This is an optimization exercise on Yosys and OpenROAD, whose aim is small area, not a production implementation.
Where RTL was checked, it was by simulation tests only, not by an equivalence proof against the original.
Some runs may be left out. An edit can pass the tests and still lose a function that they never use.
Only the layout flow was run in run 2; the RTL was not checked for function there.

==> flow/design.v <==
module vga640x480(
    input wire i_clk,            
    input wire i_pix_stb,        
    input wire i_rst,            
    output wire o_hs,            
    output wire o_vs,            
    output wire o_blanking,      
    output wire o_active,        
    output wire o_screenend,     
    output wire o_animate,       
    output wire [9:0] o_x,       
    output wire [8:0] o_y        
    );
    localparam HS_STA = 16;               
    localparam HS_END = 16 + 96;          
    localparam HA_STA = 16 + 96 + 48;     
    localparam VS_STA = 480 + 11;         
    localparam VS_END = 480 + 11 + 2;     
    localparam VA_END = 480;              
    localparam LINE   = 800;              
    localparam SCREEN = 524;              
    reg [9:0] h_count;   
    reg [9:0] v_count;   
    assign o_hs = ~((h_count >= HS_STA) & (h_count < HS_END));
    assign o_vs = ~((v_count >= VS_STA) & (v_count < VS_END));
    assign o_x = (h_count < HA_STA) ? 0 : (h_count - HA_STA);
    assign o_y = (v_count >= VA_END) ? (VA_END - 1) : (v_count);
    assign o_blanking = ((h_count < HA_STA) | (v_count > VA_END - 1));
    assign o_active = ~((h_count < HA_STA) | (v_count > VA_END - 1)); 
    assign o_screenend = ((v_count == SCREEN - 1) & (h_count == LINE));
    assign o_animate = ((v_count == VA_END - 1) & (h_count == LINE));
    always @ (posedge i_clk)
    begin
        if (i_rst)   
        begin
            h_count <= 0;
            v_count <= 0;
        end
        if (i_pix_stb)   
        begin
            if (h_count == LINE)   
            begin
                h_count <= 0;
                v_count <= v_count + 1;
            end
            else 
                h_count <= h_count + 1;
            if (v_count == SCREEN)   
                v_count <= 0;
        end
    end
endmodule
module square #(
    parameter H_SIZE=80,       
    IX=320,          
    IY=240,          
    IX_DIR=1,        
    IY_DIR=1,        
    D_WIDTH=640,     
    D_HEIGHT=480     
    )
    (
    input wire i_clk,          
    input wire i_ani_stb,      
    input wire i_rst,          
    input wire i_animate,      
    output wire [11:0] o_x1,   
    output wire [11:0] o_x2,   
    output wire [11:0] o_y1,   
    output wire [11:0] o_y2    
    );
    reg [11:0] x;         
    reg [11:0] y;         
    reg x_dir;            
    reg y_dir;            
    assign o_x1 = x - H_SIZE;   
    assign o_x2 = x + H_SIZE;   
    assign o_y1 = y - H_SIZE;   
    assign o_y2 = y + H_SIZE;   
    always @ (posedge i_clk)
    begin
        if (i_rst)   
        begin
            x <= IX;
            y <= IY;
            x_dir <= IX_DIR;
            y_dir <= IY_DIR;
        end
        if (i_animate && i_ani_stb)
        begin
            x <= (x_dir) ? x + 1 : x - 1;   
            y <= (y_dir) ? y + 1 : y - 1;   
            if (x <= H_SIZE + 1)   
                x_dir <= 1;   
            if (x >= (D_WIDTH - H_SIZE - 1))   
                x_dir <= 0;   
            if (y <= H_SIZE + 1)   
                y_dir <= 1;   
            if (y >= (D_HEIGHT - H_SIZE - 1))   
                y_dir <= 0;   
        end
    end
endmodule
module top(
    input wire CLK,              
    input wire RST_BTN,          
    output wire VGA_HS_O,        
    output wire VGA_VS_O,        
    output wire [3:0] VGA_R,     
    output wire [3:0] VGA_G,     
    output wire [3:0] VGA_B      
    );
    wire rst = ~RST_BTN;     
    wire [9:0] x;   
    wire [8:0] y;   
    wire animate;   
    reg [15:0] cnt;
    reg pix_stb;
    always @(posedge CLK)
        if (rst)
            {pix_stb, cnt} <= 0;
        else
            {pix_stb, cnt} <= cnt + 16'h8000;   
  vga640x480 display (
        .i_clk(CLK),
        .i_pix_stb(pix_stb),
        .i_rst(rst),
        .o_hs(VGA_HS_O), 
        .o_vs(VGA_VS_O), 
        .o_x(x), 
        .o_y(y),
        .o_animate(animate)
    );
    wire sq_a, sq_b, sq_c;
    wire [11:0] sq_a_x1, sq_a_x2, sq_a_y1, sq_a_y2;   
    wire [11:0] sq_b_x1, sq_b_x2, sq_b_y1, sq_b_y2;
    wire [11:0] sq_c_x1, sq_c_x2, sq_c_y1, sq_c_y2;
    square #(.IX(160), .IY(120), .H_SIZE(60)) sq_a_anim (
        .i_clk(CLK), 
        .i_ani_stb(pix_stb),
        .i_rst(rst),
        .i_animate(animate),
        .o_x1(sq_a_x1),
        .o_x2(sq_a_x2),
        .o_y1(sq_a_y1),
        .o_y2(sq_a_y2)
    );
    square #(.IX(320), .IY(240), .IY_DIR(0)) sq_b_anim (
        .i_clk(CLK), 
        .i_ani_stb(pix_stb),
        .i_rst(rst),
        .i_animate(animate),
        .o_x1(sq_b_x1),
        .o_x2(sq_b_x2),
        .o_y1(sq_b_y1),
        .o_y2(sq_b_y2)
    );    
    square #(.IX(480), .IY(360), .H_SIZE(100)) sq_c_anim (
        .i_clk(CLK), 
        .i_ani_stb(pix_stb),
        .i_rst(rst),
        .i_animate(animate),
        .o_x1(sq_c_x1),
        .o_x2(sq_c_x2),
        .o_y1(sq_c_y1),
        .o_y2(sq_c_y2)
    );
    assign sq_a = ((x > sq_a_x1) & (y > sq_a_y1) &
        (x < sq_a_x2) & (y < sq_a_y2)) ? 1 : 0;
    assign sq_b = ((x > sq_b_x1) & (y > sq_b_y1) &
        (x < sq_b_x2) & (y < sq_b_y2)) ? 1 : 0;
    assign sq_c = ((x > sq_c_x1) & (y > sq_c_y1) &
        (x < sq_c_x2) & (y < sq_c_y2)) ? 1 : 0;
    assign VGA_R[3] = sq_a;   
    assign VGA_G[3] = sq_b;   
    assign VGA_B[3] = sq_c;   
    assign VGA_R[2:0] = 3'b000;
    assign VGA_G[2:0] = 3'b000;
    assign VGA_B[2:0] = 3'b000;
endmodule
==> flow/run.sh <==
#!/bin/bash
# synth_recipe.tcl (not shown) runs the flow's synth.tcl, then flattens the netlist and writes it again
# the make line also repeats each setting of config.mk as NAME=value (left out here)
make -C /OpenROAD-flow-scripts/flow DESIGN_CONFIG=/design/flow/config.mk WORK_HOME=/design/flow/orfs CLKGATE_MAP_FILE= SYNTH_SCRIPT=/design/flow/synth_recipe.tcl finish
==> flow/config.mk <==
export PLATFORM = sky130hd
export DESIGN_NAME = top
export DESIGN_NICKNAME = top
export VERILOG_FILES = /design/flow/design.v
export SDC_FILE = /design/flow/constraint.sdc
export NUM_CORES = 4
export LEC_CHECK = 0
export CAP_MARGIN = 20
export CORE_MARGIN = 2
export CORE_UTILIZATION = 40
export PLACE_DENSITY = 0.6
export SLEW_MARGIN = 20
==> flow/constraint.sdc <==
create_clock -name core_clock -period 10.0 [get_ports {CLK}]
set_input_delay 2.0000 -clock core_clock [delete_from_list [all_inputs] [get_ports {CLK}]]
set_output_delay 2.0000 -clock core_clock [all_outputs]
set_load 0.01 [all_outputs]
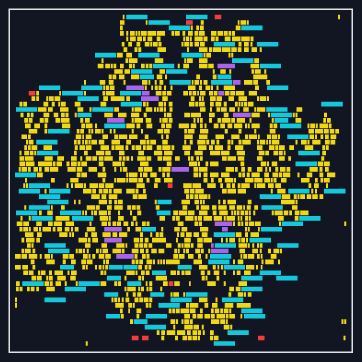
*Cell classes on the final placement, run 1*
Scale: 2 px per um.
legend:
  all other logic:
    color: yellow
    cells: 1138
    share_of_their_area: 72%
  flip-flops:
    color: cyan
    cells: 100
    share_of_their_area: 25%
  other buffers and delay cells:
    color: red
    cells: 8
    share_of_their_area: 0.66%
  clock drivers and dummy loads:
    color: purple
    cells: 16
    share_of_their_area: 2.8%
number of core rows: 61
final design instance area without fill: 11790 um2
standard cell core area: 27550 um2
fraction of area in registers: 23.94%
utilization of the core after routing: 42.80%

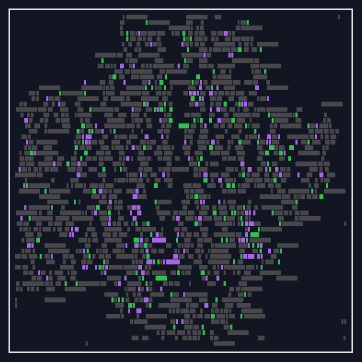
*Logic cells by family, run 1*
Scale: 2 px per um.
legend:
  NAND gates:
    color: purple
    cells: 156
  NOR gates:
    color: green
    cells: 157
number of cells in the finished layout apart from fillers: 1640
multi-input combinational area share: 66.34%
most common cell after layout, fill and taps aside: ha_1

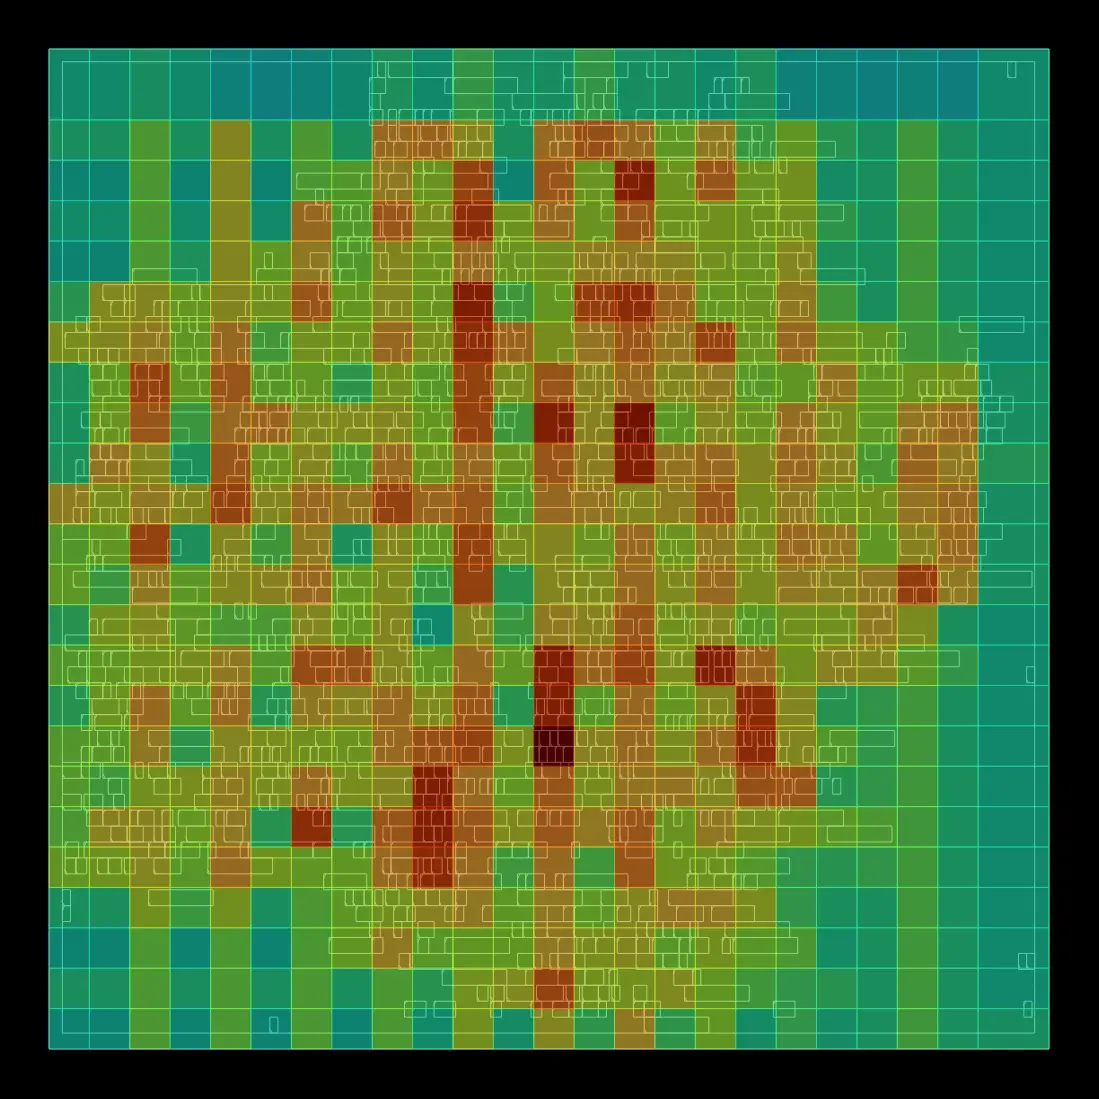
*Routing congestion, run 1*
GRT Total Usage: 18.68%
met1 track utilization from global routing: 25.98%
post-detailed-route wirelength per cell: 16.03 um

-- run 1: per-stage QoR --
stage	util (%)	cells	instance area [um2]	hold WS, ps
global route	42.80	1640	11790	424.4
global placement	41.61	1624	11460	393.4
floorplan	-	1289	11160	384.0
CTS	42.77	1640	11780	413.8
detailed placement	41.61	1624	11460	395.0
finish	42.80	1640	11790	414.6
-- run 1: area by class of cell --
type	instances	area (um2)	share of cell area, %
Inverter	74	277.8	2.355
Timing Repair Buffer	8	75.07	0.6366
Clock buffer	11	275.3	2.334
Tap cell	378	473.0	4.011
Clock inverter	5	45.04	0.3820
Sequential cell	100	2823	23.94
Multi-Input combinational cell	1064	7824	66.34
-- run 1: cell usage in the layout (no fill, tap or decap), drive strengths merged, types with 11 or more instances in the layout --
master and n:
ha 176, a21oi 104, nor2 101, nand2 86, xnor2 83, edfxtp 82, inv 77, o21ai 69
xor2 44, o21a 42, nand3 30, or3 26, nor3 23, a21o 22, nand4 18, dfxtp 18
nor4 17, o21bai 16, a2111oi 16, nand2b 14, o31ai 14, and2 13, a31oi 12, and3 11
nor2b 11, clkbuf 11
-- run 1: cell usage after synthesis (22+ instances only) --
cell,number,area [um2]
nor3_1,22,110.1
or3_1,26,162.7
a21o_1,22,165.2
nand2_1,86,322.8
inv_1,73,274.0
nor2_1,101,379.1
o21ai_0,65,325.3
edfxtp_1,82,2462
xnor2_1,83,727.0
ha_1,176,2202
a21oi_1,104,520.5
nand3_1,29,145.1
clkbuf_1,27,101.4
o21a_1,42,315.3
xor2_1,44,385.4
-- run 1: logic make-up after synthesis --
kind of cell,share of synthesized area [%]
AND/OR/NAND/NOR,17.31
AO/OA/AOI/OAI,21.23
adder cells (fa/ha/maj),20.96
XOR/XNOR,9.994
buffers and inverters,4.823
flip-flops,25.36
multiplexers,0.2923
other,0.03369
-- run 1: worst register-to-register path, cell delays in order (launching register included) --
cell and delay [ps]:
edfxtp_1 440, inv_1 130, ha_1 150, and4b_1 230, nand3_2 190, or3_2 520, buf_4 360, nand2_8 580
-- run 1: layer usage --
metal	track usage, %	vias up	wire, um
met4	4.905	0	441
li1	-	4662	-
met3	2.105	31	758
met2	30.80	150	12150
met5	0	-	0
met1	25.98	4266	12940
-- run 1: registers in the layout (all words and copies together), names as in the netlist --
name,cells
pix_stb,1
sq_a_anim.y_dir,1
sq_a_anim.x,12
sq_b_anim.x,12
sq_c_anim.x,12
sq_a_anim.x_dir,1
sq_c_anim.y,12
sq_c_anim.y_dir,1
sq_b_anim.y,12
sq_c_anim.x_dir,1
sq_b_anim.x_dir,1
sq_a_anim.y,12
sq_b_anim.y_dir,1
display.h_count,10
display.v_count,10
cnt,1
-- run 1: final timing paths --
kind	from	to	slack [ps]	cells after the start
hold / removal	cnt[15]	cnt[15]	410	1
setup / recovery	display.h_count[7]	VGA_G[3]	3640	9
hold reg to reg	cnt[15]	cnt[15]	410	1
setup reg to reg	display.h_count[1]	sq_c_anim.y[11]	6970	7
==> summary.json, run 1 <==
{
  "run_status": {
    "run_status": "finished clean"
  },
  "final_layout": {
    "fin_nets": 1441,
    "insertedDiodeCount": 0,
    "drive_above_1_share_pct": 3.328,
    "filler_cell_count": 2731,
    "flow.area_growth_from_synthesis_pct": 5.959
  },
  "synthesis": {
    "synth_cell_types": 78,
    "postSynth.topFlopCell": "edfxtp_1",
    "synthesis.area_per_instance_um2": 8.688,
    "synth-edff-count": 82,
    "synth-async-reset-ratio_pct": 0,
    "yosysWarningCount": 5,
    "synth_sequential_area_ratio_pct": 25.36,
    "post_synth_instance_area_um2": 11130,
    "cells_after_synth": 1281
  },
  "setup_path": {
    "critPathLaunchType": "register",
    "worst-setup-path-type": "register to primary output",
    "critical_path.most_common_cell": "o21ai_0",
    "timing.critical_path.slowest_stage_cell": "o21ai_0",
    "timing.critical_path.to_type": "primary output",
    "worst_ep_required_time_ps": 8000,
    "critPathMaxFanout": 8,
    "critPathMaxStageDelay_ps": 900
  },
  "die": {
    "floorplan.initialDensity_pct": 40.39,
    "die_h_um": 170.8,
    "die_area_um2": 29170,
    "io-pin-count": 16,
    "die_w_um": 170.8
  },
  "placed_design": {
    "place_ws_ps": 4065,
    "place.gp.congestion": 0.8872,
    "dp_hpwl_um": 19410
  },
  "drt": {
    "postRouteWirelength_um": 26290,
    "drtPass1Iterations": 5,
    "detailedRoute.firstIterationViolations": 536,
    "final_antenna_net_count": 0,
    "remaining_drc_errors": 0
  },
  "global_routing": {
    "grt-ovfl-total": 0,
    "grt_start_max_net_pins": 73,
    "grt_first_pass_wirelength_um": 44240,
    "antenna_found_initial": 0,
    "grt_pass1_vias": 8770
  },
  "hold_path": {
    "hold_path_class": "register to register"
  },
  "timing": {
    "grt_setup_unrepaired": "false",
    "final.period_utilization_pct": 63.59,
    "tightest_slew_ps": 1102,
    "max_freq_mhz": 157.3,
    "final_max_slew_viol_count": 0,
    "postLayoutSetupSlackWorst_ps": 3641,
    "finalSetupTns_ps": 0
  },
  "clocking": {
    "cts_max_path_buffers": 2,
    "cts_h_tree_depth": 3,
    "cts_inserted_buffers": 9,
    "numClockSinks": 100,
    "post_cts_resize_count": 0,
    "cts.clk_slew.worst_paths_ps": 80,
    "worstSkewPairLatency_ps": 360,
    "tritoncts": "yes"
  }
}
--- run 2 (diff from run 1) ---
==> flow/design.v (replaced) <==
module vga640x480(
    input  wire       i_clk,
    input  wire       i_rst,
    output wire       o_hs,
    output wire       o_vs,
    output wire [10:0] o_hc,      
    output wire [9:0] o_v,
    output wire       o_stb,      
    output wire       o_eol       
    );
    reg [10:0] hc;
    reg [9:0]  v;
    wire [9:0] h = hc[10:1];
    wire eol = (hc == 11'd1601);
    wire vstep = hc[0] & (eol | (v == 10'd524));
    assign o_hs  = ~((h >= 10'd16) & (h < 10'd112));
    assign o_vs  = ~((v >= 10'd491) & (v < 10'd493));
    assign o_hc  = hc;
    assign o_v   = v;
    assign o_stb = hc[0];
    assign o_eol = eol;
    always @(posedge i_clk) begin
        if (i_rst) begin
            hc <= 11'd1601;
            v  <= 10'd524;
        end else begin
            hc <= eol ? 11'd0 : hc + 11'd1;
            if (vstep)
                v <= (v == 10'd524) ? 10'd0 : v + 10'd1;
        end
    end
endmodule
module square #(
    parameter H_SIZE=80,       
    IX=320,                    
    IY=240,                    
    IX_DIR=1,                  
    IY_DIR=1,                  
    D_WIDTH=640,
    D_HEIGHT=480
    )
    (
    input  wire i_clk,
    input  wire i_rst,
    input  wire i_stb,       
    input  wire i_pre,       
    input  wire i_upd,       
    input  wire i_vb,        
    input  wire i_ystep,     
    input  wire i_h161,      
    input  wire i_h799,      
    input  wire i_line1,     
    output wire o_on
    );
    localparam [9:0] C0 = 10'd640 - (IX - H_SIZE);
    localparam [8:0] D0 = 9'd480 - (IY - H_SIZE);
    localparam [8:0] DB = 2*H_SIZE;
    reg [9:0] c;
    reg [8:0] d;
    reg x_dir, y_dir;
    wire cstep = (i_stb & ~(i_upd & x_dir)) | (i_pre & ~x_dir);
    wire dstep = (i_ystep & ~(i_upd & y_dir)) | (i_pre & ~y_dir);
    wire on_x = (c != 10'd0) & (c < 2*H_SIZE);
    wire on_y = i_vb ? (d == DB) : ((d != 9'd0) & (d < DB));
    assign o_on = on_x & on_y;
    always @(posedge i_clk) begin
        if (i_rst) begin
            c <= C0;
            d <= D0;
            x_dir <= IX_DIR;
            y_dir <= IY_DIR;
        end else begin
            if (cstep)
                c <= (c == 10'd800) ? 10'd0 : c + 10'd1;
            if (dstep)
                d <= (d == 9'd480) ? 9'd0 : d + 9'd1;
            if (on_x & i_h161) x_dir <= 1'b1;
            if (on_x & i_h799) x_dir <= 1'b0;
            if (on_y & i_line1) y_dir <= 1'b1;
            if (on_y & i_vb) y_dir <= 1'b0;
        end
    end
endmodule
module top(
    input wire CLK,              
    input wire RST_BTN,          
    output wire VGA_HS_O,        
    output wire VGA_VS_O,        
    output wire [3:0] VGA_R,     
    output wire [3:0] VGA_G,     
    output wire [3:0] VGA_B      
    );
    wire rst = ~RST_BTN;     
    wire [10:0] hc;
    wire [9:0] v;
    wire stb, eol;
    vga640x480 display (
        .i_clk(CLK),
        .i_rst(rst),
        .o_hs(VGA_HS_O),
        .o_vs(VGA_VS_O),
        .o_hc(hc),
        .o_v(v),
        .o_stb(stb),
        .o_eol(eol)
    );
    wire line479 = (v == 10'd479);
    wire pre = line479 & (hc == 11'd1600);
    wire upd = line479 & eol;
    wire vb = (v >= 10'd480);
    wire h161 = (hc == 11'd323);
    wire h799 = (hc == 11'd1599);
    wire line1 = (v == 10'd1);
    wire ystep = stb & ((eol & ~vb) | (v == 10'd524));
    wire sq_a, sq_b, sq_c;
    square #(.IX(160), .IY(120), .H_SIZE(60)) sq_a_anim (
        .i_clk(CLK), .i_rst(rst), .i_stb(stb), .i_pre(pre), .i_upd(upd),
        .i_vb(vb), .i_ystep(ystep),
        .i_h161(h161), .i_h799(h799), .i_line1(line1),
        .o_on(sq_a)
    );
    square #(.IX(320), .IY(240), .IY_DIR(0)) sq_b_anim (
        .i_clk(CLK), .i_rst(rst), .i_stb(stb), .i_pre(pre), .i_upd(upd),
        .i_vb(vb), .i_ystep(ystep),
        .i_h161(h161), .i_h799(h799), .i_line1(line1),
        .o_on(sq_b)
    );
    square #(.IX(480), .IY(360), .H_SIZE(100)) sq_c_anim (
        .i_clk(CLK), .i_rst(rst), .i_stb(stb), .i_pre(pre), .i_upd(upd),
        .i_vb(vb), .i_ystep(ystep),
        .i_h161(h161), .i_h799(h799), .i_line1(line1),
        .o_on(sq_c)
    );
    assign VGA_R[3] = sq_a;   
    assign VGA_G[3] = sq_b;   
    assign VGA_B[3] = sq_c;   
    assign VGA_R[2:0] = 3'b000;
    assign VGA_G[2:0] = 3'b000;
    assign VGA_B[2:0] = 3'b000;
endmodule
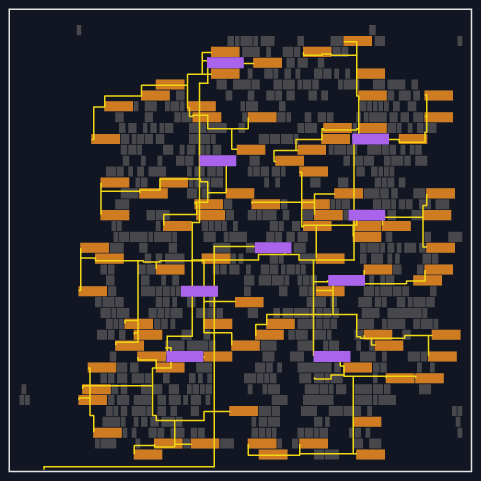
*Clock wires, drivers and flops, run 2*
Scale: 4 px per um.
legend:
  cells driving clock nets:
    color: purple
    count: 9
  clock wires:
    color: yellow
    length: 1100 um
  flip-flops:
    color: orange
    count: 84
flops lie: widely spread
clock latency (worst-skew pair): 340 ps
final worst clock skew: 7.139 ps

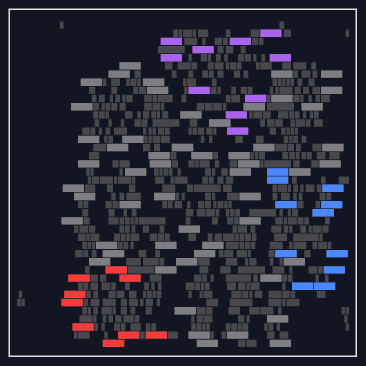
*Register map, names as in the netlist, run 2*
Scale: 3 px per um. Other sequential cells in the stronger gray, the rest of the logic in the fainter gray.
legend:
  display.hc:
    color: blue
    sequential_cells: 11
  sq_a_anim.c:
    color: purple
    sequential_cells: 10
  sq_b_anim.d:
    color: red
    sequential_cells: 9
not colored: 54
Reg area: 1682 um2
utilization of the core after routing: 44.09%
fraction of area in registers: 31.62%

==> run 2 against run 1 <==
  * Clock skew decreased by 6.4 ps
  * Global-route usage shrank 1.6 points
  * Setup slack gained 1300 ps
  * Flip-flop and latch count fell by 16
  * Utilization rose by 1.3 points
  * Critical endpoint unchanged
==> summary.json, run 2 <==
{
  "clocking": {
    "cts.clk_slew.worst_paths_ps": 60,
    "cts_max_path_buffers": 2,
    "cts_inserted_buffers": 9,
    "cts_h_tree_depth": 3,
    "numClockSinks": 84
  },
  "setup_path": {
    "worst-setup-path-type": "register to primary output",
    "critPathMaxStageDelay_ps": 580,
    "rr_startpoint": "display.hc[0]",
    "crit_start": "sq_b_anim.d[0]",
    "timing.reg2reg.worst_path_depth": 7,
    "critPathLaunchType": "register",
    "timing.critical_path.slowest_stage_cell": "or4_1",
    "timing.critical_path.depth": 7,
    "endpoint_of_the_worst_setup_timing_path": "VGA_G[3]",
    "regToRegSetupSlack_ps": 7060,
    "timing.critical_path.to_type": "primary output"
  },
  "timing": {
    "grt_setup_unrepaired": "false",
    "final_max_slew_viol_count": 0,
    "final.period_utilization_pct": 50.27,
    "max_freq_mhz": 198.9,
    "finalSetupTns_ps": 0
  },
  "final_layout": {
    "mostFrequentLayoutCell": "dfxtp_1",
    "flow.area_growth_from_synthesis_pct": 7.513,
    "final_cell_area_um2": 5318,
    "drive_above_1_share_pct": 6.885,
    "insertedDiodeCount": 0,
    "max_reg_flops": 11
  },
  "synthesis": {
    "synth.area.top_cells": "dfxtp_1 (34%), ha_1 (4.8%), o21ai_0 (4.6%), nand2_1 (4.4%), nor2_1 (3.9%)",
    "synth-async-reset-ratio_pct": 0,
    "synth_area_leader_cell": "dfxtp_1",
    "post_synth_instance_area_um2": 4946,
    "synthesis.area_per_instance_um2": 8.003,
    "cells_after_synth": 618,
    "synth_cell_types": 73,
    "yosysWarningCount": 4,
    "synth-edff-count": 0
  },
  "die": {
    "rows": 40,
    "die_w_um": 115.2,
    "standard_cell_core_area_um2": 12060,
    "floorplan.initialDensity_pct": 41.01
  },
  "drt": {
    "met3_length_um": 266,
    "route.layer.met1.wl_um": 5294,
    "remaining_drc_errors": 0,
    "detailedRoute.firstIterationViolations": 316,
    "drtPass1Iterations": 5,
    "post_drt_wl_per_cell_um": 13.84
  },
  "placed_design": {
    "place.gp.congestion": 0.8464,
    "placement.cell_area_um2": 5027
  },
  "run_status": {
    "run_status": "finished clean"
  },
  "global_routing": {
    "grt-ovfl-total": 0,
    "grt_start_max_net_pins": 52
  }
}
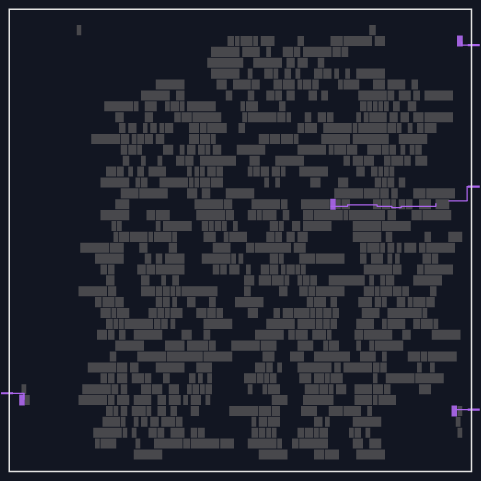
*I/O nets highlighted, run 2*
Scale: 4 px per um.
legend:
  VGA_B:
    color: purple
    direction: output
    edge: 3 east, 1 west
    end_cells: 4
    buffers: 1
    wire: 46.8 um
number of primary I/O pins: 16
number of input and output port buffers inserted: 6

run 2: changes by cell type after synthesis, sizes merged, moves of 19 or more:
cell    change
o21ai      -22
nor2       -49
ha        -157
o21a       -33
a21o       -19
dfxtp      +66
xor2       -35
a21oi      -68
inv        -47
edfxtp     -82
nand2      -28
xnor2      -76
run 2: metal layers:
metal  up-vias  global-route usage (%)
met2        67                   28.94
met5         -                       0
met3        13                   2.425
met4         0                   6.586
li1       2213                       -
met1      2091                   22.14
run 2: cell type report:
class / count / area [um2]
Clock buffer: 13 / 270.3
Clock inverter: 3 / 20.02
Fill cell: 1188 / 6744
Inverter: 27 / 101.3
Multi-Input combinational cell: 474 / 2957
Sequential cell: 84 / 1682
Tap cell: 168 / 210.2
Timing Repair Buffer: 9 / 77.57
run 2: per-stage QoR:
step / worst slack, ps / hold WS, ps / cells
2_1_floorplan: 6089 / 457.3 / 626
3_3_place_gp: 5436 / 467.8 / 762
3_5_place_dp: 5362 / 478.3 / 762
4_1_cts: 4968 / 486.1 / 778
5_1_grt: 4827 / 525.8 / 778
6_report: 4973 / 486.6 / 778
run 2: how the worst min path moves through the flow:
stage | start | endpoint | slack (ps) | depth (start not counted)
2_1_floorplan | sq_a_anim.d[1] | sq_a_anim.d[1] | 460 | 2
3_3_place_gp | sq_a_anim.d[1] | sq_a_anim.d[1] | 470 | 2
3_5_place_dp | sq_a_anim.d[1] | sq_a_anim.d[1] | 480 | 2
4_1_cts | sq_a_anim.d[1] | sq_a_anim.d[1] | 490 | 2
5_1_grt | sq_a_anim.c[1] | sq_a_anim.c[1] | 530 | 2
6_report | sq_a_anim.d[1] | sq_a_anim.d[1] | 490 | 2
run 2: worst reg2reg max path, stage by stage, from the launching register on:
cell     delay, ps
dfxtp_1        470
inv_1          160
ha_1           150
nor3b_1        430
a21oi_1        330
a21oi_1        760
a31oi_1        160
or3_1          360
run 2: kinds of logic after synthesis:
kind of cell               Yosys count  share of synthesized area [%]
muxes                                6                          1.240
and+or+nand+nor                    271                          30.18
xor gates and xnor gates            16                          2.833
adders and majority gates           19                          4.807
buffers and inverters               68                          6.830
DFF                                 84                          34.00
AOI/OAI and AO/OA                  153                          20.04
other                                1                        0.07582
--- run 3 (changed files replaced; the others as in run 2) ---
==> flow/design.v <==
module ctr #(
    parameter W = 10,
    parameter M = 1024,
    parameter RST = 0            
    )
    (
    input  wire         i_clk,
    input  wire         i_rst,
    input  wire         i_en,
    output reg  [W-1:0] o_q,
    output wire         o_wrap   
    );
    localparam [W-1:0] LOAD = (1 << W) - M;
    localparam [W-1:0] RV = RST;
    reg [W-1:0] cy;              
    integer i;
    always @* begin
        cy[0] = i_en;
        for (i = 1; i < W; i = i + 1)
            cy[i] = cy[i-1] & o_q[i-1];
    end
    assign o_wrap = cy[W-1] & o_q[W-1];
    always @(posedge i_clk)
        if (i_rst)
            o_q <= RV;
        else if (o_wrap)
            o_q <= LOAD;
        else
            o_q <= o_q ^ cy;
endmodule
module vga640x480(
    input  wire        i_clk,
    input  wire        i_rst,
    output wire        o_hs,
    output wire        o_vs,
    output wire        o_stb,     
    output wire        o_eol,     
    output wire        o_pre,     
    output wire        o_upd,     
    output wire        o_vb,      
    output wire        o_ystep,   
    output wire        o_h161,    
    output wire        o_h799,    
    output wire        o_line1    
    );
    localparam HOFF = 2048 - 1602;
    localparam VOFF = 1024 - 525;
    wire [10:0] hq;
    wire [9:0]  vq;
    wire eol, vwrap;
    wire stb = hq[0];                        
    wire vend = &vq;                         
    wire vstep = stb & (eol | vend);
    ctr #(.W(11), .M(1602), .RST(1601 + HOFF)) hcnt (
        .i_clk(i_clk), .i_rst(i_rst), .i_en(1'b1), .o_q(hq), .o_wrap(eol));
    ctr #(.W(10), .M(525), .RST(524 + VOFF)) vcnt (
        .i_clk(i_clk), .i_rst(i_rst), .i_en(vstep), .o_q(vq), .o_wrap(vwrap));
    wire line479 = (vq == 479 + VOFF);
    assign o_vb  = (vq >= 480 + VOFF);
    assign o_hs  = ~((hq >= 32 + HOFF) & (hq <= 223 + HOFF));    
    assign o_vs  = ~(vq[9:1] == (491 + VOFF) / 2);               
    assign o_stb = stb;
    assign o_eol = eol;
    assign o_pre = line479 & (hq == 1600 + HOFF);
    assign o_upd = line479 & eol;
    assign o_ystep = stb & ((eol & ~o_vb) | vend);
    assign o_h161 = (hq == 323 + HOFF);
    assign o_h799 = (hq == 1599 + HOFF);
    assign o_line1 = (vq == 1 + VOFF);
endmodule
module square #(
    parameter H_SIZE=80,       
    IX=320,                    
    IY=240,                    
    IX_DIR=1,                  
    IY_DIR=1,                  
    D_WIDTH=640,
    D_HEIGHT=480
    )
    (
    input  wire i_clk,
    input  wire i_rst,
    input  wire i_stb,       
    input  wire i_pre,       
    input  wire i_upd,       
    input  wire i_vb,        
    input  wire i_ystep,     
    input  wire i_h161,      
    input  wire i_h799,      
    input  wire i_line1,     
    output wire o_on
    );
    localparam C0 = 640 - (IX - H_SIZE);
    localparam D0 = 480 - (IY - H_SIZE);
    localparam COFF = 1024 - 801;
    localparam DOFF = 512 - 481;
    localparam CLO = (1 + 801 - C0) % 801 + COFF;
    localparam CHI = (2*H_SIZE - 1 + 801 - C0) % 801 + COFF;
    localparam DLO = (1 + 481 - D0) % 481 + DOFF;
    localparam DHI = (2*H_SIZE - 1 + 481 - D0) % 481 + DOFF;
    localparam DB  = (2*H_SIZE + 481 - D0) % 481 + DOFF;
    wire [9:0] cq;
    wire [8:0] dq;
    wire cwrap, dwrap;
    reg x_dir, y_dir;
    wire cstep = (i_stb & ~(i_upd & x_dir)) | (i_pre & ~x_dir);
    wire dstep = (i_ystep & ~(i_upd & y_dir)) | (i_pre & ~y_dir);
    ctr #(.W(10), .M(801), .RST(COFF)) xcnt (
        .i_clk(i_clk), .i_rst(i_rst), .i_en(cstep), .o_q(cq), .o_wrap(cwrap));
    ctr #(.W(9), .M(481), .RST(DOFF)) ycnt (
        .i_clk(i_clk), .i_rst(i_rst), .i_en(dstep), .o_q(dq), .o_wrap(dwrap));
    wire on_x = (cq >= CLO) & (cq <= CHI);
    wire on_y = i_vb ? (dq == DB) : ((dq >= DLO) & (dq <= DHI));
    assign o_on = on_x & on_y;
    always @(posedge i_clk) begin
        if (i_rst) begin
            x_dir <= IX_DIR;
            y_dir <= IY_DIR;
        end else begin
            if (on_x & i_h161) x_dir <= 1'b1;
            if (on_x & i_h799) x_dir <= 1'b0;
            if (on_y & i_line1) y_dir <= 1'b1;
            if (on_y & i_vb) y_dir <= 1'b0;
        end
    end
endmodule
module top(
    input wire CLK,              
    input wire RST_BTN,          
    output wire VGA_HS_O,        
    output wire VGA_VS_O,        
    output wire [3:0] VGA_R,     
    output wire [3:0] VGA_G,     
    output wire [3:0] VGA_B      
    );
    wire rst = ~RST_BTN;     
    wire stb, eol, pre, upd, vb, ystep, h161, h799, line1;
    vga640x480 display (
        .i_clk(CLK),
        .i_rst(rst),
        .o_hs(VGA_HS_O),
        .o_vs(VGA_VS_O),
        .o_stb(stb),
        .o_eol(eol),
        .o_pre(pre),
        .o_upd(upd),
        .o_vb(vb),
        .o_ystep(ystep),
        .o_h161(h161),
        .o_h799(h799),
        .o_line1(line1)
    );
    wire sq_a, sq_b, sq_c;
    square #(.IX(160), .IY(120), .H_SIZE(60)) sq_a_anim (
        .i_clk(CLK), .i_rst(rst), .i_stb(stb), .i_pre(pre), .i_upd(upd),
        .i_vb(vb), .i_ystep(ystep), .i_h161(h161), .i_h799(h799),
        .i_line1(line1), .o_on(sq_a)
    );
    square #(.IX(320), .IY(240), .IY_DIR(0)) sq_b_anim (
        .i_clk(CLK), .i_rst(rst), .i_stb(stb), .i_pre(pre), .i_upd(upd),
        .i_vb(vb), .i_ystep(ystep), .i_h161(h161), .i_h799(h799),
        .i_line1(line1), .o_on(sq_b)
    );
    square #(.IX(480), .IY(360), .H_SIZE(100)) sq_c_anim (
        .i_clk(CLK), .i_rst(rst), .i_stb(stb), .i_pre(pre), .i_upd(upd),
        .i_vb(vb), .i_ystep(ystep), .i_h161(h161), .i_h799(h799),
        .i_line1(line1), .o_on(sq_c)
    );
    assign VGA_R[3] = sq_a;   
    assign VGA_G[3] = sq_b;   
    assign VGA_B[3] = sq_c;   
    assign VGA_R[2:0] = 3'b000;
    assign VGA_G[2:0] = 3'b000;
    assign VGA_B[2:0] = 3'b000;
endmodule
==> flow/config.mk <==
export PLATFORM = sky130hd
export DESIGN_NAME = top
export DESIGN_NICKNAME = top
export VERILOG_FILES = /design/flow/design.v
export SDC_FILE = /design/flow/constraint.sdc
export NUM_CORES = 4
export LEC_CHECK = 0
export CAP_MARGIN = 20
export CORE_MARGIN = 2
export CORE_UTILIZATION = 70
export PLACE_DENSITY = 0.8
export SLEW_MARGIN = 20
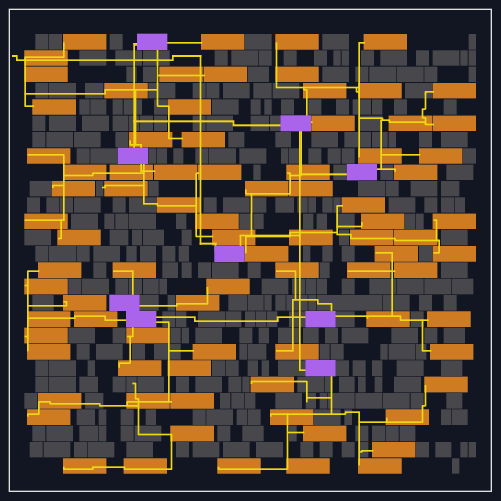
*Clock wires, drivers and flops, run 3*
Scale: 6 px per um.
legend:
  clock wires:
    color: yellow
    length: 913 um
  cells driving clock nets:
    color: purple
    count: 9
  flip-flops:
    color: orange
    count: 84
flops lie: widely spread
final worst clock skew: 5.655 ps

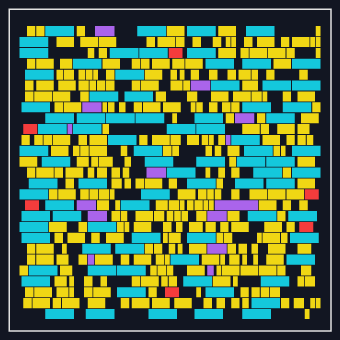
*Cell classes on the final placement, run 3*
Scale: 4 px per um.
legend:
  all other logic:
    color: yellow
    cells: 301
    share_of_their_area: 55%
  clock drivers and dummy loads:
    color: purple
    cells: 14
    share_of_their_area: 4.1%
  other buffers and delay cells:
    color: red
    cells: 6
    share_of_their_area: 1.4%
  flip-flops:
    color: cyan
    cells: 84
    share_of_their_area: 40%
final design instance area without fill: 4307 um2
standard cell core area: 5540 um2
number of core rows: 27
fraction of area in registers: 39.05%
utilization of the core after routing: 77.73%

==> run 3 against run 2 <==
  * Register-to-register slack lost 2600 ps
  * Design area is 19% lower
  * Utilization increased by 34 points
  * Flip-flop and latch count stayed put
  * Clock-buffer cell count decreased by 2
  * Synthesized area decreased by 18%
  * Critical path depth rose by 18
  * Cell count shrank 39%
  * Die area shrank 52%
  * Critical path type is now register to register
  * Sequential share of layout area up 7.4 points
  * Largest cell class unchanged
==> summary.json, run 3 <==
{
  "global_routing": {
    "grt_pass1_vias": 2646,
    "track_usage_pct": 22.54,
    "grt-ovfl-total": 0,
    "antenna_found_initial": 0,
    "grt_first_pass_wirelength_um": 11250,
    "grt_start_max_net_pins": 22
  },
  "synthesis": {
    "synthesis.area_per_instance_um2": 10.36,
    "yosysMostFrequentCell": "dfxtp_1",
    "post_synth_instance_area_um2": 4053,
    "synth.ff_latch_count": 84,
    "synth-async-reset-ratio_pct": 0,
    "synth_cell_types": 42,
    "ys_top_cells_by_count": "dfxtp_1 (84), ha_1 (79), nand2b_1 (52), and2_1 (23), a21oi_1 (18)",
    "synth_area_leader_cell": "dfxtp_1",
    "yosysWarningCount": 7,
    "cells_after_synth": 391,
    "synthDominantCellAreaShare_pct": 41.49,
    "synth_sequential_area_ratio_pct": 41.49,
    "synth.area.top_cells": "dfxtp_1 (41%), ha_1 (24%), nand2b_1 (8.0%), and2_1 (3.6%), a21oi_1 (2.2%)",
    "synth-edff-count": 0,
    "postSynth.topFlopCell": "dfxtp_1"
  },
  "drt": {
    "remaining_drc_errors": 0,
    "routed_via_density": 5.688,
    "postRouteWirelength_um": 6575,
    "met3_length_um": 192,
    "post_drt_wl_per_cell_um": 13.78,
    "route.met2.wl_um": 3171,
    "final_antenna_net_count": 0,
    "detailedRoute.firstIterationViolations": 83,
    "drtPass1Iterations": 4,
    "route.layer.met1.wl_um": 3103,
    "highest_signal_layer": "met4"
  },
  "final_layout": {
    "final_cell_mix": "dfxtp_1 (84), ha_1 (79), nand2b_1 (52)",
    "insertedDiodeCount": 0,
    "fin_nets": 483,
    "largest-register": "display.hcnt.o_q",
    "final_cell_count_no_fill": 477,
    "drive_above_1_share_pct": 3.704,
    "mostFrequentLayoutCell": "dfxtp_1",
    "max_reg_flops": 11
  },
  "die": {
    "die_h_um": 80.09,
    "die_area_um2": 6414,
    "die_w_um": 80.09,
    "floorplan.initialDensity_pct": 73.15,
    "io-pin-count": 16
  },
  "setup_path": {
    "worst-setup-path-type": "register to register",
    "critPathLaunchType": "register",
    "timing.critical_path.to_type": "register",
    "worst_ep_required_time_ps": 10290,
    "critPathMaxFanout": 9,
    "timing.reg2reg.worst_path_depth": 25
  },
  "timing": {
    "final_max_slew_viol_count": 0,
    "finalSetupTns_ps": 0,
    "tightest_slew_ps": 673.4,
    "final-hold-violation-count": 0,
    "max_freq_mhz": 182.0,
    "grt_setup_unrepaired": "false",
    "final.period_utilization_pct": 54.94
  },
  "placed_design": {
    "place.gp.congestion": 0.8100,
    "dp_hpwl_um": 4933,
    "placed_cells": 463,
    "port_buffers": 6,
    "placement.cell_area_um2": 4135
  },
  "clocking": {
    "post_cts_resize_count": 0,
    "cts_max_path_buffers": 2,
    "cts_inserted_buffers": 9,
    "cts.clk_slew.worst_paths_ps": 70,
    "numClockSinks": 84,
    "worstSkewPairLatency_ps": 350,
    "tritoncts": "yes",
    "cts_h_tree_depth": 3
  },
  "hold_path": {
    "whs_path_depth": 2,
    "hold_path_class": "register to register"
  },
  "run_status": {
    "run_status": "finished clean"
  }
}
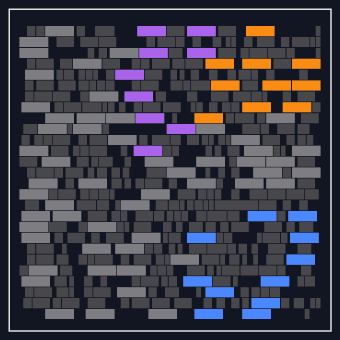
*Register map, names as in the netlist, run 3*
Scale: 4 px per um. Other sequential cells in the stronger gray, the rest of the logic in the fainter gray.
legend:
  display.hcnt.o_q:
    color: blue
    sequential_cells: 11
    where: south-east
  sq_b_anim.ycnt.o_q:
    color: purple
    sequential_cells: 9
    where: north
  sq_c_anim.xcnt.o_q:
    color: orange
    sequential_cells: 10
    where: north-east
not colored: 54

==> run 3: changes by cell type in the layout (fill, tap and decap cells not counted), sizes merged, moves of 9 or more <==
cell    before  now
and2         6   23
nor2        52   12
a21oi       36   18
nor3        12    3
nand2b       4   52
nand3       37    9
and3        18    3
nand2       58    9
or3         20    3
ha          19   79
o21ai       47   18
xor2         9    0
inv         27    7
==> run 3: worst paths after layout <==
| kind | slack, ps | to | startpoint |
|---|---|---|---|
| worst max-delay path | 4510 | sq_a_anim.ycnt.o_q[5] | display.hcnt.o_q[0] |
| worst min-delay path | 500 | sq_b_anim.y_dir | sq_b_anim.y_dir |
| worst min register to register | 500 | sq_b_anim.y_dir | sq_b_anim.y_dir |
| worst max register to register | 4510 | sq_a_anim.ycnt.o_q[5] | display.hcnt.o_q[0] |
==> run 3: cell type report <==
class / instances / area [um2]
Clock buffer: 11 / 131.4
Clock inverter: 3 / 40.04
Fill cell: 400 / 1234
Inverter: 7 / 26.28
Multi-Input combinational cell: 294 / 2277
Sequential cell: 84 / 1682
Tap cell: 72 / 90.09
Timing Repair Buffer: 6 / 60.06
==> run 3: metal layers <==
metal  GRT usage (%)  vias up
met3           5.955       12
met2           39.33       36
met4           7.458        0
li1                -     1397
met5               0        -
met1           26.83     1268
==> run 3: stage by stage <==
stage          utilization [%]  setup slack (ps)  hold WS (ps)
2_1_floorplan                -              5065         449.4
3_3_place_gp             74.64              4645         488.7
3_5_place_dp             74.64              4505         489.4
4_1_cts                  77.73              4488         499.9
5_1_grt                  77.73              4247         539.3
6_report                 77.73              4506         503.0
==> run 3: logic make-up after synthesis <==
logic type / Yosys count / synth area share [%]
AOI/OAI and AO/OA: 59 / 9.139
adders and majority gates: 79 / 24.39
buffers and inverters: 21 / 3.057
DFF: 84 / 41.49
other: 1 / 0.09253
and+or+nand+nor: 147 / 21.83
==> run 3: worst max-delay path, cell delays in order, from the launching register on <==
cell	delay, ps
dfxtp_1	360
ha_1	200
ha_1	180
ha_1	190
ha_1	190
ha_1	180
ha_1	170
ha_1	180
ha_1	180
ha_1	180
ha_1	240
a41o_1	240
and2_1	170
a21oi_1	290
a21oi_1	90
ha_1	210
ha_1	200
ha_1	200
ha_1	220
ha_1	200
ha_1	200
ha_1	200
ha_1	200
ha_1	180
nor2b_1	400
and2_1	200
--- run 4 (diff from run 3) ---
--- a/flow/config.mk
+++ b/flow/config.mk
@@ -9,4 +9,4 @@
 export CORE_MARGIN = 2
-export CORE_UTILIZATION = 70
-export PLACE_DENSITY = 0.8
+export CORE_UTILIZATION = 40
+export PLACE_DENSITY = 0.6
 export SLEW_MARGIN = 20
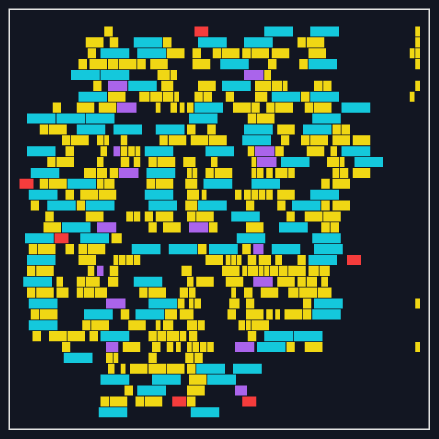
*Cell classes on the final placement, run 4*
Scale: 4 px per um.
legend:
  all other logic:
    color: yellow
    cells: 301
    share_of_their_area: 54%
  clock drivers and dummy loads:
    color: purple
    cells: 16
    share_of_their_area: 4.4%
  other buffers and delay cells:
    color: red
    cells: 6
    share_of_their_area: 1.4%
  flip-flops:
    color: cyan
    cells: 84
    share_of_their_area: 40%
final design instance area without fill: 4398 um2
standard cell core area: 9819 um2

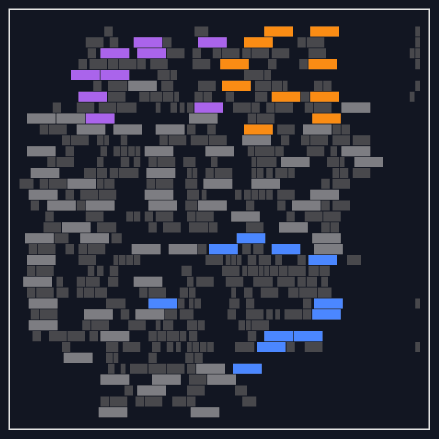
*Register map, names as in the netlist, run 4*
Scale: 4 px per um. Other sequential cells in the stronger gray, the rest of the logic in the fainter gray.
legend:
  display.hcnt.o_q:
    color: blue
    sequential_cells: 11
  sq_b_anim.ycnt.o_q:
    color: purple
    sequential_cells: 9
    where: north-west
  sq_c_anim.xcnt.o_q:
    color: orange
    sequential_cells: 10
utilization of the core after routing: 44.79%
fraction of area in registers: 38.24%

==> run 4 against run 3 <==
  * Utilization shrank 33 points
  * Still clean
  * Clock skew grew 7.1 ps
  * Non-clock buffer count stayed put
==> summary.json, run 4 <==
{
  "setup_path": {
    "rr_startpoint": "display.hcnt.o_q[0]",
    "critical_path.most_common_cell": "ha_1",
    "critPathMaxStageDelay_ps": 450,
    "critPathLaunchType": "register",
    "timing.critical_path.depth": 25,
    "worst_ep_required_time_ps": 10300,
    "cp.buffers_inverters": 0,
    "timing.critical_path.slowest_stage_cell": "nor2b_1",
    "arrival_time_worst_endpoint_ps": 5890,
    "endpoint_of_the_worst_setup_timing_path": "sq_b_anim.ycnt.o_q[6]",
    "endpoint_of_the_most_critical_register_to_register_path": "sq_b_anim.ycnt.o_q[6]",
    "regToRegSetupSlack_ps": 4410,
    "path_delay_family": "adder cells",
    "crit_start": "display.hcnt.o_q[0]",
    "worst-setup-path-type": "register to register",
    "critPathMaxFanout": 9,
    "timing.reg2reg.worst_path_depth": 25,
    "timing.critical_path.to_type": "register"
  },
  "clocking": {
    "cts_h_tree_depth": 3,
    "tritoncts": "yes",
    "worstSkewPairLatency_ps": 360,
    "cts.clk_slew.worst_paths_ps": 80,
    "cts_max_path_buffers": 2,
    "cts_inserted_buffers": 9,
    "numClockSinks": 84,
    "post_cts.repair.setup_buffers": 0,
    "post_cts_resize_count": 0,
    "postCtsHoldBufs": 0,
    "clk_root_buffer_cell": "clkbuf_8"
  },
  "global_routing": {
    "track_usage_pct": 12.96,
    "grt_first_pass_wirelength_um": 11560,
    "antenna_found_initial": 0,
    "grt-ovfl-total": 0,
    "grt_start_max_net_pins": 22,
    "grt_pass1_vias": 2660
  },
  "placed_design": {
    "dp_hpwl_um": 4915,
    "port_buffers": 6,
    "place.gp.congestion": 0.8369,
    "placed_cells": 524
  },
  "timing": {
    "relSlewSlack_pct": 49.20,
    "tightest_slew_ps": 759.6,
    "fin_hold_ws_ps": 507.4,
    "clock-skew-final_ps": 12.76,
    "final.period_utilization_pct": 55.88,
    "final_max_slew_viol_count": 0,
    "grt_setup_unrepaired": "false",
    "final-hold-violation-count": 0,
    "post-route-min-period_ps": 5588,
    "finalSetupTns_ps": 0,
    "setup_viol_count_final": 0,
    "max_freq_mhz": 179.0
  },
  "drt": {
    "detailedRoute.firstIterationViolations": 69,
    "detailroute.via_count": 2715,
    "routed_via_density": 5.028,
    "post_drt_wl_per_cell_um": 12.15,
    "final_antenna_net_count": 0,
    "remaining_drc_errors": 0,
    "postRouteWirelength_um": 6560,
    "drtPass1Iterations": 4
  },
  "synthesis": {
    "synth_area_leader_cell": "dfxtp_1",
    "synth_sequential_area_ratio_pct": 41.49,
    "synth-edff-count": 0,
    "synthesis.area_per_instance_um2": 10.36,
    "synthDominantCellAreaShare_pct": 41.49,
    "synth_cell_types": 42,
    "synth.ff_latch_count": 84,
    "cells_after_synth": 391,
    "yosysMostFrequentCell": "dfxtp_1",
    "postSynth.topFlopCell": "dfxtp_1",
    "yosysWarningCount": 7,
    "synth.area.top_cells": "dfxtp_1 (41%), ha_1 (24%), nand2b_1 (8.0%), and2_1 (3.6%), a21oi_1 (2.2%)",
    "synth-async-reset-ratio_pct": 0,
    "ys_top_cells_by_count": "dfxtp_1 (84), ha_1 (79), nand2b_1 (52), and2_1 (23), a21oi_1 (18)",
    "post_synth_instance_area_um2": 4053
  },
  "job": {
    "maxCapViolations": 0
  },
  "final_layout": {
    "fin_nets": 483,
    "final_cell_count_no_fill": 540,
    "flow.area_growth_from_synthesis_pct": 8.521,
    "insertedDiodeCount": 0,
    "max_reg_flops": 11,
    "mostFrequentLayoutCell": "dfxtp_1",
    "largest-register": "display.hcnt.o_q",
    "drive_above_1_share_pct": 4.668,
    "final_cell_mix": "dfxtp_1 (84), ha_1 (79), nand2b_1 (52)"
  },
  "die": {
    "rows": 36,
    "die_h_um": 104.7,
    "floorplan.initialDensity_pct": 41.27,
    "io-pin-count": 16,
    "die_area_um2": 10950,
    "die_w_um": 104.7
  },
  "run_status": {
    "run_status": "finished clean"
  },
  "hold_path": {
    "min-delay-start": "sq_b_anim.y_dir",
    "hold_path_class": "register to register"
  }
}
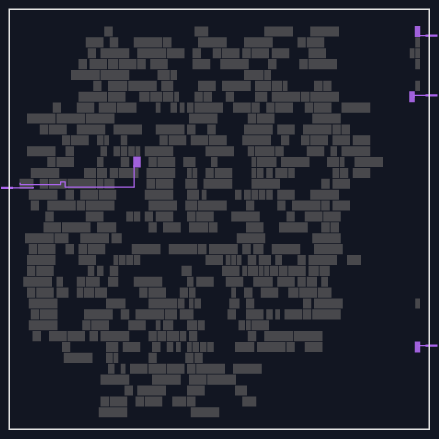
*I/O nets highlighted, run 4*
Scale: 4 px per um.
legend:
  VGA_B:
    color: purple
    direction: output
    edge: 3 east, 1 west
    end_cells: 4
    buffers: 1
    wire: 50.2 um

## run 4: cell count changes in the layout (fill, tap and decap cells not counted), sizes merged
cell / delta
clkinvlp: +1
bufinv: -1
inv: +1
clkinv: +1
## run 4: through the flow
| stage | instance area (um2) | utilization [%] | worst slack [ps] |
|---|---|---|---|
| finish | 4398 | 44.79 | 4412 |
| CTS | 4398 | 44.79 | 4391 |
| global placement | 4212 | 42.89 | 4608 |
| detailed placement | 4212 | 42.89 | 4450 |
| floorplan | 4083 | - | 5065 |
| global route | 4398 | 44.79 | 4012 |
## run 4: how the worst min path moves through the flow
stage / endpoint / slack [ps] / depth (start not counted)
after global routing: sq_b_anim.y_dir / 570 / 2
after CTS: sq_b_anim.y_dir / 520 / 2
final: sq_b_anim.y_dir / 510 / 2
after detailed placement: sq_b_anim.y_dir / 500 / 2
after global placement: sq_b_anim.y_dir / 500 / 2
after floorplan: sq_b_anim.y_dir / 450 / 2
## run 4: final cells by class
| class | instances | area (um2) |
|---|---|---|
| repair buffers | 6 | 60.06 |
| clock inverters | 5 | 35.03 |
| clock buffers | 11 | 151.4 |
| fillers | 969 | 5421 |
| inverters | 7 | 26.28 |
| well taps | 133 | 166.4 |
| flip-flops and latches | 84 | 1682 |
| multi-input cells | 294 | 2277 |
## run 4: worst reg2reg max path, delay by kind of cell (launching register included)
| kind | cells | cell delay, ps |
|---|---|---|
| adder cells (fa/ha/maj) | 19 | 3700 |
| flip-flops | 1 | 370 |
| AO/OA/AOI/OAI | 3 | 610 |
| AND/OR/NAND/NOR | 3 | 830 |
## run 4: cells by family after synthesis
group	after synthesis	share of synthesized area [%]
compound gates	59	9.139
flops	84	41.49
fa+ha+maj	79	24.39
buf+inv	21	3.057
other cells	1	0.09253
simple gates	147	21.83
## run 4: per-layer routing
metal | part of all wire [%] | track usage [%]
met1 | 48 | 15.86
met2 | 46 | 21.57
met3 | 3.0 | 2.246
met4 | 2.7 | 7.238
met5 | 0 | 0
--- run 5 (diff from run 4) ---
==> flow/flow/run.sh (new file) <==
#!/bin/bash
# Layout flow: the standard flow (standard.sh) with an area-oriented
# technology mapping in synthesis (see overrides.tcl) and, if flow/cts.args
# exists, its clock tree synthesis options. Runs in the work folder; each
# tool's output goes to a log file here.
set -euo pipefail
work=$(pwd)
cat "$work/flow/overrides.tcl" "$work/synth_recipe.tcl" > "$work/area_synth.tcl"
sed "s|SYNTH_SCRIPT=[^ ]*|SYNTH_SCRIPT=$work/area_synth.tcl|" "$work/standard.sh" > "$work/area_standard.sh"
grep -q "SYNTH_SCRIPT=$work/area_synth.tcl" "$work/area_standard.sh"
export FLOW_AREA_ABC="$work/flow/area.abc"
extra=()
if [[ -f "$work/flow/cts.args" ]]; then
  extra+=("CTS_ARGS=$(tr '\n' ' ' < "$work/flow/cts.args")")
fi
bash "$work/area_standard.sh" "${extra[@]}" synth > "$work/synth.log" 2>&1
bash "$work/area_standard.sh" "${extra[@]}" finish > "$work/layout.log" 2>&1
==> flow/flow/area.abc (new file) <==
strash
dc2
&get -n
&st
&synch2
&dch -f
&nf -R 1000
&put
==> flow/flow/cts.args (new file) <==
-sink_clustering_enable -repair_clock_nets -dont_use_dummy_load -buf_list sky130_fd_sc_hd__clkbuf_8 -sink_clustering_size 40 -sink_clustering_max_diameter 300
==> flow/flow/overrides.tcl (new file) <==
# Prepended to synth_recipe.tcl: the standard synthesis, except that Yosys
# does not extract half and full adders and ABC maps the logic for area
# (flow/area.abc) in place of the speed script. Registers are mapped before
# either step, so their names and cells are the standard synthesis's.
proc extract_fa {args} { puts "run.sh: extract_fa skipped" }
proc abc {args} {
  set i [lsearch -exact $args -script]
  set args [lreplace $args $i [expr {$i + 1}] -script $::env(FLOW_AREA_ABC)]
  yosys abc {*}$args
}
==> flow/standard.sh (new file) <==
#!/bin/bash
# synth_recipe.tcl (not shown) runs the flow's synth.tcl, then flattens the netlist and writes it again
# the make line also repeats each setting of config.mk as NAME=value (left out here)
make -C /OpenROAD-flow-scripts/flow DESIGN_CONFIG=/design/flow/config.mk WORK_HOME=/design/flow/orfs CLKGATE_MAP_FILE= SYNTH_SCRIPT=/design/flow/synth_recipe.tcl "${@:-finish}"
removed: flow/run.sh
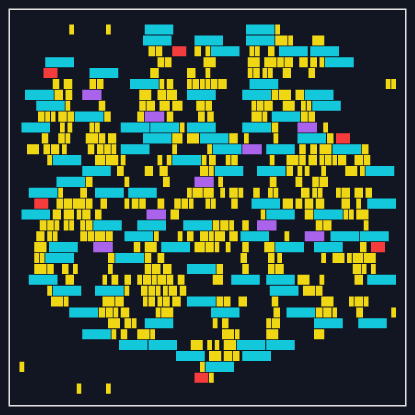
*Cell classes on the final placement, run 5*
Scale: 4 px per um.
legend:
  cells driving clock nets:
    color: purple
    cells: 9
    share_of_their_area: 3.3%
  other buffers and delay cells:
    color: red
    cells: 6
    share_of_their_area: 1.6%
  all other logic:
    color: yellow
    cells: 351
    share_of_their_area: 50%
  flip-flops:
    color: cyan
    cells: 84
    share_of_their_area: 45%
utilization of the core after routing: 44.13%
standard cell core area: 8721 um2
fraction of area in registers: 43.69%
final design instance area without fill: 3849 um2

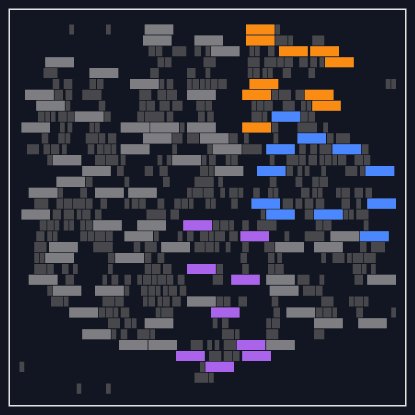
*Register map, names as in the netlist, run 5*
Scale: 4 px per um. Other sequential cells in the stronger gray, the rest of the logic in the fainter gray.
legend:
  sq_c_anim.xcnt.o_q:
    color: orange
    sequential_cells: 10
  sq_b_anim.ycnt.o_q:
    color: purple
    sequential_cells: 9
    where: south
  display.hcnt.o_q:
    color: blue
    sequential_cells: 11
    where: east

==> run 5 against run 4 <==
  * Still clean on timing, DRC and antenna
  * Critical path depth fell by 16
  * Clock-buffer cell count fell by 2
  * Die area fell by 11%
  * Setup slack improved by 760 ps
  * Global-route usage rose by 1.9 points
  * Maximum frequency rose by 16%
  * Utilization fell by 0.66 points
  * Synthesized cell count rose by 12%
  * Sequential share of layout area rose by 5.5 points
  * Critical endpoint is now VGA_B[3]
  * Largest cell class unchanged
  * Highest routed layer unchanged
==> summary.json, run 5 <==
{
  "drt": {
    "final_antenna_net_count": 0,
    "detailedRoute.firstIterationViolations": 96,
    "postRouteWirelength_um": 6778,
    "remaining_drc_errors": 0,
    "post_drt_wl_per_cell_um": 12.15,
    "detailroute.via_count": 2959
  },
  "setup_path": {
    "worst-setup-path-type": "register to primary output",
    "critPathMaxFanout": 7,
    "crit_start": "display.vcnt.o_q[2]",
    "timing.critical_path.slowest_stage_cell": "nor3_1",
    "rr_startpoint": "display.vcnt.o_q[6]",
    "timing.critical_path.cells": "nor2_1 -> nand2_1 -> a21oi_1 -> nor3_1 -> a21oi_1 -> o2111ai_1 -> o2111ai_1 -> nor2_1 -> clkdlybuf4s50_1",
    "arrival_time_worst_endpoint_ps": 2830,
    "timing.critical_path.to_type": "primary output",
    "critPathMaxStageDelay_ps": 560,
    "path_delay_family": "simple AND/OR/NAND/NOR gates",
    "worst_ep_required_time_ps": 8000,
    "critPathLaunchType": "register"
  },
  "global_routing": {
    "track_usage_pct": 14.83,
    "grt-ovfl-total": 0,
    "grt_pass1_vias": 2680,
    "antenna_found_initial": 0
  },
  "placed_design": {
    "dp_hpwl_um": 4952,
    "placement.cell_area_um2": 3725,
    "place.gp.congestion": 0.8408,
    "port_buffers": 6
  },
  "run_status": {
    "run_status": "finished clean"
  },
  "synthesis": {
    "synth.ff_latch_count": 84,
    "synth.area.top_cells": "dfxtp_1 (47%), o21ai_0 (6.8%), nand2_1 (6.7%), a21oi_1 (5.2%), nor2_1 (4.8%)",
    "postSynth.topFlopCell": "dfxtp_1",
    "ys_top_cells_by_count": "dfxtp_1 (84), nand2_1 (64), o21ai_0 (49), nor2_1 (46), a21oi_1 (37)",
    "yosysWarningCount": 7,
    "synth_cell_types": 32,
    "synthesis.area_per_instance_um2": 8.177,
    "synth-async-reset-ratio_pct": 0,
    "synthDominantCellAreaShare_pct": 46.85
  },
  "clocking": {
    "tritoncts": "yes",
    "post_cts_resize_count": 0,
    "numClockSinks": 84,
    "cts_inserted_buffers": 9,
    "cts_h_tree_depth": 3,
    "postCtsHoldBufs": 0,
    "cts.clk_slew.worst_paths_ps": 70
  },
  "hold_path": {
    "min-delay-start": "sq_b_anim.x_dir",
    "hold_path_class": "register to register"
  },
  "final_layout": {
    "fin_nets": 454,
    "max_reg_flops": 11,
    "final_cell_mix": "dfxtp_1 (84), nand2_1 (64), o21ai_0 (49)",
    "largest-register": "display.hcnt.o_q",
    "filler_cell_count": 880
  },
  "die": {
    "die_w_um": 98.73,
    "die_area_um2": 9748,
    "io-pin-count": 16,
    "floorplan.initialDensity_pct": 41.16
  },
  "job": {
    "maxCapViolations": 0
  },
  "timing": {
    "relSlewSlack_pct": 49.27,
    "final_max_slew_viol_count": 0,
    "grt_setup_unrepaired": "false",
    "final.period_utilization_pct": 48.26,
    "finalSetupTns_ps": 0,
    "final-hold-violation-count": 0,
    "tightest_slew_ps": 758.6
  }
}
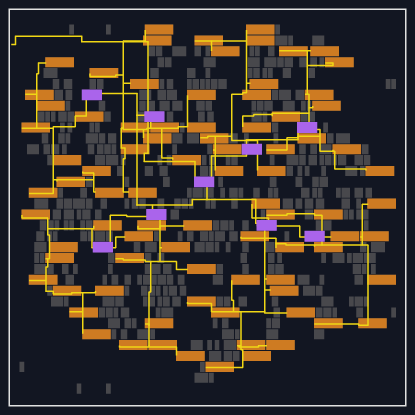
*Clock wires, drivers and flops, run 5*
Scale: 4 px per um.
legend:
  cells driving clock nets:
    color: purple
    count: 9
  flip-flops:
    color: orange
    count: 84
  clock wires:
    color: yellow
    length: 1000 um
routed clock nets: 10
flops lie: widely spread
final worst clock skew: 10.38 ps

-- run 5: area by class of cell --
type	count	area [um2]	area share (%)
multi-input combinational	345	1826	47.43
sequential	84	1682	43.69
tap	108	135.1	3.511
clock buffer	9	123.9	3.218
timing repair buffer	6	60.06	1.560
inverter	6	22.52	0.5852
-- run 5: worst paths after layout --
check / cells past startpoint / slack, ps / end
min: 2 / 480 / sq_b_anim.x_dir
min reg2reg: 2 / 480 / sq_b_anim.x_dir
max reg2reg: 15 / 6010 / sq_b_anim.xcnt.o_q[5]
max: 9 / 5170 / VGA_B[3]
-- run 5: cells by family (layout without fill, tap and decap cells) --
logic type,count (synthesis),count (layout),synth area share [%]
simple gates,196,196,25.76
compound gates,113,113,17.57
flops,84,84,46.85
xor+xnor,27,27,6.588
buf+inv,18,21,3.137
other cells,1,9,0.1045
-- run 5: routing by layer --
layer  GRT usage [%]  routed length (um)
met5               0                   0
met4           4.426                  62
met3           3.901                 189
met2           23.34                3022
met1           20.11                3504
-- run 5: stage by stage --
step | std cells | setup WS, ps | util (%)
floorplan | 447 | 6395 | -
global placement | 549 | 5380 | 42.71
detailed placement | 549 | 5343 | 42.71
CTS | 558 | 5122 | 44.13
global route | 558 | 4817 | 44.13
finish | 558 | 5174 | 44.13
-- run 5: worst register-to-register path: stages (launching register included) --
cell and delay, ps:
dfxtp_1 380, nand2_1 110, nor2_1 100, nand3_1 100
nor4_1 550, nand3b_1 130, nor3_1 320, nor2_1 120
o21ai_0 520, nand4_1 190, nor2_1 240, and3_1 280
and3_1 220, and2_0 190, a21oi_1 230, nor3b_1 210
--- run 6 (diff from run 5) ---
==> flow/flow/cts.args (replaced) <==
-sink_clustering_enable -repair_clock_nets -dont_use_dummy_load
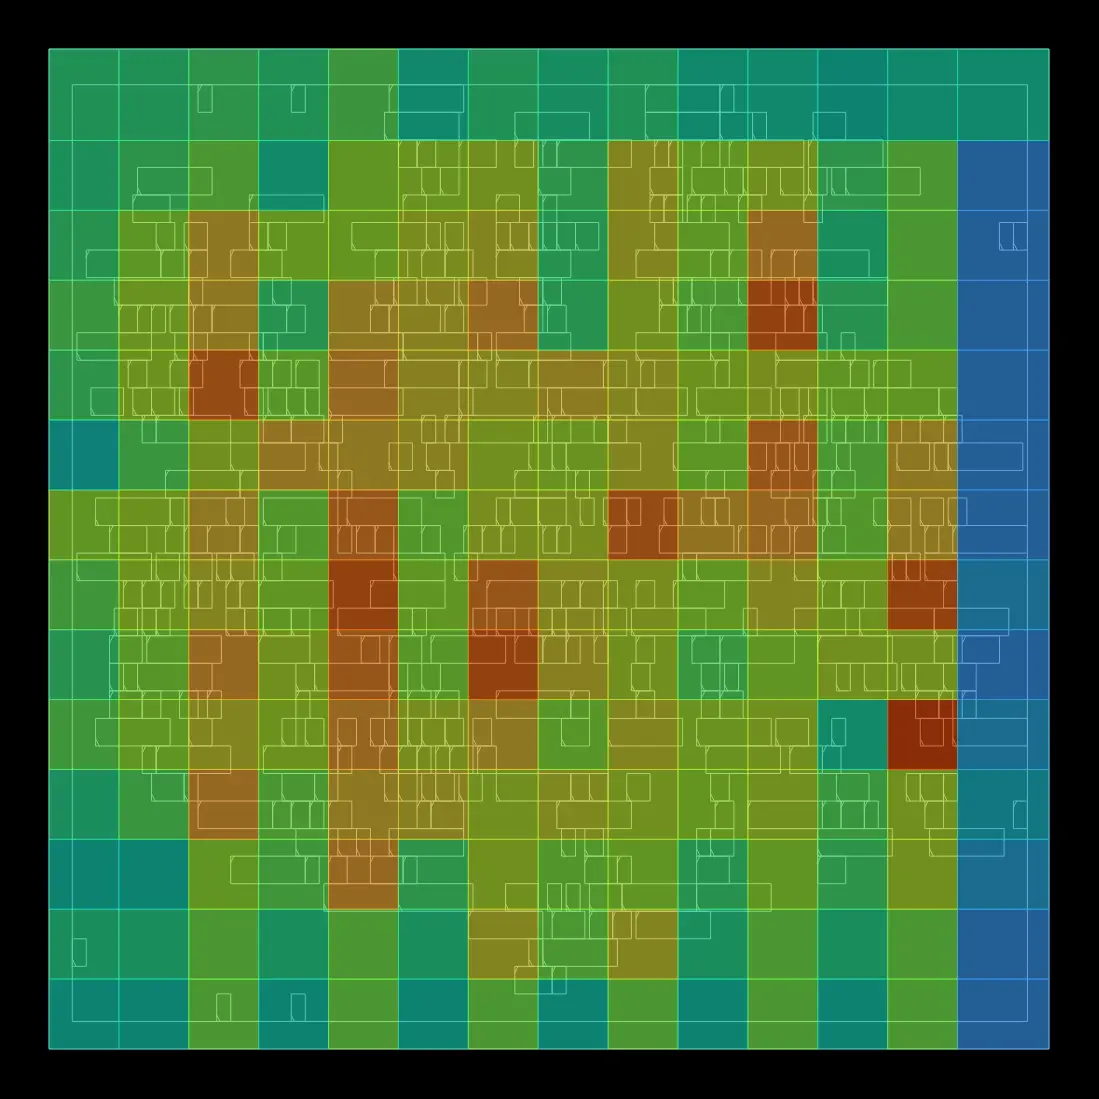
*Routing congestion, run 6*
met2 capacity usage during global routing: 23.34%
most used routing layer in global routing: met2

==> run 6 against run 5 <==
  * Design area stayed put
  * Utilization unchanged
  * Global-route usage did not move
  * Flip-flop and latch count did not move
  * Register-to-register slack is essentially flat
  * Via count unchanged
  * Synthesized area unchanged
  * Critical endpoint unchanged
==> summary.json, run 6 <==
{
  "setup_path": {
    "timing.critical_path.to_type": "primary output",
    "worst_ep_required_time_ps": 8000,
    "rr_startpoint": "display.vcnt.o_q[6]",
    "critPathLaunchType": "register",
    "endpoint_of_the_most_critical_register_to_register_path": "sq_b_anim.xcnt.o_q[5]",
    "timing.reg2reg.worst_path_depth": 15,
    "worst-setup-path-type": "register to primary output",
    "regToRegSetupSlack_ps": 6010,
    "critPathMaxFanout": 7,
    "arrival_time_worst_endpoint_ps": 2830
  },
  "global_routing": {
    "global_route.usage.met3_pct": 3.901,
    "grt-ovfl-total": 0,
    "track_usage_pct": 14.83,
    "grt_start_max_net_pins": 23,
    "antenna_found_initial": 0,
    "grt_first_pass_wirelength_um": 11950,
    "grt_pass1_vias": 2680,
    "global_route.usage.met1_pct": 20.11
  },
  "clocking": {
    "post_cts_resize_count": 0,
    "numClockSinks": 84,
    "tritoncts": "yes",
    "cts.clk_slew.worst_paths_ps": 70,
    "cts_h_tree_depth": 3,
    "clk_root_buffer_cell": "clkbuf_8",
    "worstSkewPairLatency_ps": 340,
    "cts_max_path_buffers": 2,
    "cts_inserted_buffers": 9,
    "postCtsHoldBufs": 0,
    "post_cts.repair.setup_buffers": 0
  },
  "timing": {
    "max_freq_mhz": 207.2,
    "final_max_slew_viol_count": 0,
    "grt_setup_unrepaired": "false",
    "final.period_utilization_pct": 48.26,
    "post-route-min-period_ps": 4826,
    "finalSetupTns_ps": 0,
    "clock-skew-final_ps": 10.38,
    "setup_viol_count_final": 0,
    "tightest_slew_ps": 758.6,
    "relSlewSlack_pct": 49.27,
    "final-hold-violation-count": 0
  },
  "synthesis": {
    "postSynth.topFlopCell": "dfxtp_1",
    "synthDominantCellAreaShare_pct": 46.85,
    "synthesis.area_per_instance_um2": 8.177,
    "ys_top_cells_by_count": "dfxtp_1 (84), nand2_1 (64), o21ai_0 (49), nor2_1 (46), a21oi_1 (37)",
    "synth.ff_latch_count": 84,
    "fraction_of_the_mapped_netlist_area_in_adder_cells_pct": 0,
    "synth-async-reset-ratio_pct": 0,
    "synth_mux_area_share_pct": 0,
    "synth_cell_types": 32,
    "synth_compound_gate_area_share_pct": 17.57,
    "yosys.area_share.xor_xnor_pct": 6.588,
    "post_synth_and_or_nand_nor_area_fraction_pct": 25.76,
    "yosysMostFrequentCell": "dfxtp_1",
    "synth.area.top_cells": "dfxtp_1 (47%), o21ai_0 (6.8%), nand2_1 (6.7%), a21oi_1 (5.2%), nor2_1 (4.8%)",
    "cells_after_synth": 439,
    "synth-edff-count": 0,
    "synth_area_leader_cell": "dfxtp_1",
    "yosysWarningCount": 7,
    "main_combinational_cell_family_by_area_after_synthesis": "simple AND/OR/NAND/NOR gates",
    "synth_sequential_area_ratio_pct": 46.85,
    "post_synth_instance_area_um2": 3590
  },
  "drt": {
    "detailedRoute.firstIterationViolations": 96,
    "final_antenna_net_count": 0,
    "post_drt_wl_per_cell_um": 12.15,
    "drtPass1Iterations": 4,
    "postRouteWirelength_um": 6778,
    "routed_via_density": 5.303,
    "remaining_drc_errors": 0,
    "detailroute.via_count": 2959
  },
  "hold_path": {
    "min-delay-start": "sq_b_anim.x_dir",
    "whs_endpoint": "sq_b_anim.x_dir",
    "hold_path_class": "register to register",
    "whs_path_depth": 2
  },
  "final_layout": {
    "insertedDiodeCount": 0,
    "largest-register": "display.hcnt.o_q",
    "drive_above_1_share_pct": 2.000,
    "final_core_util_pct": 44.13,
    "mostFrequentLayoutCell": "dfxtp_1",
    "final_cell_mix": "dfxtp_1 (84), nand2_1 (64), o21ai_0 (49)",
    "fin_nets": 454,
    "flow.area_growth_from_synthesis_pct": 7.215,
    "max_reg_flops": 11,
    "filler_cell_count": 880
  },
  "placed_design": {
    "place.gp.congestion": 0.8408,
    "dp_hpwl_um": 4952,
    "port_buffers": 6
  },
  "die": {
    "die_w_um": 98.73,
    "die_area_um2": 9748,
    "die_h_um": 98.73,
    "standard_cell_core_area_um2": 8721,
    "io-pin-count": 16,
    "floorplan.initialDensity_pct": 41.16,
    "rows": 34
  },
  "job": {
    "maxCapViolations": 0
  },
  "run_status": {
    "run_status": "finished clean"
  }
}
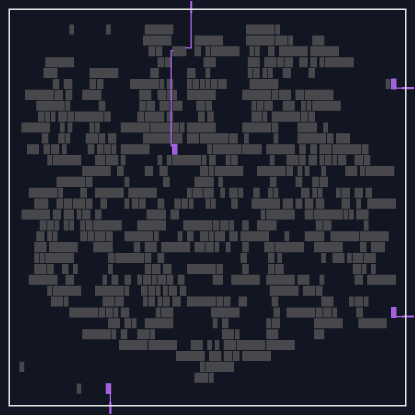
*I/O nets highlighted, run 6*
Scale: 4 px per um.
legend:
  VGA_B:
    color: purple
    direction: output
    edge: 2 east, 1 south, 1 north
    end_cells: 4
    buffers: 1
    wire: 42.9 um

-- run 6: cell counts after synthesis --
No cell type changed its count.
-- run 6: worst max-delay path: stages (launching register included) --
cell             delay (ps)
dfxtp_1                 450
nor2_1                   60
nand2_1                  60
a21oi_1                  70
nor3_1                  560
a21oi_1                 140
o2111ai_1               220
o2111ai_1               190
nor2_1                  170
clkdlybuf4s50_1         560
-- run 6: worst max path at each step --
| stage | slack, ps | startpoint | endpoint |
|---|---|---|---|
| 2_1_floorplan | 6400 | display.vcnt.o_q[2] | VGA_B[3] |
| 3_3_place_gp | 5380 | RST_BTN | sq_a_anim.xcnt.o_q[5] |
| 3_5_place_dp | 5340 | RST_BTN | sq_b_anim.xcnt.o_q[3] |
| 4_1_cts | 5120 | display.vcnt.o_q[2] | VGA_B[3] |
| 5_1_grt | 4820 | display.vcnt.o_q[2] | VGA_B[3] |
| 6_report | 5170 | display.vcnt.o_q[2] | VGA_B[3] |
-- run 6: final cells by class --
class                           instances  area (um2)  share of cell area [%]
Multi-Input combinational cell        345        1826                   47.43
Sequential cell                        84        1682                   43.69
Tap cell                              108       135.1                   3.511
Clock buffer                            9       123.9                   3.218
Timing Repair Buffer                    6       60.06                   1.560
Inverter                                6       22.52                  0.5852
-- run 6: through the flow --
stage	hold slack [ps]	std cells	worst slack (ps)	cell area, um2
after detailed placement	462.5	549	5343	3725
after global placement	445.5	549	5380	3725
after global routing	501.3	558	4817	3849
after CTS	479.8	558	5122	3849
after floorplan	434.5	447	6395	3620
final	481.0	558	5174	3849
-- run 6: cell families (layout without fill, tap and decap cells) --
kind of cell | after synthesis | count (layout)
buffers and inverters | 18 | 21
other | 1 | 9
AOI/OAI and AO/OA | 113 | 113
xor gates and xnor gates | 27 | 27
DFF | 84 | 84
and+or+nand+nor | 196 | 196
-- run 6: routing by layer --
layer,up-vias,wire [um]
met3,7,189
met1,1362,3504
met2,33,3022
met4,0,62
li1,1557,-
met5,-,0
--- run 7 (diff from run 6) ---
--- a/flow/flow/run.sh
+++ b/flow/flow/run.sh
@@ -2,5 +2,5 @@
 # Layout flow: the standard flow (standard.sh) with an area-oriented
-# technology mapping in synthesis (see overrides.tcl) and, if flow/cts.args
-# exists, its clock tree synthesis options. Runs in the work folder; each
-# tool's output goes to a log file here.
+# technology mapping in synthesis (see overrides.tcl) and the extra ORFS
+# make variables listed one per line in flow/make.args, if present.
+# Runs in the work folder; each tool's output goes to a log file here.
 set -euo pipefail
@@ -12,4 +12,6 @@
 extra=()
-if [[ -f "$work/flow/cts.args" ]]; then
-  extra+=("CTS_ARGS=$(tr '\n' ' ' < "$work/flow/cts.args")")
+if [[ -f "$work/flow/make.args" ]]; then
+  while IFS= read -r line; do
+    [[ -n "$line" ]] && extra+=("$line")
+  done < "$work/flow/make.args"
 fi
==> flow/flow/make.args (new file) <==
CTS_ARGS=-sink_clustering_enable -repair_clock_nets -dont_use_dummy_load
BUFFER_PORTS_ARGS=-buffer_cell sky130_fd_sc_hd__buf_1
SKIP_REPAIR_TIE_FANOUT=1
removed: flow/flow/cts.args
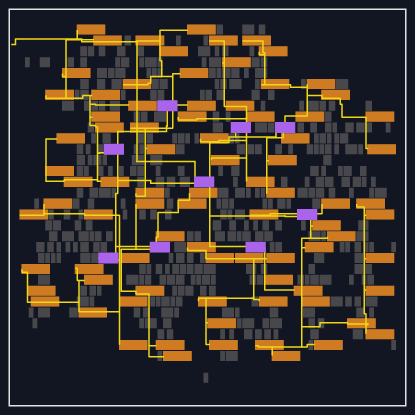
*Clock wires, drivers and flops, run 7*
Scale: 4 px per um.
legend:
  clock wires:
    color: yellow
    length: 1040 um
  flip-flops:
    color: orange
    count: 84
  cells driving clock nets:
    color: purple
    count: 9
flops lie: widely spread
routed clock nets: 10
clock latency (worst-skew pair): 350 ps
final worst clock skew: 24.22 ps

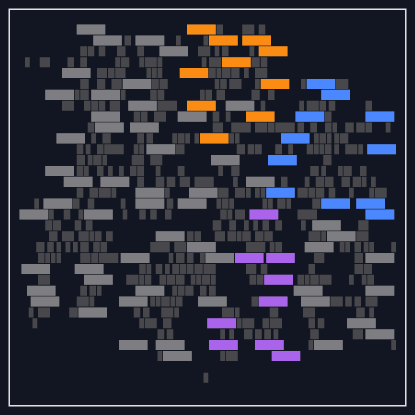
*Register map, names as in the netlist, run 7*
Scale: 4 px per um. Other sequential cells in the stronger gray, the rest of the logic in the fainter gray.
legend:
  sq_b_anim.ycnt.o_q:
    color: purple
    sequential_cells: 9
  sq_c_anim.xcnt.o_q:
    color: orange
    sequential_cells: 10
    where: north
  display.hcnt.o_q:
    color: blue
    sequential_cells: 11
not colored: 54
fraction of area in registers: 44.39%
utilization of the core after routing: 43.44%

==> run 7 against run 6 <==
  * Design area is 1.6% lower
  * Clock-buffer cell count stayed put
  * Global-route usage is 0.18 points higher
  * First-iteration DRC count is 6.3% lower
  * Synthesized cell count stayed put
  * Clock skew is 14 ps higher
  * Critical path depth stayed put
  * Sequential share of layout area is 0.69 points higher
  * Setup slack better by 410 ps
  * Routed wire length is 2.1% higher
  * Non-clock buffer count is 1 higher
  * Synthesized area stayed put
  * Largest cell class unchanged
==> summary.json, run 7 <==
{
  "run_status": {
    "run_status": "finished clean"
  },
  "global_routing": {
    "grt-ovfl-total": 0,
    "grt_start_max_net_pins": 23
  },
  "final_layout": {
    "insertedDiodeCount": 0,
    "fin_nets": 447,
    "max_reg_flops": 11,
    "mostFrequentLayoutCell": "dfxtp_1"
  },
  "placed_design": {
    "placement.cell_area_um2": 3665,
    "port_buffers": 6
  },
  "timing": {
    "finalSetupTns_ps": 0,
    "tightest_slew_ps": 726.5,
    "post-route-min-period_ps": 4414,
    "setup_viol_count_final": 0,
    "final_max_slew_viol_count": 0,
    "fin_hold_ws_ps": 476.4
  },
  "drt": {
    "detailedRoute.firstIterationViolations": 90,
    "final_antenna_net_count": 0,
    "remaining_drc_errors": 0,
    "detailroute.via_count": 2937,
    "postRouteWirelength_um": 6921
  },
  "setup_path": {
    "crit_start": "display.vcnt.o_q[2]",
    "critPathLaunchType": "register",
    "worst_ep_required_time_ps": 8000,
    "worst-setup-path-type": "register to primary output",
    "endpoint_of_the_worst_setup_timing_path": "VGA_B[3]",
    "timing.reg2reg.worst_path_depth": 15
  },
  "clocking": {
    "cts.clk_slew.worst_paths_ps": 70,
    "post_cts.repair.setup_buffers": 0,
    "postCtsHoldBufs": 0
  },
  "synthesis": {
    "synth.ff_latch_count": 84,
    "synth-async-reset-ratio_pct": 0,
    "yosys.area_share.xor_xnor_pct": 6.588,
    "synth.area.top_cells": "dfxtp_1 (47%), o21ai_0 (6.8%), nand2_1 (6.7%), a21oi_1 (5.2%), nor2_1 (4.8%)",
    "yosysMostFrequentCell": "dfxtp_1",
    "post_synth_and_or_nand_nor_area_fraction_pct": 25.76,
    "fraction_of_the_mapped_netlist_area_in_adder_cells_pct": 0,
    "synth_mux_area_share_pct": 0,
    "cells_after_synth": 439
  },
  "die": {
    "die_w_um": 98.73,
    "standard_cell_core_area_um2": 8721
  },
  "hold_path": {
    "hold_path_class": "register to register"
  }
}
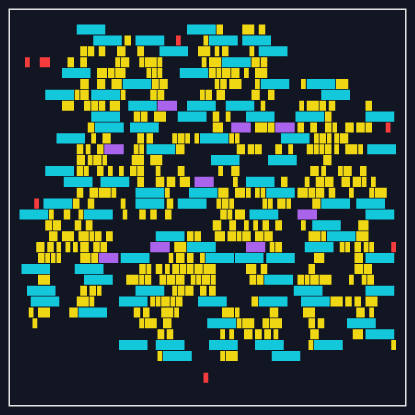
*Cell classes on the final placement, run 7*
Scale: 4 px per um.
legend:
  other buffers and delay cells:
    color: red
    cells: 7
    share_of_their_area: 0.82%
  flip-flops:
    color: cyan
    cells: 84
    share_of_their_area: 46%
  all other logic:
    color: yellow
    cells: 343
    share_of_their_area: 50%
  cells driving clock nets:
    color: purple
    cells: 9
    share_of_their_area: 3.4%
number of core rows: 34
final design instance area without fill: 3789 um2

-- run 7: how the worst min path moves through the flow --
stage / from / endpoint / slack [ps] / cells past startpoint
after global routing: sq_c_anim.y_dir / sq_c_anim.y_dir / 500 / 2
after detailed placement: sq_c_anim.y_dir / sq_c_anim.y_dir / 460 / 2
final: sq_c_anim.y_dir / sq_c_anim.y_dir / 480 / 2
after CTS: sq_c_anim.y_dir / sq_c_anim.y_dir / 480 / 2
after global placement: sq_c_anim.x_dir / sq_c_anim.x_dir / 450 / 2
after floorplan: sq_b_anim.x_dir / sq_b_anim.x_dir / 430 / 2
-- run 7: cell type report --
cell class                 count  area (um2)
inverter                       6       22.52
multi-input combinational    337        1795
fill                         905        4932
timing repair buffer           7       30.03
sequential                    84        1682
tap                          108       135.1
clock buffer                   9       123.9
-- run 7: kinds of logic (layout without fill, tap and decap cells) --
family | Yosys count | count (layout)
DFF | 84 | 84
other | 1 | 1
and+or+nand+nor | 196 | 196
AOI/OAI and AO/OA | 113 | 113
xor gates and xnor gates | 27 | 27
buffers and inverters | 18 | 22
-- run 7: metrics by stage --
stage          cells
2_1_floorplan    439
3_3_place_gp     542
3_5_place_dp     542
4_1_cts          551
5_1_grt          551
6_report         551
-- run 7: critical path, cell delays in order (launching register included) --
cell and delay, ps:
dfxtp_1 450, nor2_1 60, nand2_1 70, a21oi_1 70, nor3_1 570, a21oi_1 140, o2111ai_1 210, o2111ai_1 190
nor2_1 150, buf_1 170
-- run 7: layer usage --
layer	global-route usage, %	vias up
li1	-	1542
met1	20.02	1361
met2	24.12	30
met3	4.255	4
met4	3.793	0
met5	0	-
--- run 8 (diff from run 7) ---
==> flow/flow/make.args (replaced) <==
CTS_ARGS=-sink_clustering_enable -repair_clock_nets -dont_use_dummy_load -buf_list sky130_fd_sc_hd__clkbuf_16 -sink_clustering_size 30
BUFFER_PORTS_ARGS=-buffer_cell sky130_fd_sc_hd__buf_1
SKIP_REPAIR_TIE_FANOUT=1
CORE_UTILIZATION=70
PLACE_DENSITY=0.85
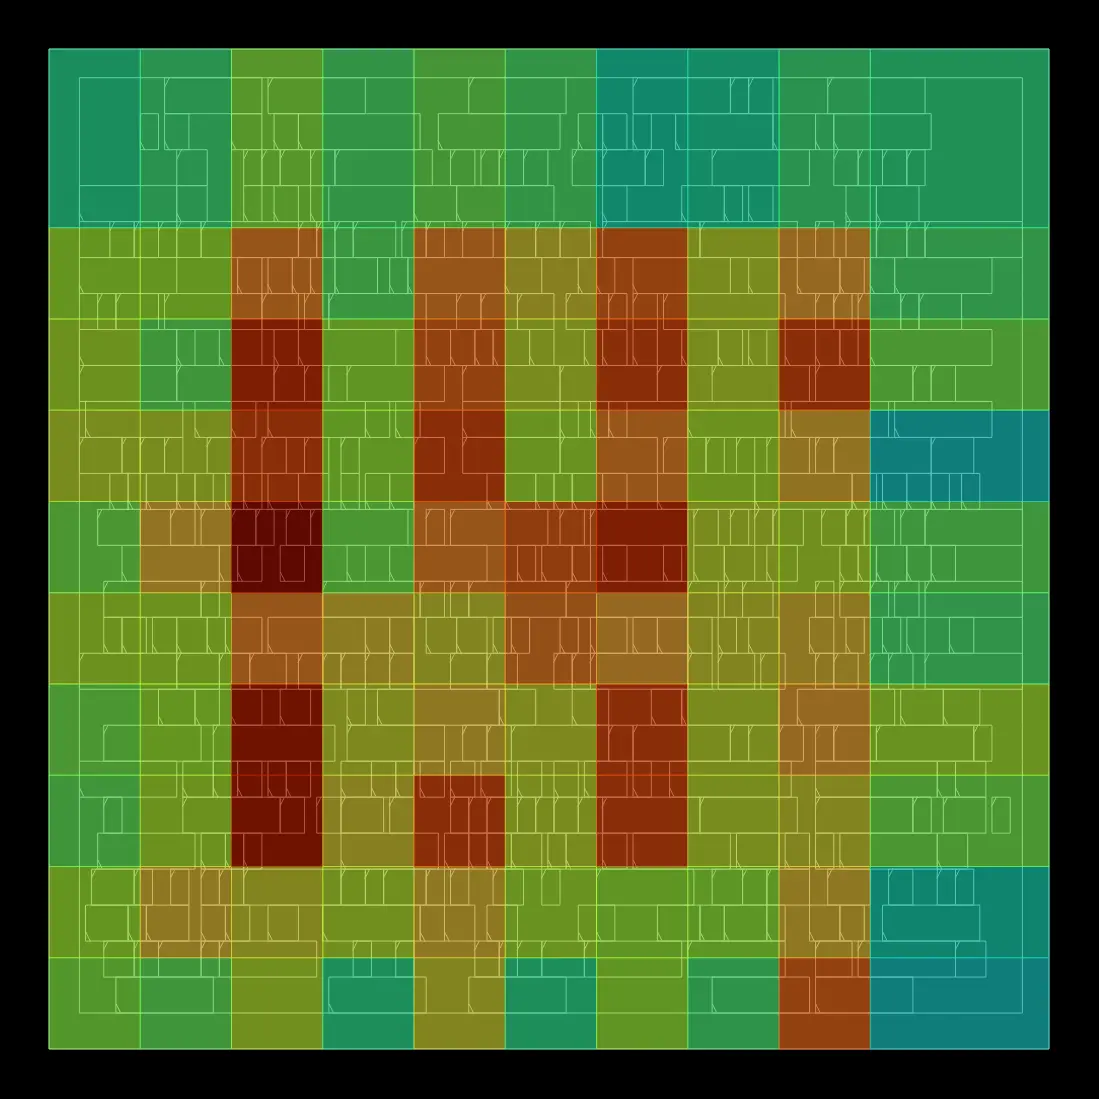
*Routing congestion, run 8*
grt met3 use: 7.804%
utilization of the core after routing: 76.20%
met1 track utilization from global routing: 32.18%
post-detailed-route wirelength per cell: 13.77 um
met2 capacity usage during global routing: 44.73%

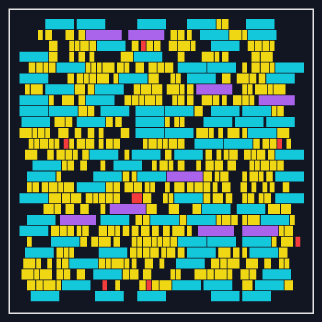
*Cell classes on the final placement, run 8*
Scale: 4 px per um.
legend:
  flip-flops:
    color: cyan
    cells: 84
    share_of_their_area: 45%
  other buffers and delay cells:
    color: red
    cells: 7
    share_of_their_area: 0.80%
  cells driving clock nets:
    color: purple
    cells: 9
    share_of_their_area: 6.0%
  all other logic:
    color: yellow
    cells: 343
    share_of_their_area: 48%
final design instance area without fill: 3842 um2
fraction of area in registers: 43.76%
standard cell core area: 5042 um2
number of core rows: 26

==> run 8 against run 7 <==
  * Still clean on timing, DRC and antenna
  * Via count increased by 2.1%
  * Global-route usage rose by 12 points
==> summary.json, run 8 <==
{
  "clocking": {
    "postCtsHoldBufs": 0,
    "post_cts_resize_count": 0,
    "cts_inserted_buffers": 9,
    "cts_h_tree_depth": 3,
    "numClockSinks": 84,
    "post_cts.repair.setup_buffers": 0,
    "clk_root_buffer_cell": "clkbuf_16",
    "tritoncts": "yes",
    "cts.clk_slew.worst_paths_ps": 50,
    "cts_max_path_buffers": 2
  },
  "setup_path": {
    "arrival_time_worst_endpoint_ps": 4420,
    "critPathLaunchType": "input pin",
    "worst-setup-path-type": "input pin to register",
    "worst_ep_required_time_ps": 10240,
    "timing.critical_path.to_type": "register",
    "critPathMaxFanout": 22
  },
  "synthesis": {
    "synthesis.area_per_instance_um2": 8.177,
    "synth_sequential_area_ratio_pct": 46.85,
    "synth.area.top_cells": "dfxtp_1 (47%), o21ai_0 (6.8%), nand2_1 (6.7%), a21oi_1 (5.2%), nor2_1 (4.8%)",
    "postSynth.topFlopCell": "dfxtp_1",
    "synth.ff_latch_count": 84,
    "synth_area_leader_cell": "dfxtp_1",
    "synthDominantCellAreaShare_pct": 46.85,
    "synth-edff-count": 0,
    "yosysMostFrequentCell": "dfxtp_1",
    "cells_after_synth": 439,
    "yosysWarningCount": 7,
    "post_synth_instance_area_um2": 3590,
    "ys_top_cells_by_count": "dfxtp_1 (84), nand2_1 (64), o21ai_0 (49), nor2_1 (46), a21oi_1 (37)",
    "synth_cell_types": 32,
    "synth-async-reset-ratio_pct": 0
  },
  "placed_design": {
    "place.gp.congestion": 0.8492,
    "placement.cell_area_um2": 3617,
    "port_buffers": 6,
    "dp_hpwl_um": 4750
  },
  "final_layout": {
    "mostFrequentLayoutCell": "dfxtp_1",
    "insertedDiodeCount": 0,
    "drive_above_1_share_pct": 2.257,
    "max_reg_flops": 11,
    "largest-register": "display.hcnt.o_q",
    "fin_nets": 447,
    "flow.area_growth_from_synthesis_pct": 7.041,
    "final_cell_mix": "dfxtp_1 (84), nand2_1 (64), o21ai_0 (49)"
  },
  "die": {
    "die_w_um": 75.61,
    "floorplan.initialDensity_pct": 71.19,
    "die_h_um": 75.61,
    "io-pin-count": 16,
    "die_area_um2": 5717
  },
  "drt": {
    "remaining_drc_errors": 0,
    "detailedRoute.firstIterationViolations": 149,
    "routed_via_density": 5.846,
    "postRouteWirelength_um": 7066,
    "detailroute.via_count": 2999,
    "drtPass1Iterations": 5,
    "final_antenna_net_count": 0
  },
  "timing": {
    "final_max_slew_viol_count": 0,
    "final-hold-violation-count": 0,
    "fin_hold_ws_ps": 472.2,
    "setup_viol_count_final": 0,
    "final.period_utilization_pct": 41.79,
    "grt_setup_unrepaired": "false",
    "post-route-min-period_ps": 4179,
    "tightest_slew_ps": 947.6,
    "max_freq_mhz": 239.3,
    "relSlewSlack_pct": 36.02,
    "finalSetupTns_ps": 0
  },
  "hold_path": {
    "hold_path_class": "register to register"
  },
  "global_routing": {
    "grt_start_max_net_pins": 23,
    "grt_pass1_vias": 2661,
    "track_usage_pct": 26.57,
    "grt-ovfl-total": 0,
    "antenna_found_initial": 0,
    "grt_first_pass_wirelength_um": 11480
  },
  "job": {
    "maxCapViolations": 0
  },
  "run_status": {
    "run_status": "finished clean"
  }
}
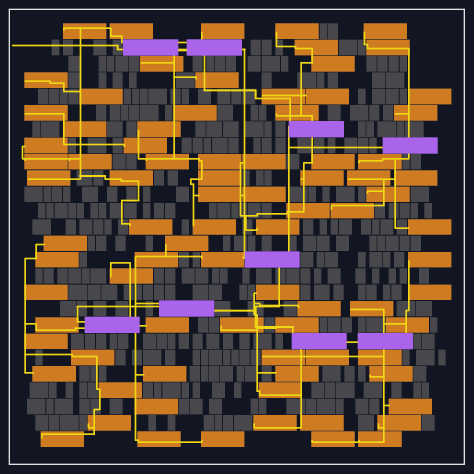
*Clock wires, drivers and flops, run 8*
Scale: 6 px per um.
legend:
  cells driving clock nets:
    color: purple
    count: 9
  flip-flops:
    color: orange
    count: 84
  clock wires:
    color: yellow
    length: 911 um
flops lie: widely spread
clock latency (worst-skew pair): 330 ps
final worst clock skew: 14.06 ps

[run 8: worst paths after layout]
kind	startpoint	endpoint	slack (ps)	depth (start not counted)
hold / removal	sq_c_anim.x_dir	sq_c_anim.x_dir	470	2
setup reg to reg	display.hcnt.o_q[0]	sq_a_anim.xcnt.o_q[5]	6110	14
hold reg to reg	sq_c_anim.x_dir	sq_c_anim.x_dir	470	2
setup / recovery	RST_BTN	sq_a_anim.xcnt.o_q[5]	5820	5
[run 8: metrics by stage]
step | std cells | worst slack (ps)
4_1_cts | 513 | 5826
3_3_place_gp | 504 | 5722
3_5_place_dp | 504 | 5685
5_1_grt | 513 | 5593
6_report | 513 | 5821
2_1_floorplan | 439 | 6395
[run 8: cell type report]
cell class,count,area (um2)
fill,352,1200
timing repair buffer,7,30.03
tap,70,87.58
inverter,6,22.52
sequential,84,1682
multi-input combinational,337,1795
clock buffer,9,225.2
[run 8: cell families (layout without fill, tap and decap cells)]
group	after synthesis	after routing	share of synthesized area, %
and+or+nand+nor	196	196	25.76
xor gates and xnor gates	27	27	6.588
DFF	84	84	46.85
AOI/OAI and AO/OA	113	113	17.57
buffers and inverters	18	22	3.137
other	1	1	0.1045
[run 8: critical path, cell delays in order]
cell      delay [ps]
buf_1            680
clkinv_1         660
a21oi_1          670
o21ai_0          230
a21oi_1          180
[run 8: routing by layer]
layer | vias to the layer above | wire (um) | GRT usage [%]
met4 | 0 | 112 | 10.14
met2 | 70 | 3399 | 44.73
met3 | 13 | 272 | 7.804
met5 | - | 0 | 0
li1 | 1547 | - | -
met1 | 1369 | 3282 | 32.18
--- run 9 (diff from run 8) ---
==> flow/flow/run.sh (replaced) <==
#!/bin/bash
# Layout flow: the standard flow (standard.sh) with an area-oriented
# technology mapping in synthesis (see overrides.tcl). Runs in the work
# folder; each tool's output goes to a log file here.
set -euo pipefail
work=$(pwd)
cat "$work/flow/overrides.tcl" "$work/synth_recipe.tcl" > "$work/area_synth.tcl"
sed "s|SYNTH_SCRIPT=[^ ]*|SYNTH_SCRIPT=$work/area_synth.tcl|" "$work/standard.sh" > "$work/area_standard.sh"
grep -q "SYNTH_SCRIPT=$work/area_synth.tcl" "$work/area_standard.sh"
export FLOW_AREA_ABC="$work/flow/area.abc"
bash "$work/area_standard.sh" synth > "$work/synth.log" 2>&1
bash "$work/area_standard.sh" finish > "$work/layout.log" 2>&1
removed: flow/flow/make.args
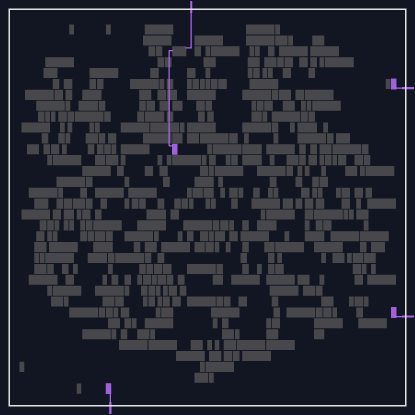
*I/O nets highlighted, run 9*
Scale: 4 px per um.
legend:
  VGA_B:
    color: purple
    direction: output
    edge: 2 east, 1 south, 1 north
    end_cells: 4
    buffers: 1
    wire: 43.8 um

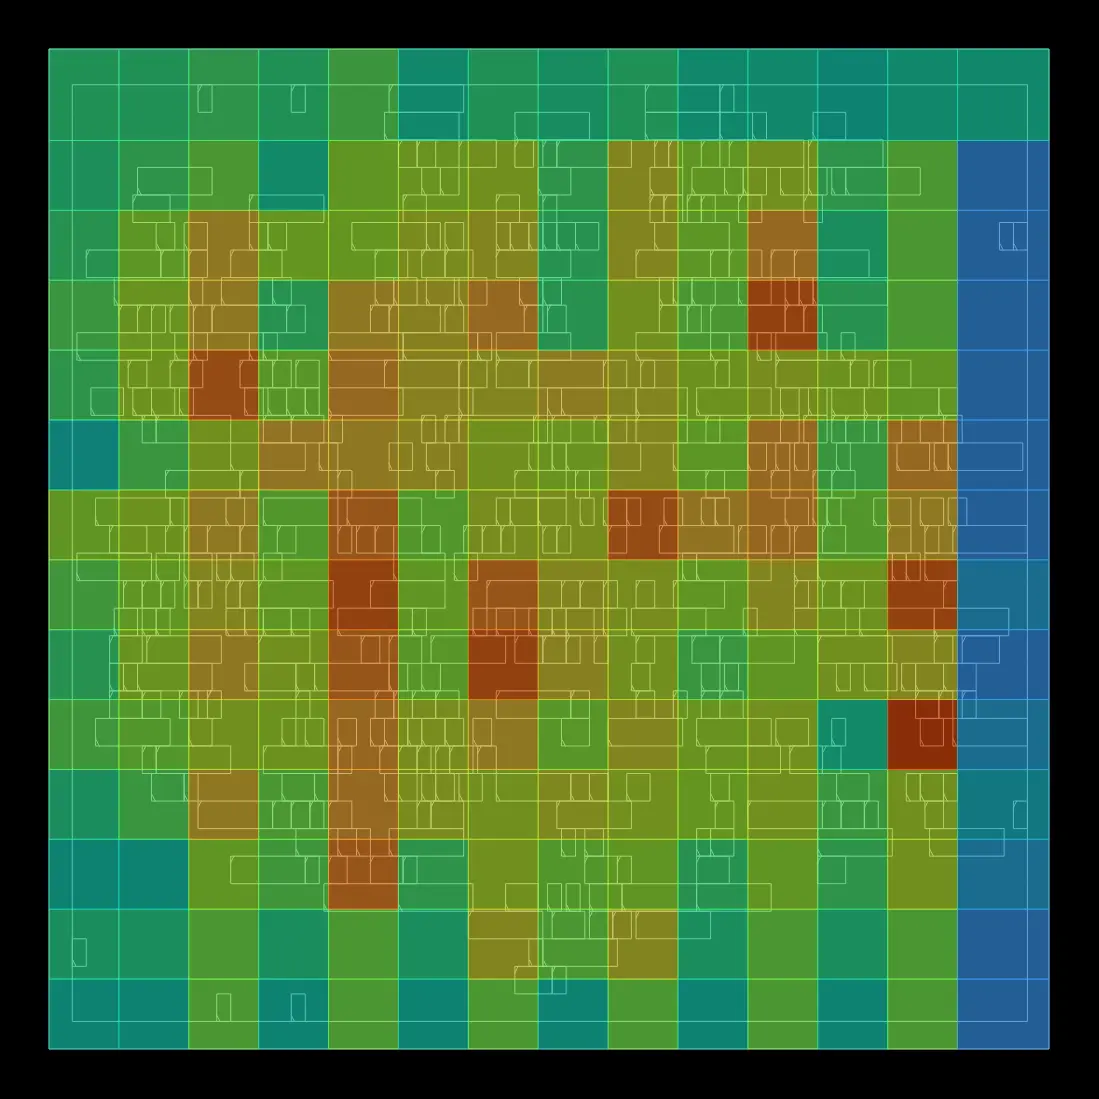
*Routing congestion, run 9*
post-detailed-route wirelength per cell: 11.97 um
utilization of the core after routing: 44.79%
met1 track utilization from global routing: 19.97%
met2 capacity usage during global routing: 23.39%

==> run 9 against run 8 <==
  * Setup slack got worse by 650 ps
  * Cell count increased by 10%
  * Non-clock buffer count shrank 1
  * Via count fell by 0.87%
  * Sequential share of layout area fell by 0.71 points
  * First-iteration DRC count decreased by 9.4%
  * Worst hold slack gained 8.8 ps
  * Flip-flop and latch count is the same
  * Critical path depth grew 4
  * Maximum frequency is 13% lower
  * Synthesized area is the same
  * Synthesized cell count is the same
==> summary.json, run 9 <==
{
  "final_layout": {
    "final_cell_mix": "dfxtp_1 (84), nand2_1 (64), o21ai_0 (49)",
    "drive_above_1_share_pct": 2.845,
    "fin_nets": 454,
    "max_reg_flops": 11,
    "mostFrequentLayoutCell": "dfxtp_1"
  },
  "clocking": {
    "clk_root_buffer_cell": "clkbuf_8",
    "worstSkewPairLatency_ps": 340,
    "cts_inserted_buffers": 9,
    "cts_max_path_buffers": 2
  },
  "synthesis": {
    "post_synth_instance_area_um2": 3590,
    "synthDominantCellAreaShare_pct": 46.85,
    "yosysWarningCount": 7,
    "synth-edff-count": 0,
    "synthesis.area_per_instance_um2": 8.177,
    "postSynth.topFlopCell": "dfxtp_1",
    "synth_cell_types": 32
  },
  "global_routing": {
    "grt-ovfl-total": 0,
    "grt_pass1_vias": 2695,
    "antenna_found_initial": 0,
    "track_usage_pct": 14.84,
    "grt_start_max_net_pins": 23
  },
  "run_status": {
    "run_status": "finished clean"
  },
  "setup_path": {
    "critPathMaxFanout": 7,
    "critPathLaunchType": "register",
    "arrival_time_worst_endpoint_ps": 2830,
    "timing.reg2reg.worst_path_depth": 15,
    "worst_ep_required_time_ps": 8000,
    "regToRegSetupSlack_ps": 6030
  },
  "drt": {
    "final_antenna_net_count": 0,
    "remaining_drc_errors": 0,
    "routed_via_density": 5.262,
    "drtPass1Iterations": 4,
    "postRouteWirelength_um": 6762,
    "detailedRoute.firstIterationViolations": 135,
    "detailroute.via_count": 2973
  },
  "timing": {
    "setup_viol_count_final": 0,
    "max_freq_mhz": 207.1,
    "relSlewSlack_pct": 49.24,
    "finalSetupTns_ps": 0,
    "clock-skew-final_ps": 5.161,
    "final-hold-violation-count": 0,
    "final.period_utilization_pct": 48.28
  },
  "placed_design": {
    "place.gp.congestion": 0.8408,
    "placement.cell_area_um2": 3725
  },
  "die": {
    "floorplan.initialDensity_pct": 41.16,
    "standard_cell_core_area_um2": 8721,
    "die_w_um": 98.73,
    "die_area_um2": 9748,
    "io-pin-count": 16
  },
  "hold_path": {
    "whs_endpoint": "sq_b_anim.x_dir",
    "whs_path_depth": 2
  },
  "job": {
    "maxCapViolations": 0
  }
}
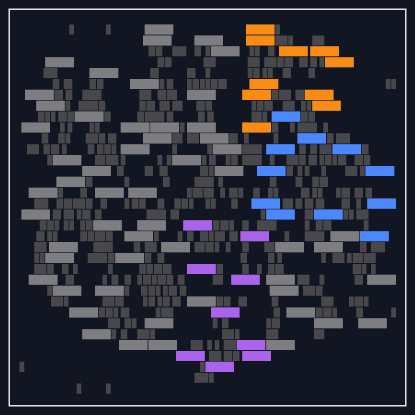
*Register map, names as in the netlist, run 9*
Scale: 4 px per um. Other sequential cells in the stronger gray, the rest of the logic in the fainter gray.
legend:
  sq_b_anim.ycnt.o_q:
    color: purple
    sequential_cells: 9
    where: south
  display.hcnt.o_q:
    color: blue
    sequential_cells: 11
    where: east
  sq_c_anim.xcnt.o_q:
    color: orange
    sequential_cells: 10
not colored: 54
fraction of area in registers: 43.05%

-- run 9: kinds of logic after synthesis --
logic type,count (synthesis),synth area share (%)
buffers and inverters,18,3.137
DFF,84,46.85
xor gates and xnor gates,27,6.588
other,1,0.1045
AOI/OAI and AO/OA,113,17.57
and+or+nand+nor,196,25.76
-- run 9: layout make-up --
type | instances | area [um2]
Clock inverter | 1 | 5.005
Inverter | 6 | 22.52
Multi-Input combinational cell | 345 | 1826
Tap cell | 108 | 135.1
Sequential cell | 84 | 1682
Clock buffer | 15 | 176.4
Fill cell | 875 | 4815
Timing Repair Buffer | 6 | 60.06
-- run 9: worst max-delay path by stage --
stage | startpoint | to | slack (ps) | cells past startpoint
detailed placement | RST_BTN | sq_b_anim.xcnt.o_q[3] | 5340 | 4
global placement | RST_BTN | sq_a_anim.xcnt.o_q[5] | 5380 | 5
global route | display.vcnt.o_q[2] | VGA_B[3] | 4820 | 9
CTS | display.vcnt.o_q[2] | VGA_B[3] | 5110 | 9
finish | display.vcnt.o_q[2] | VGA_B[3] | 5170 | 9
floorplan | display.vcnt.o_q[2] | VGA_B[3] | 6400 | 9
-- run 9: per-layer routing --
metal	part of all wire [%]	global-route usage, %	vias to the layer above
met5	0	0	-
met4	0.35	4.426	0
met3	3.4	4.113	2
met2	45	23.39	46
met1	51	19.97	1361
li1	-	-	1564
-- run 9: per-stage QoR --
step,util (%),instances,setup slack [ps]
2_1_floorplan,-,447,6395
3_3_place_gp,42.71,549,5380
3_5_place_dp,42.71,549,5343
4_1_cts,44.79,565,5111
5_1_grt,44.79,565,4815
6_report,44.79,565,5172
-- run 9: critical path: stages (launching register included) --
cell and delay, ps:
dfxtp_1 450, nor2_1 60, nand2_1 60, a21oi_1 70, nor3_1 560, a21oi_1 140, o2111ai_1 220, o2111ai_1 200
nor2_1 170, clkdlybuf4s50_1 560
--- run 10 (diff from run 9) ---
==> flow/flow/run.sh (replaced) <==
#!/bin/bash
# Layout flow: the standard flow (standard.sh) with an area-oriented
# technology mapping in synthesis (see overrides.tcl): the design is
# synthesized once with each ABC script flow/abc*.abc, and the layout is
# made from the one with the smallest cell area. Extra ORFS make variables
# are listed one per line in flow/make.args.
# Runs in the work folder; each tool's output goes to a log file here.
set -euo pipefail
work=$(pwd)
cat "$work/flow/overrides.tcl" "$work/synth_recipe.tcl" > "$work/area_synth.tcl"
sed "s|SYNTH_SCRIPT=[^ ]*|SYNTH_SCRIPT=$work/area_synth.tcl|" "$work/standard.sh" > "$work/area_standard.sh"
grep -q "SYNTH_SCRIPT=$work/area_synth.tcl" "$work/area_standard.sh"
extra=()
if [[ -f "$work/flow/make.args" ]]; then
  while IFS= read -r line; do
    [[ -n "$line" ]] && extra+=("$line")
  done < "$work/flow/make.args"
fi

# trial syntheses, one work home each
best=""; best_area=""
pids=()
for s in "$work"/flow/abc*.abc; do
  k=$(basename "$s" .abc)
  sed "s|WORK_HOME=[^ ]*|WORK_HOME=$work/trial_$k|" "$work/area_standard.sh" > "$work/trial_$k.sh"
  grep -q "WORK_HOME=$work/trial_$k" "$work/trial_$k.sh"
  FLOW_AREA_ABC="$s" bash "$work/trial_$k.sh" "${extra[@]}" synth > "$work/synth_$k.log" 2>&1 &
  pids+=($!)
done
for p in "${pids[@]}"; do wait "$p"; done
for s in "$work"/flow/abc*.abc; do
  k=$(basename "$s" .abc)
  a=$(awk '/Chip area for module/ {print $NF}' "$work"/trial_$k/reports/*/top/base/synth_stat.txt | tail -1)
  echo "$k $a" >> "$work/trials.txt"
  if [[ -z "$best" ]] || awk -v a="$a" -v b="$best_area" 'BEGIN { exit !(a < b) }'; then
    best=$s; best_area=$a
  fi
done
echo "chosen $(basename "$best" .abc) $best_area" >> "$work/trials.txt"

export FLOW_AREA_ABC="$best"
bash "$work/area_standard.sh" "${extra[@]}" synth > "$work/synth.log" 2>&1
bash "$work/area_standard.sh" "${extra[@]}" finish > "$work/layout.log" 2>&1
==> flow/flow/abc1.abc (new file) <==
strash
dc2
&get -n
&st
&synch2
&dch -f
&nf -R 1000
&put
==> flow/flow/abc2.abc (new file) <==
strash
&get -n
&dch -f
&nf -R 1000
&put
==> flow/flow/abc3.abc (new file) <==
strash
dc2
dc2
&get -n
&st
&synch2
&dch -f
&nf -R 1000
&put
==> flow/flow/abc4.abc (new file) <==
strash
&get -n
&st
&syn2
&dch -f
&nf -R 1000
&put
==> flow/flow/make.args (new file) <==
CTS_ARGS=-sink_clustering_enable -repair_clock_nets -dont_use_dummy_load
BUFFER_PORTS_ARGS=-buffer_cell sky130_fd_sc_hd__buf_1
SKIP_REPAIR_TIE_FANOUT=1
removed: flow/flow/area.abc
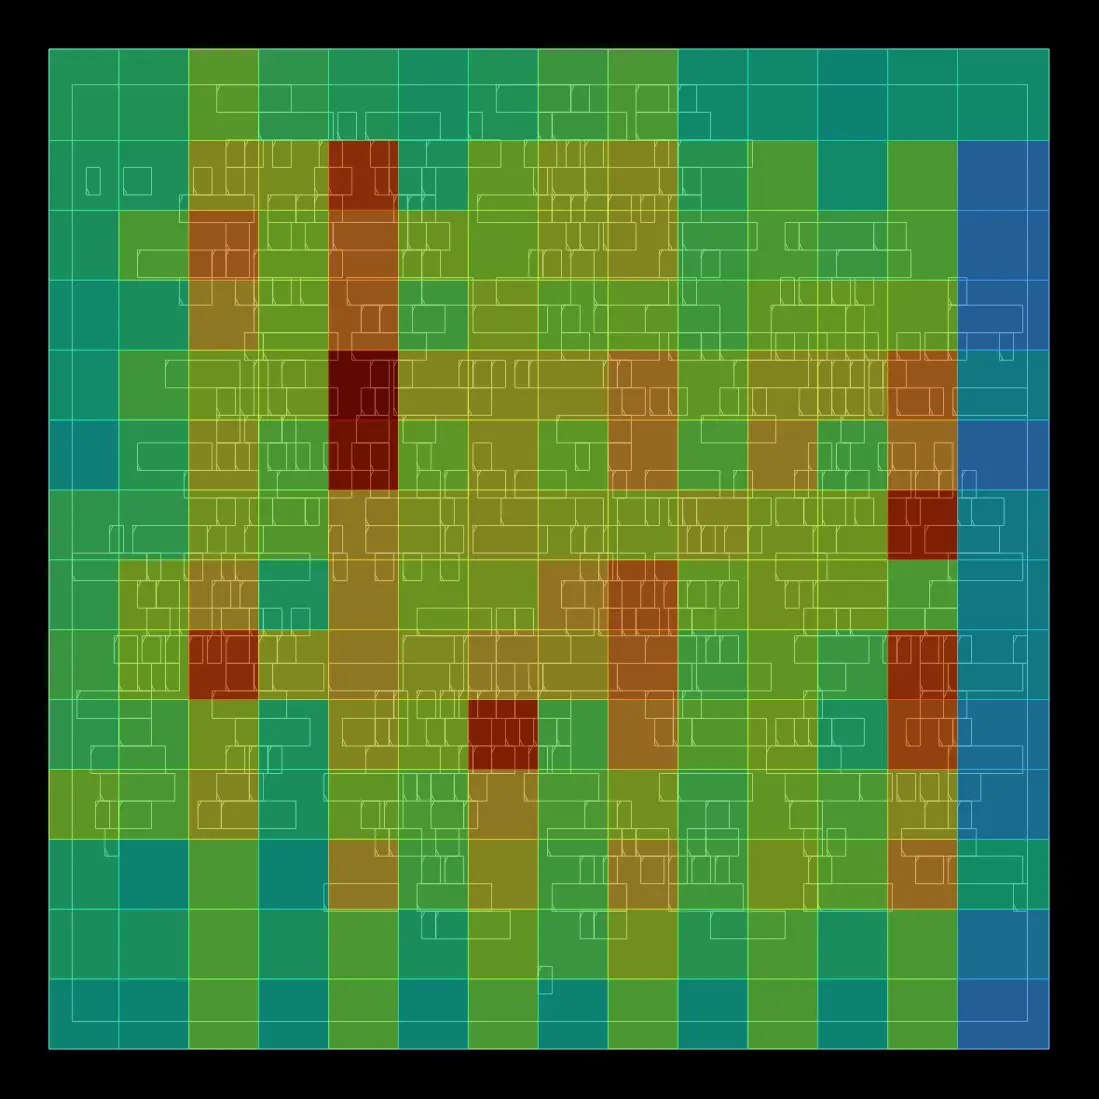
*Routing congestion, run 10*
post-detailed-route wirelength per cell: 12.56 um
grt met3 use: 4.255%
GRT Total Usage: 15.01%
met1 track utilization from global routing: 20.02%
utilization of the core after routing: 43.44%

==> run 10 against run 9 <==
  * Still clean on timing, DRC and antenna
  * Worst hold slack got worse by 4.5 ps
  * Setup slack improved by 410 ps
  * Non-clock buffer count increased by 1
==> summary.json, run 10 <==
{
  "run_status": {
    "run_status": "finished clean"
  },
  "synthesis": {
    "synth-edff-count": 0,
    "yosysWarningCount": 7,
    "postSynth.topFlopCell": "dfxtp_1",
    "synth.area.top_cells": "dfxtp_1 (47%), o21ai_0 (6.8%), nand2_1 (6.7%), a21oi_1 (5.2%), nor2_1 (4.8%)",
    "synthDominantCellAreaShare_pct": 46.85,
    "post_synth_instance_area_um2": 3590,
    "ys_top_cells_by_count": "dfxtp_1 (84), nand2_1 (64), o21ai_0 (49), nor2_1 (46), a21oi_1 (37)",
    "synth_area_leader_cell": "dfxtp_1",
    "synthesis.area_per_instance_um2": 8.177,
    "synth_cell_types": 32,
    "synth-async-reset-ratio_pct": 0,
    "cells_after_synth": 439,
    "yosysMostFrequentCell": "dfxtp_1",
    "synth.ff_latch_count": 84,
    "synth_sequential_area_ratio_pct": 46.85
  },
  "timing": {
    "max_freq_mhz": 226.6,
    "relSlewSlack_pct": 51.19,
    "postLayoutSetupSlackWorst_ps": 5586,
    "final_max_slew_viol_count": 0,
    "clock-skew-final_ps": 24.22,
    "grt_setup_unrepaired": "false",
    "post-route-min-period_ps": 4414,
    "tightest_slew_ps": 726.5,
    "final.period_utilization_pct": 44.14,
    "finalSetupTns_ps": 0,
    "setup_viol_count_final": 0,
    "final-hold-violation-count": 0
  },
  "final_layout": {
    "mostFrequentLayoutCell": "dfxtp_1",
    "largest-register": "display.hcnt.o_q",
    "max_reg_flops": 11,
    "insertedDiodeCount": 0,
    "flow.area_growth_from_synthesis_pct": 5.542,
    "fin_nets": 447,
    "final_cell_mix": "dfxtp_1 (84), nand2_1 (64), o21ai_0 (49)",
    "drive_above_1_share_pct": 2.257
  },
  "clocking": {
    "cts_h_tree_depth": 3,
    "postCtsHoldBufs": 0,
    "cts_inserted_buffers": 9,
    "clk_root_buffer_cell": "clkbuf_8",
    "numClockSinks": 84,
    "cts_max_path_buffers": 2,
    "post_cts.repair.setup_buffers": 0,
    "post_cts_resize_count": 0,
    "cts.clk_slew.worst_paths_ps": 70,
    "tritoncts": "yes",
    "worstSkewPairLatency_ps": 350
  },
  "setup_path": {
    "timing.critical_path.to_type": "primary output",
    "worst_ep_required_time_ps": 8000,
    "critPathMaxStageDelay_ps": 570,
    "cp.buffers_inverters": 1,
    "arrival_time_worst_endpoint_ps": 2410,
    "timing.critical_path.slowest_stage_cell": "nor3_1",
    "worst-setup-path-type": "register to primary output",
    "path_delay_family": "simple AND/OR/NAND/NOR gates",
    "timing.critical_path.cells": "nor2_1 -> nand2_1 -> a21oi_1 -> nor3_1 -> a21oi_1 -> o2111ai_1 -> o2111ai_1 -> nor2_1 -> buf_1",
    "critPathLaunchType": "register",
    "critPathMaxFanout": 7
  },
  "drt": {
    "routed_via_density": 5.330,
    "detailroute.via_count": 2937,
    "postRouteWirelength_um": 6921,
    "drtPass1Iterations": 5,
    "remaining_drc_errors": 0,
    "final_antenna_net_count": 0,
    "detailedRoute.firstIterationViolations": 90
  },
  "placed_design": {
    "dp_hpwl_um": 4931,
    "port_buffers": 6,
    "place_ws_ps": 5917,
    "place.gp.congestion": 0.8768
  },
  "die": {
    "rows": 34,
    "die_w_um": 98.73,
    "die_area_um2": 9748,
    "io-pin-count": 16,
    "floorplan.initialDensity_pct": 41.16,
    "die_h_um": 98.73,
    "standard_cell_core_area_um2": 8721
  },
  "global_routing": {
    "grt_start_max_net_pins": 23,
    "antenna_found_initial": 0,
    "grt_pass1_vias": 2729,
    "grt-ovfl-total": 0,
    "grt_first_pass_wirelength_um": 12200
  },
  "hold_path": {
    "hold_path_class": "register to register"
  },
  "job": {
    "maxCapViolations": 0
  }
}
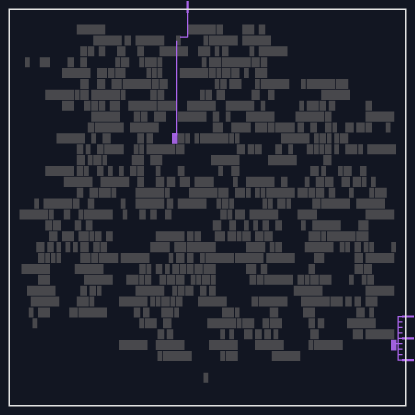
*I/O nets highlighted, run 10*
Scale: 4 px per um.
legend:
  VGA_B:
    color: purple
    direction: output
    edge: 3 east, 1 north
    end_cells: 2
    buffers: 1
    wire: 52.1 um

-- run 10: worst paths after layout --
check                     endpoint  slack [ps]  cells after the start                start
max                       VGA_B[3]        5590                      9  display.vcnt.o_q[2]
min                sq_c_anim.y_dir         480                      2      sq_c_anim.y_dir
max reg2reg  sq_b_anim.xcnt.o_q[5]        6180                     15  display.vcnt.o_q[6]
min reg2reg        sq_c_anim.y_dir         480                      2      sq_c_anim.y_dir
-- run 10: worst reg2reg max path: cells and delay by family, from the launching register on --
family,cells,cell delay (ps)
DFF,1,390
and+or+nand+nor,13,2640
AOI/OAI and AO/OA,2,690
-- run 10: per-stage QoR --
stage,cell area (um2),std cells,hold slack [ps]
2_1_floorplan,3590,439,434.5
3_3_place_gp,3665,542,450.4
3_5_place_dp,3665,542,460.0
4_1_cts,3789,551,477.4
5_1_grt,3789,551,503.1
6_report,3789,551,476.4
-- run 10: layout make-up --
type | count | area, um2
fillers | 905 | 4932
multi-input cells | 337 | 1795
repair buffers | 7 | 30.03
well taps | 108 | 135.1
inverters | 6 | 22.52
clock buffers | 9 | 123.9
flip-flops and latches | 84 | 1682
-- run 10: kinds of logic after synthesis --
logic type / synth area share (%)
buffers and inverters: 3.137
other: 0.1045
AO/OA/AOI/OAI: 17.57
flip-flops: 46.85
XOR/XNOR: 6.588
AND/OR/NAND/NOR: 25.76
-- run 10: routing by layer --
layer  global-route usage [%]  wire, um
met3                    4.255       217
met4                    3.793        47
met5                        0         0
met1                    20.02      3541
met2                    24.12      3114

## Gallery

Clock wires, drivers and flops.
image #1
Scale: 4 px per um.
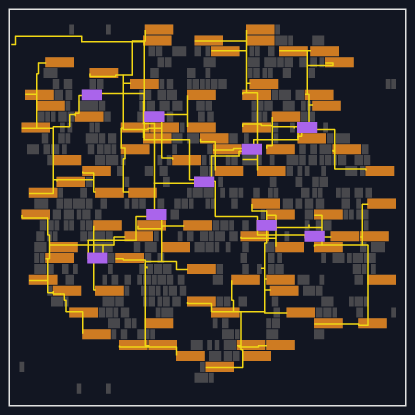
image #2
Scale: 4 px per um.
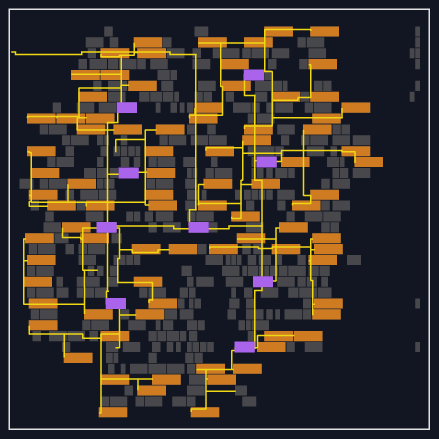
image #3
Scale: 3 px per um.
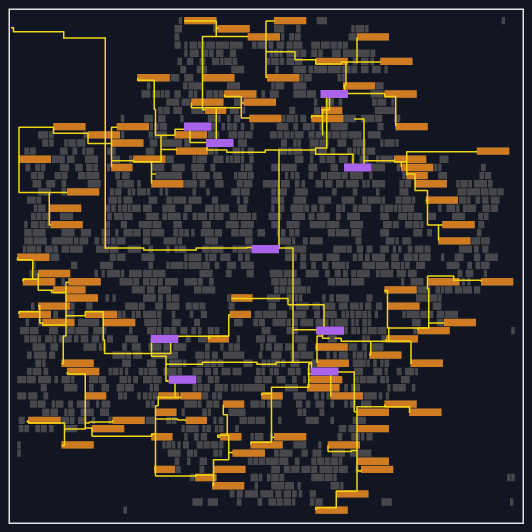
Of these, most sequential cells: image #3
Of these, largest die: image #3
- run 4 = image #2
- run 9 = image #1
- run 1 = image #3


==> layout pictures side by side <==
Routing congestion.
panel A
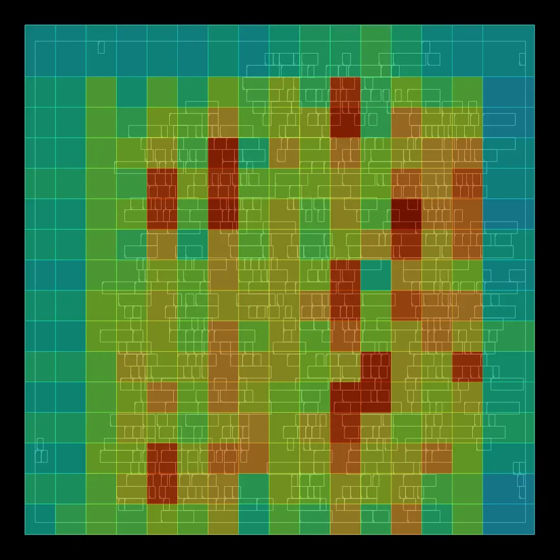
panel B
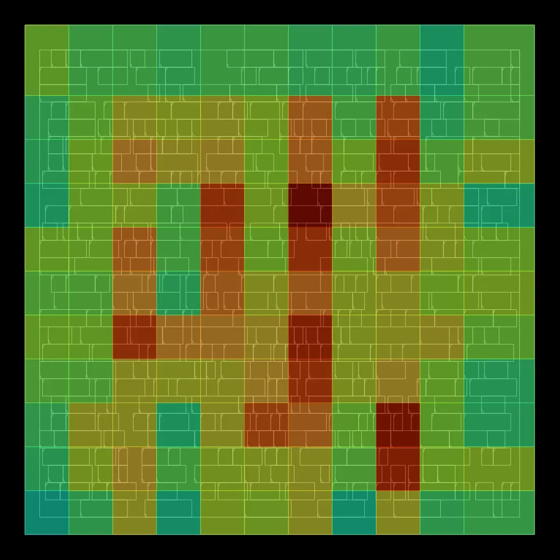
panel C
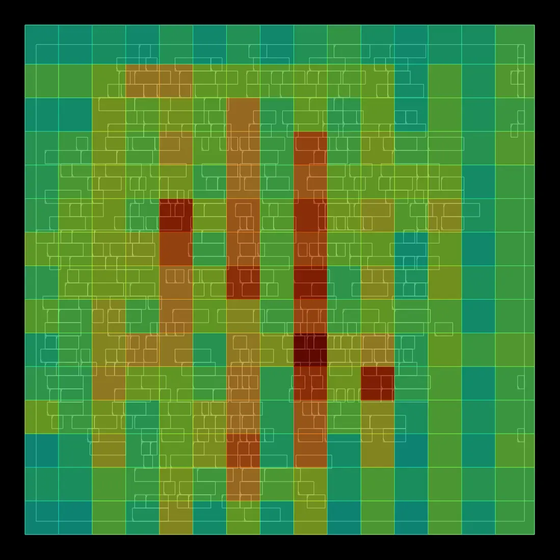
panel A: run 2
panel C: run 4
panel B: run 3

-- static timing again, ports no longer ideal --
Ports are ideal in the flow. The routed layouts listed here were re-timed in OpenROAD.
Step 1 sets driving cells, clkbuf_16 on the clock port and buf_2 on the other inputs (assumed; they add their load-dependent delay and slew).
Step 2 times the ports against the registers' clock, not the clock port: input delays grow and output delays shrink by t, the midpoint of the rising clock arrivals with the driver on.
Three values: no drivers, after step 1, after step 2; two values: the first two.
| run | shift t [ns] | setup slack, ns | latest minus earliest clock arrival (ns) |
|---|---|---|---|
| run 1 | 0.405 | 3.641 / 3.593 / 3.999 | 0.013 / 0.013 |
| run 2 | 0.372 | 4.973 / 4.935 / 5.307 | 0.007 / 0.008 |
| run 3 | 0.372 | 4.506 / 4.506 / 4.506 | 0.005 / 0.006 |
| run 4 | 0.384 | 4.412 / 4.412 / 4.412 | 0.012 / 0.013 |
| run 5 | 0.364 | 5.174 / 5.144 / 5.413 | 0.010 / 0.010 |
| run 6 | 0.364 | 5.174 / 5.144 / 5.413 | 0.010 / 0.010 |
| run 7 | 0.371 | 5.586 / 5.555 / 5.926 | 0.024 / 0.024 |
| run 8 | 0.358 | 5.821 / 5.795 / 5.469 | 0.014 / 0.014 |
| run 9 | 0.364 | 5.172 / 5.143 / 5.407 | 0.006 / 0.005 |
| run 10 | 0.371 | 5.586 / 5.555 / 5.926 | 0.024 / 0.024 |
After both steps every run listed still meets setup and hold. The setup slack of run 8, which loses most, moves by -0.026 ns with the drivers and by -0.352 ns with both steps.
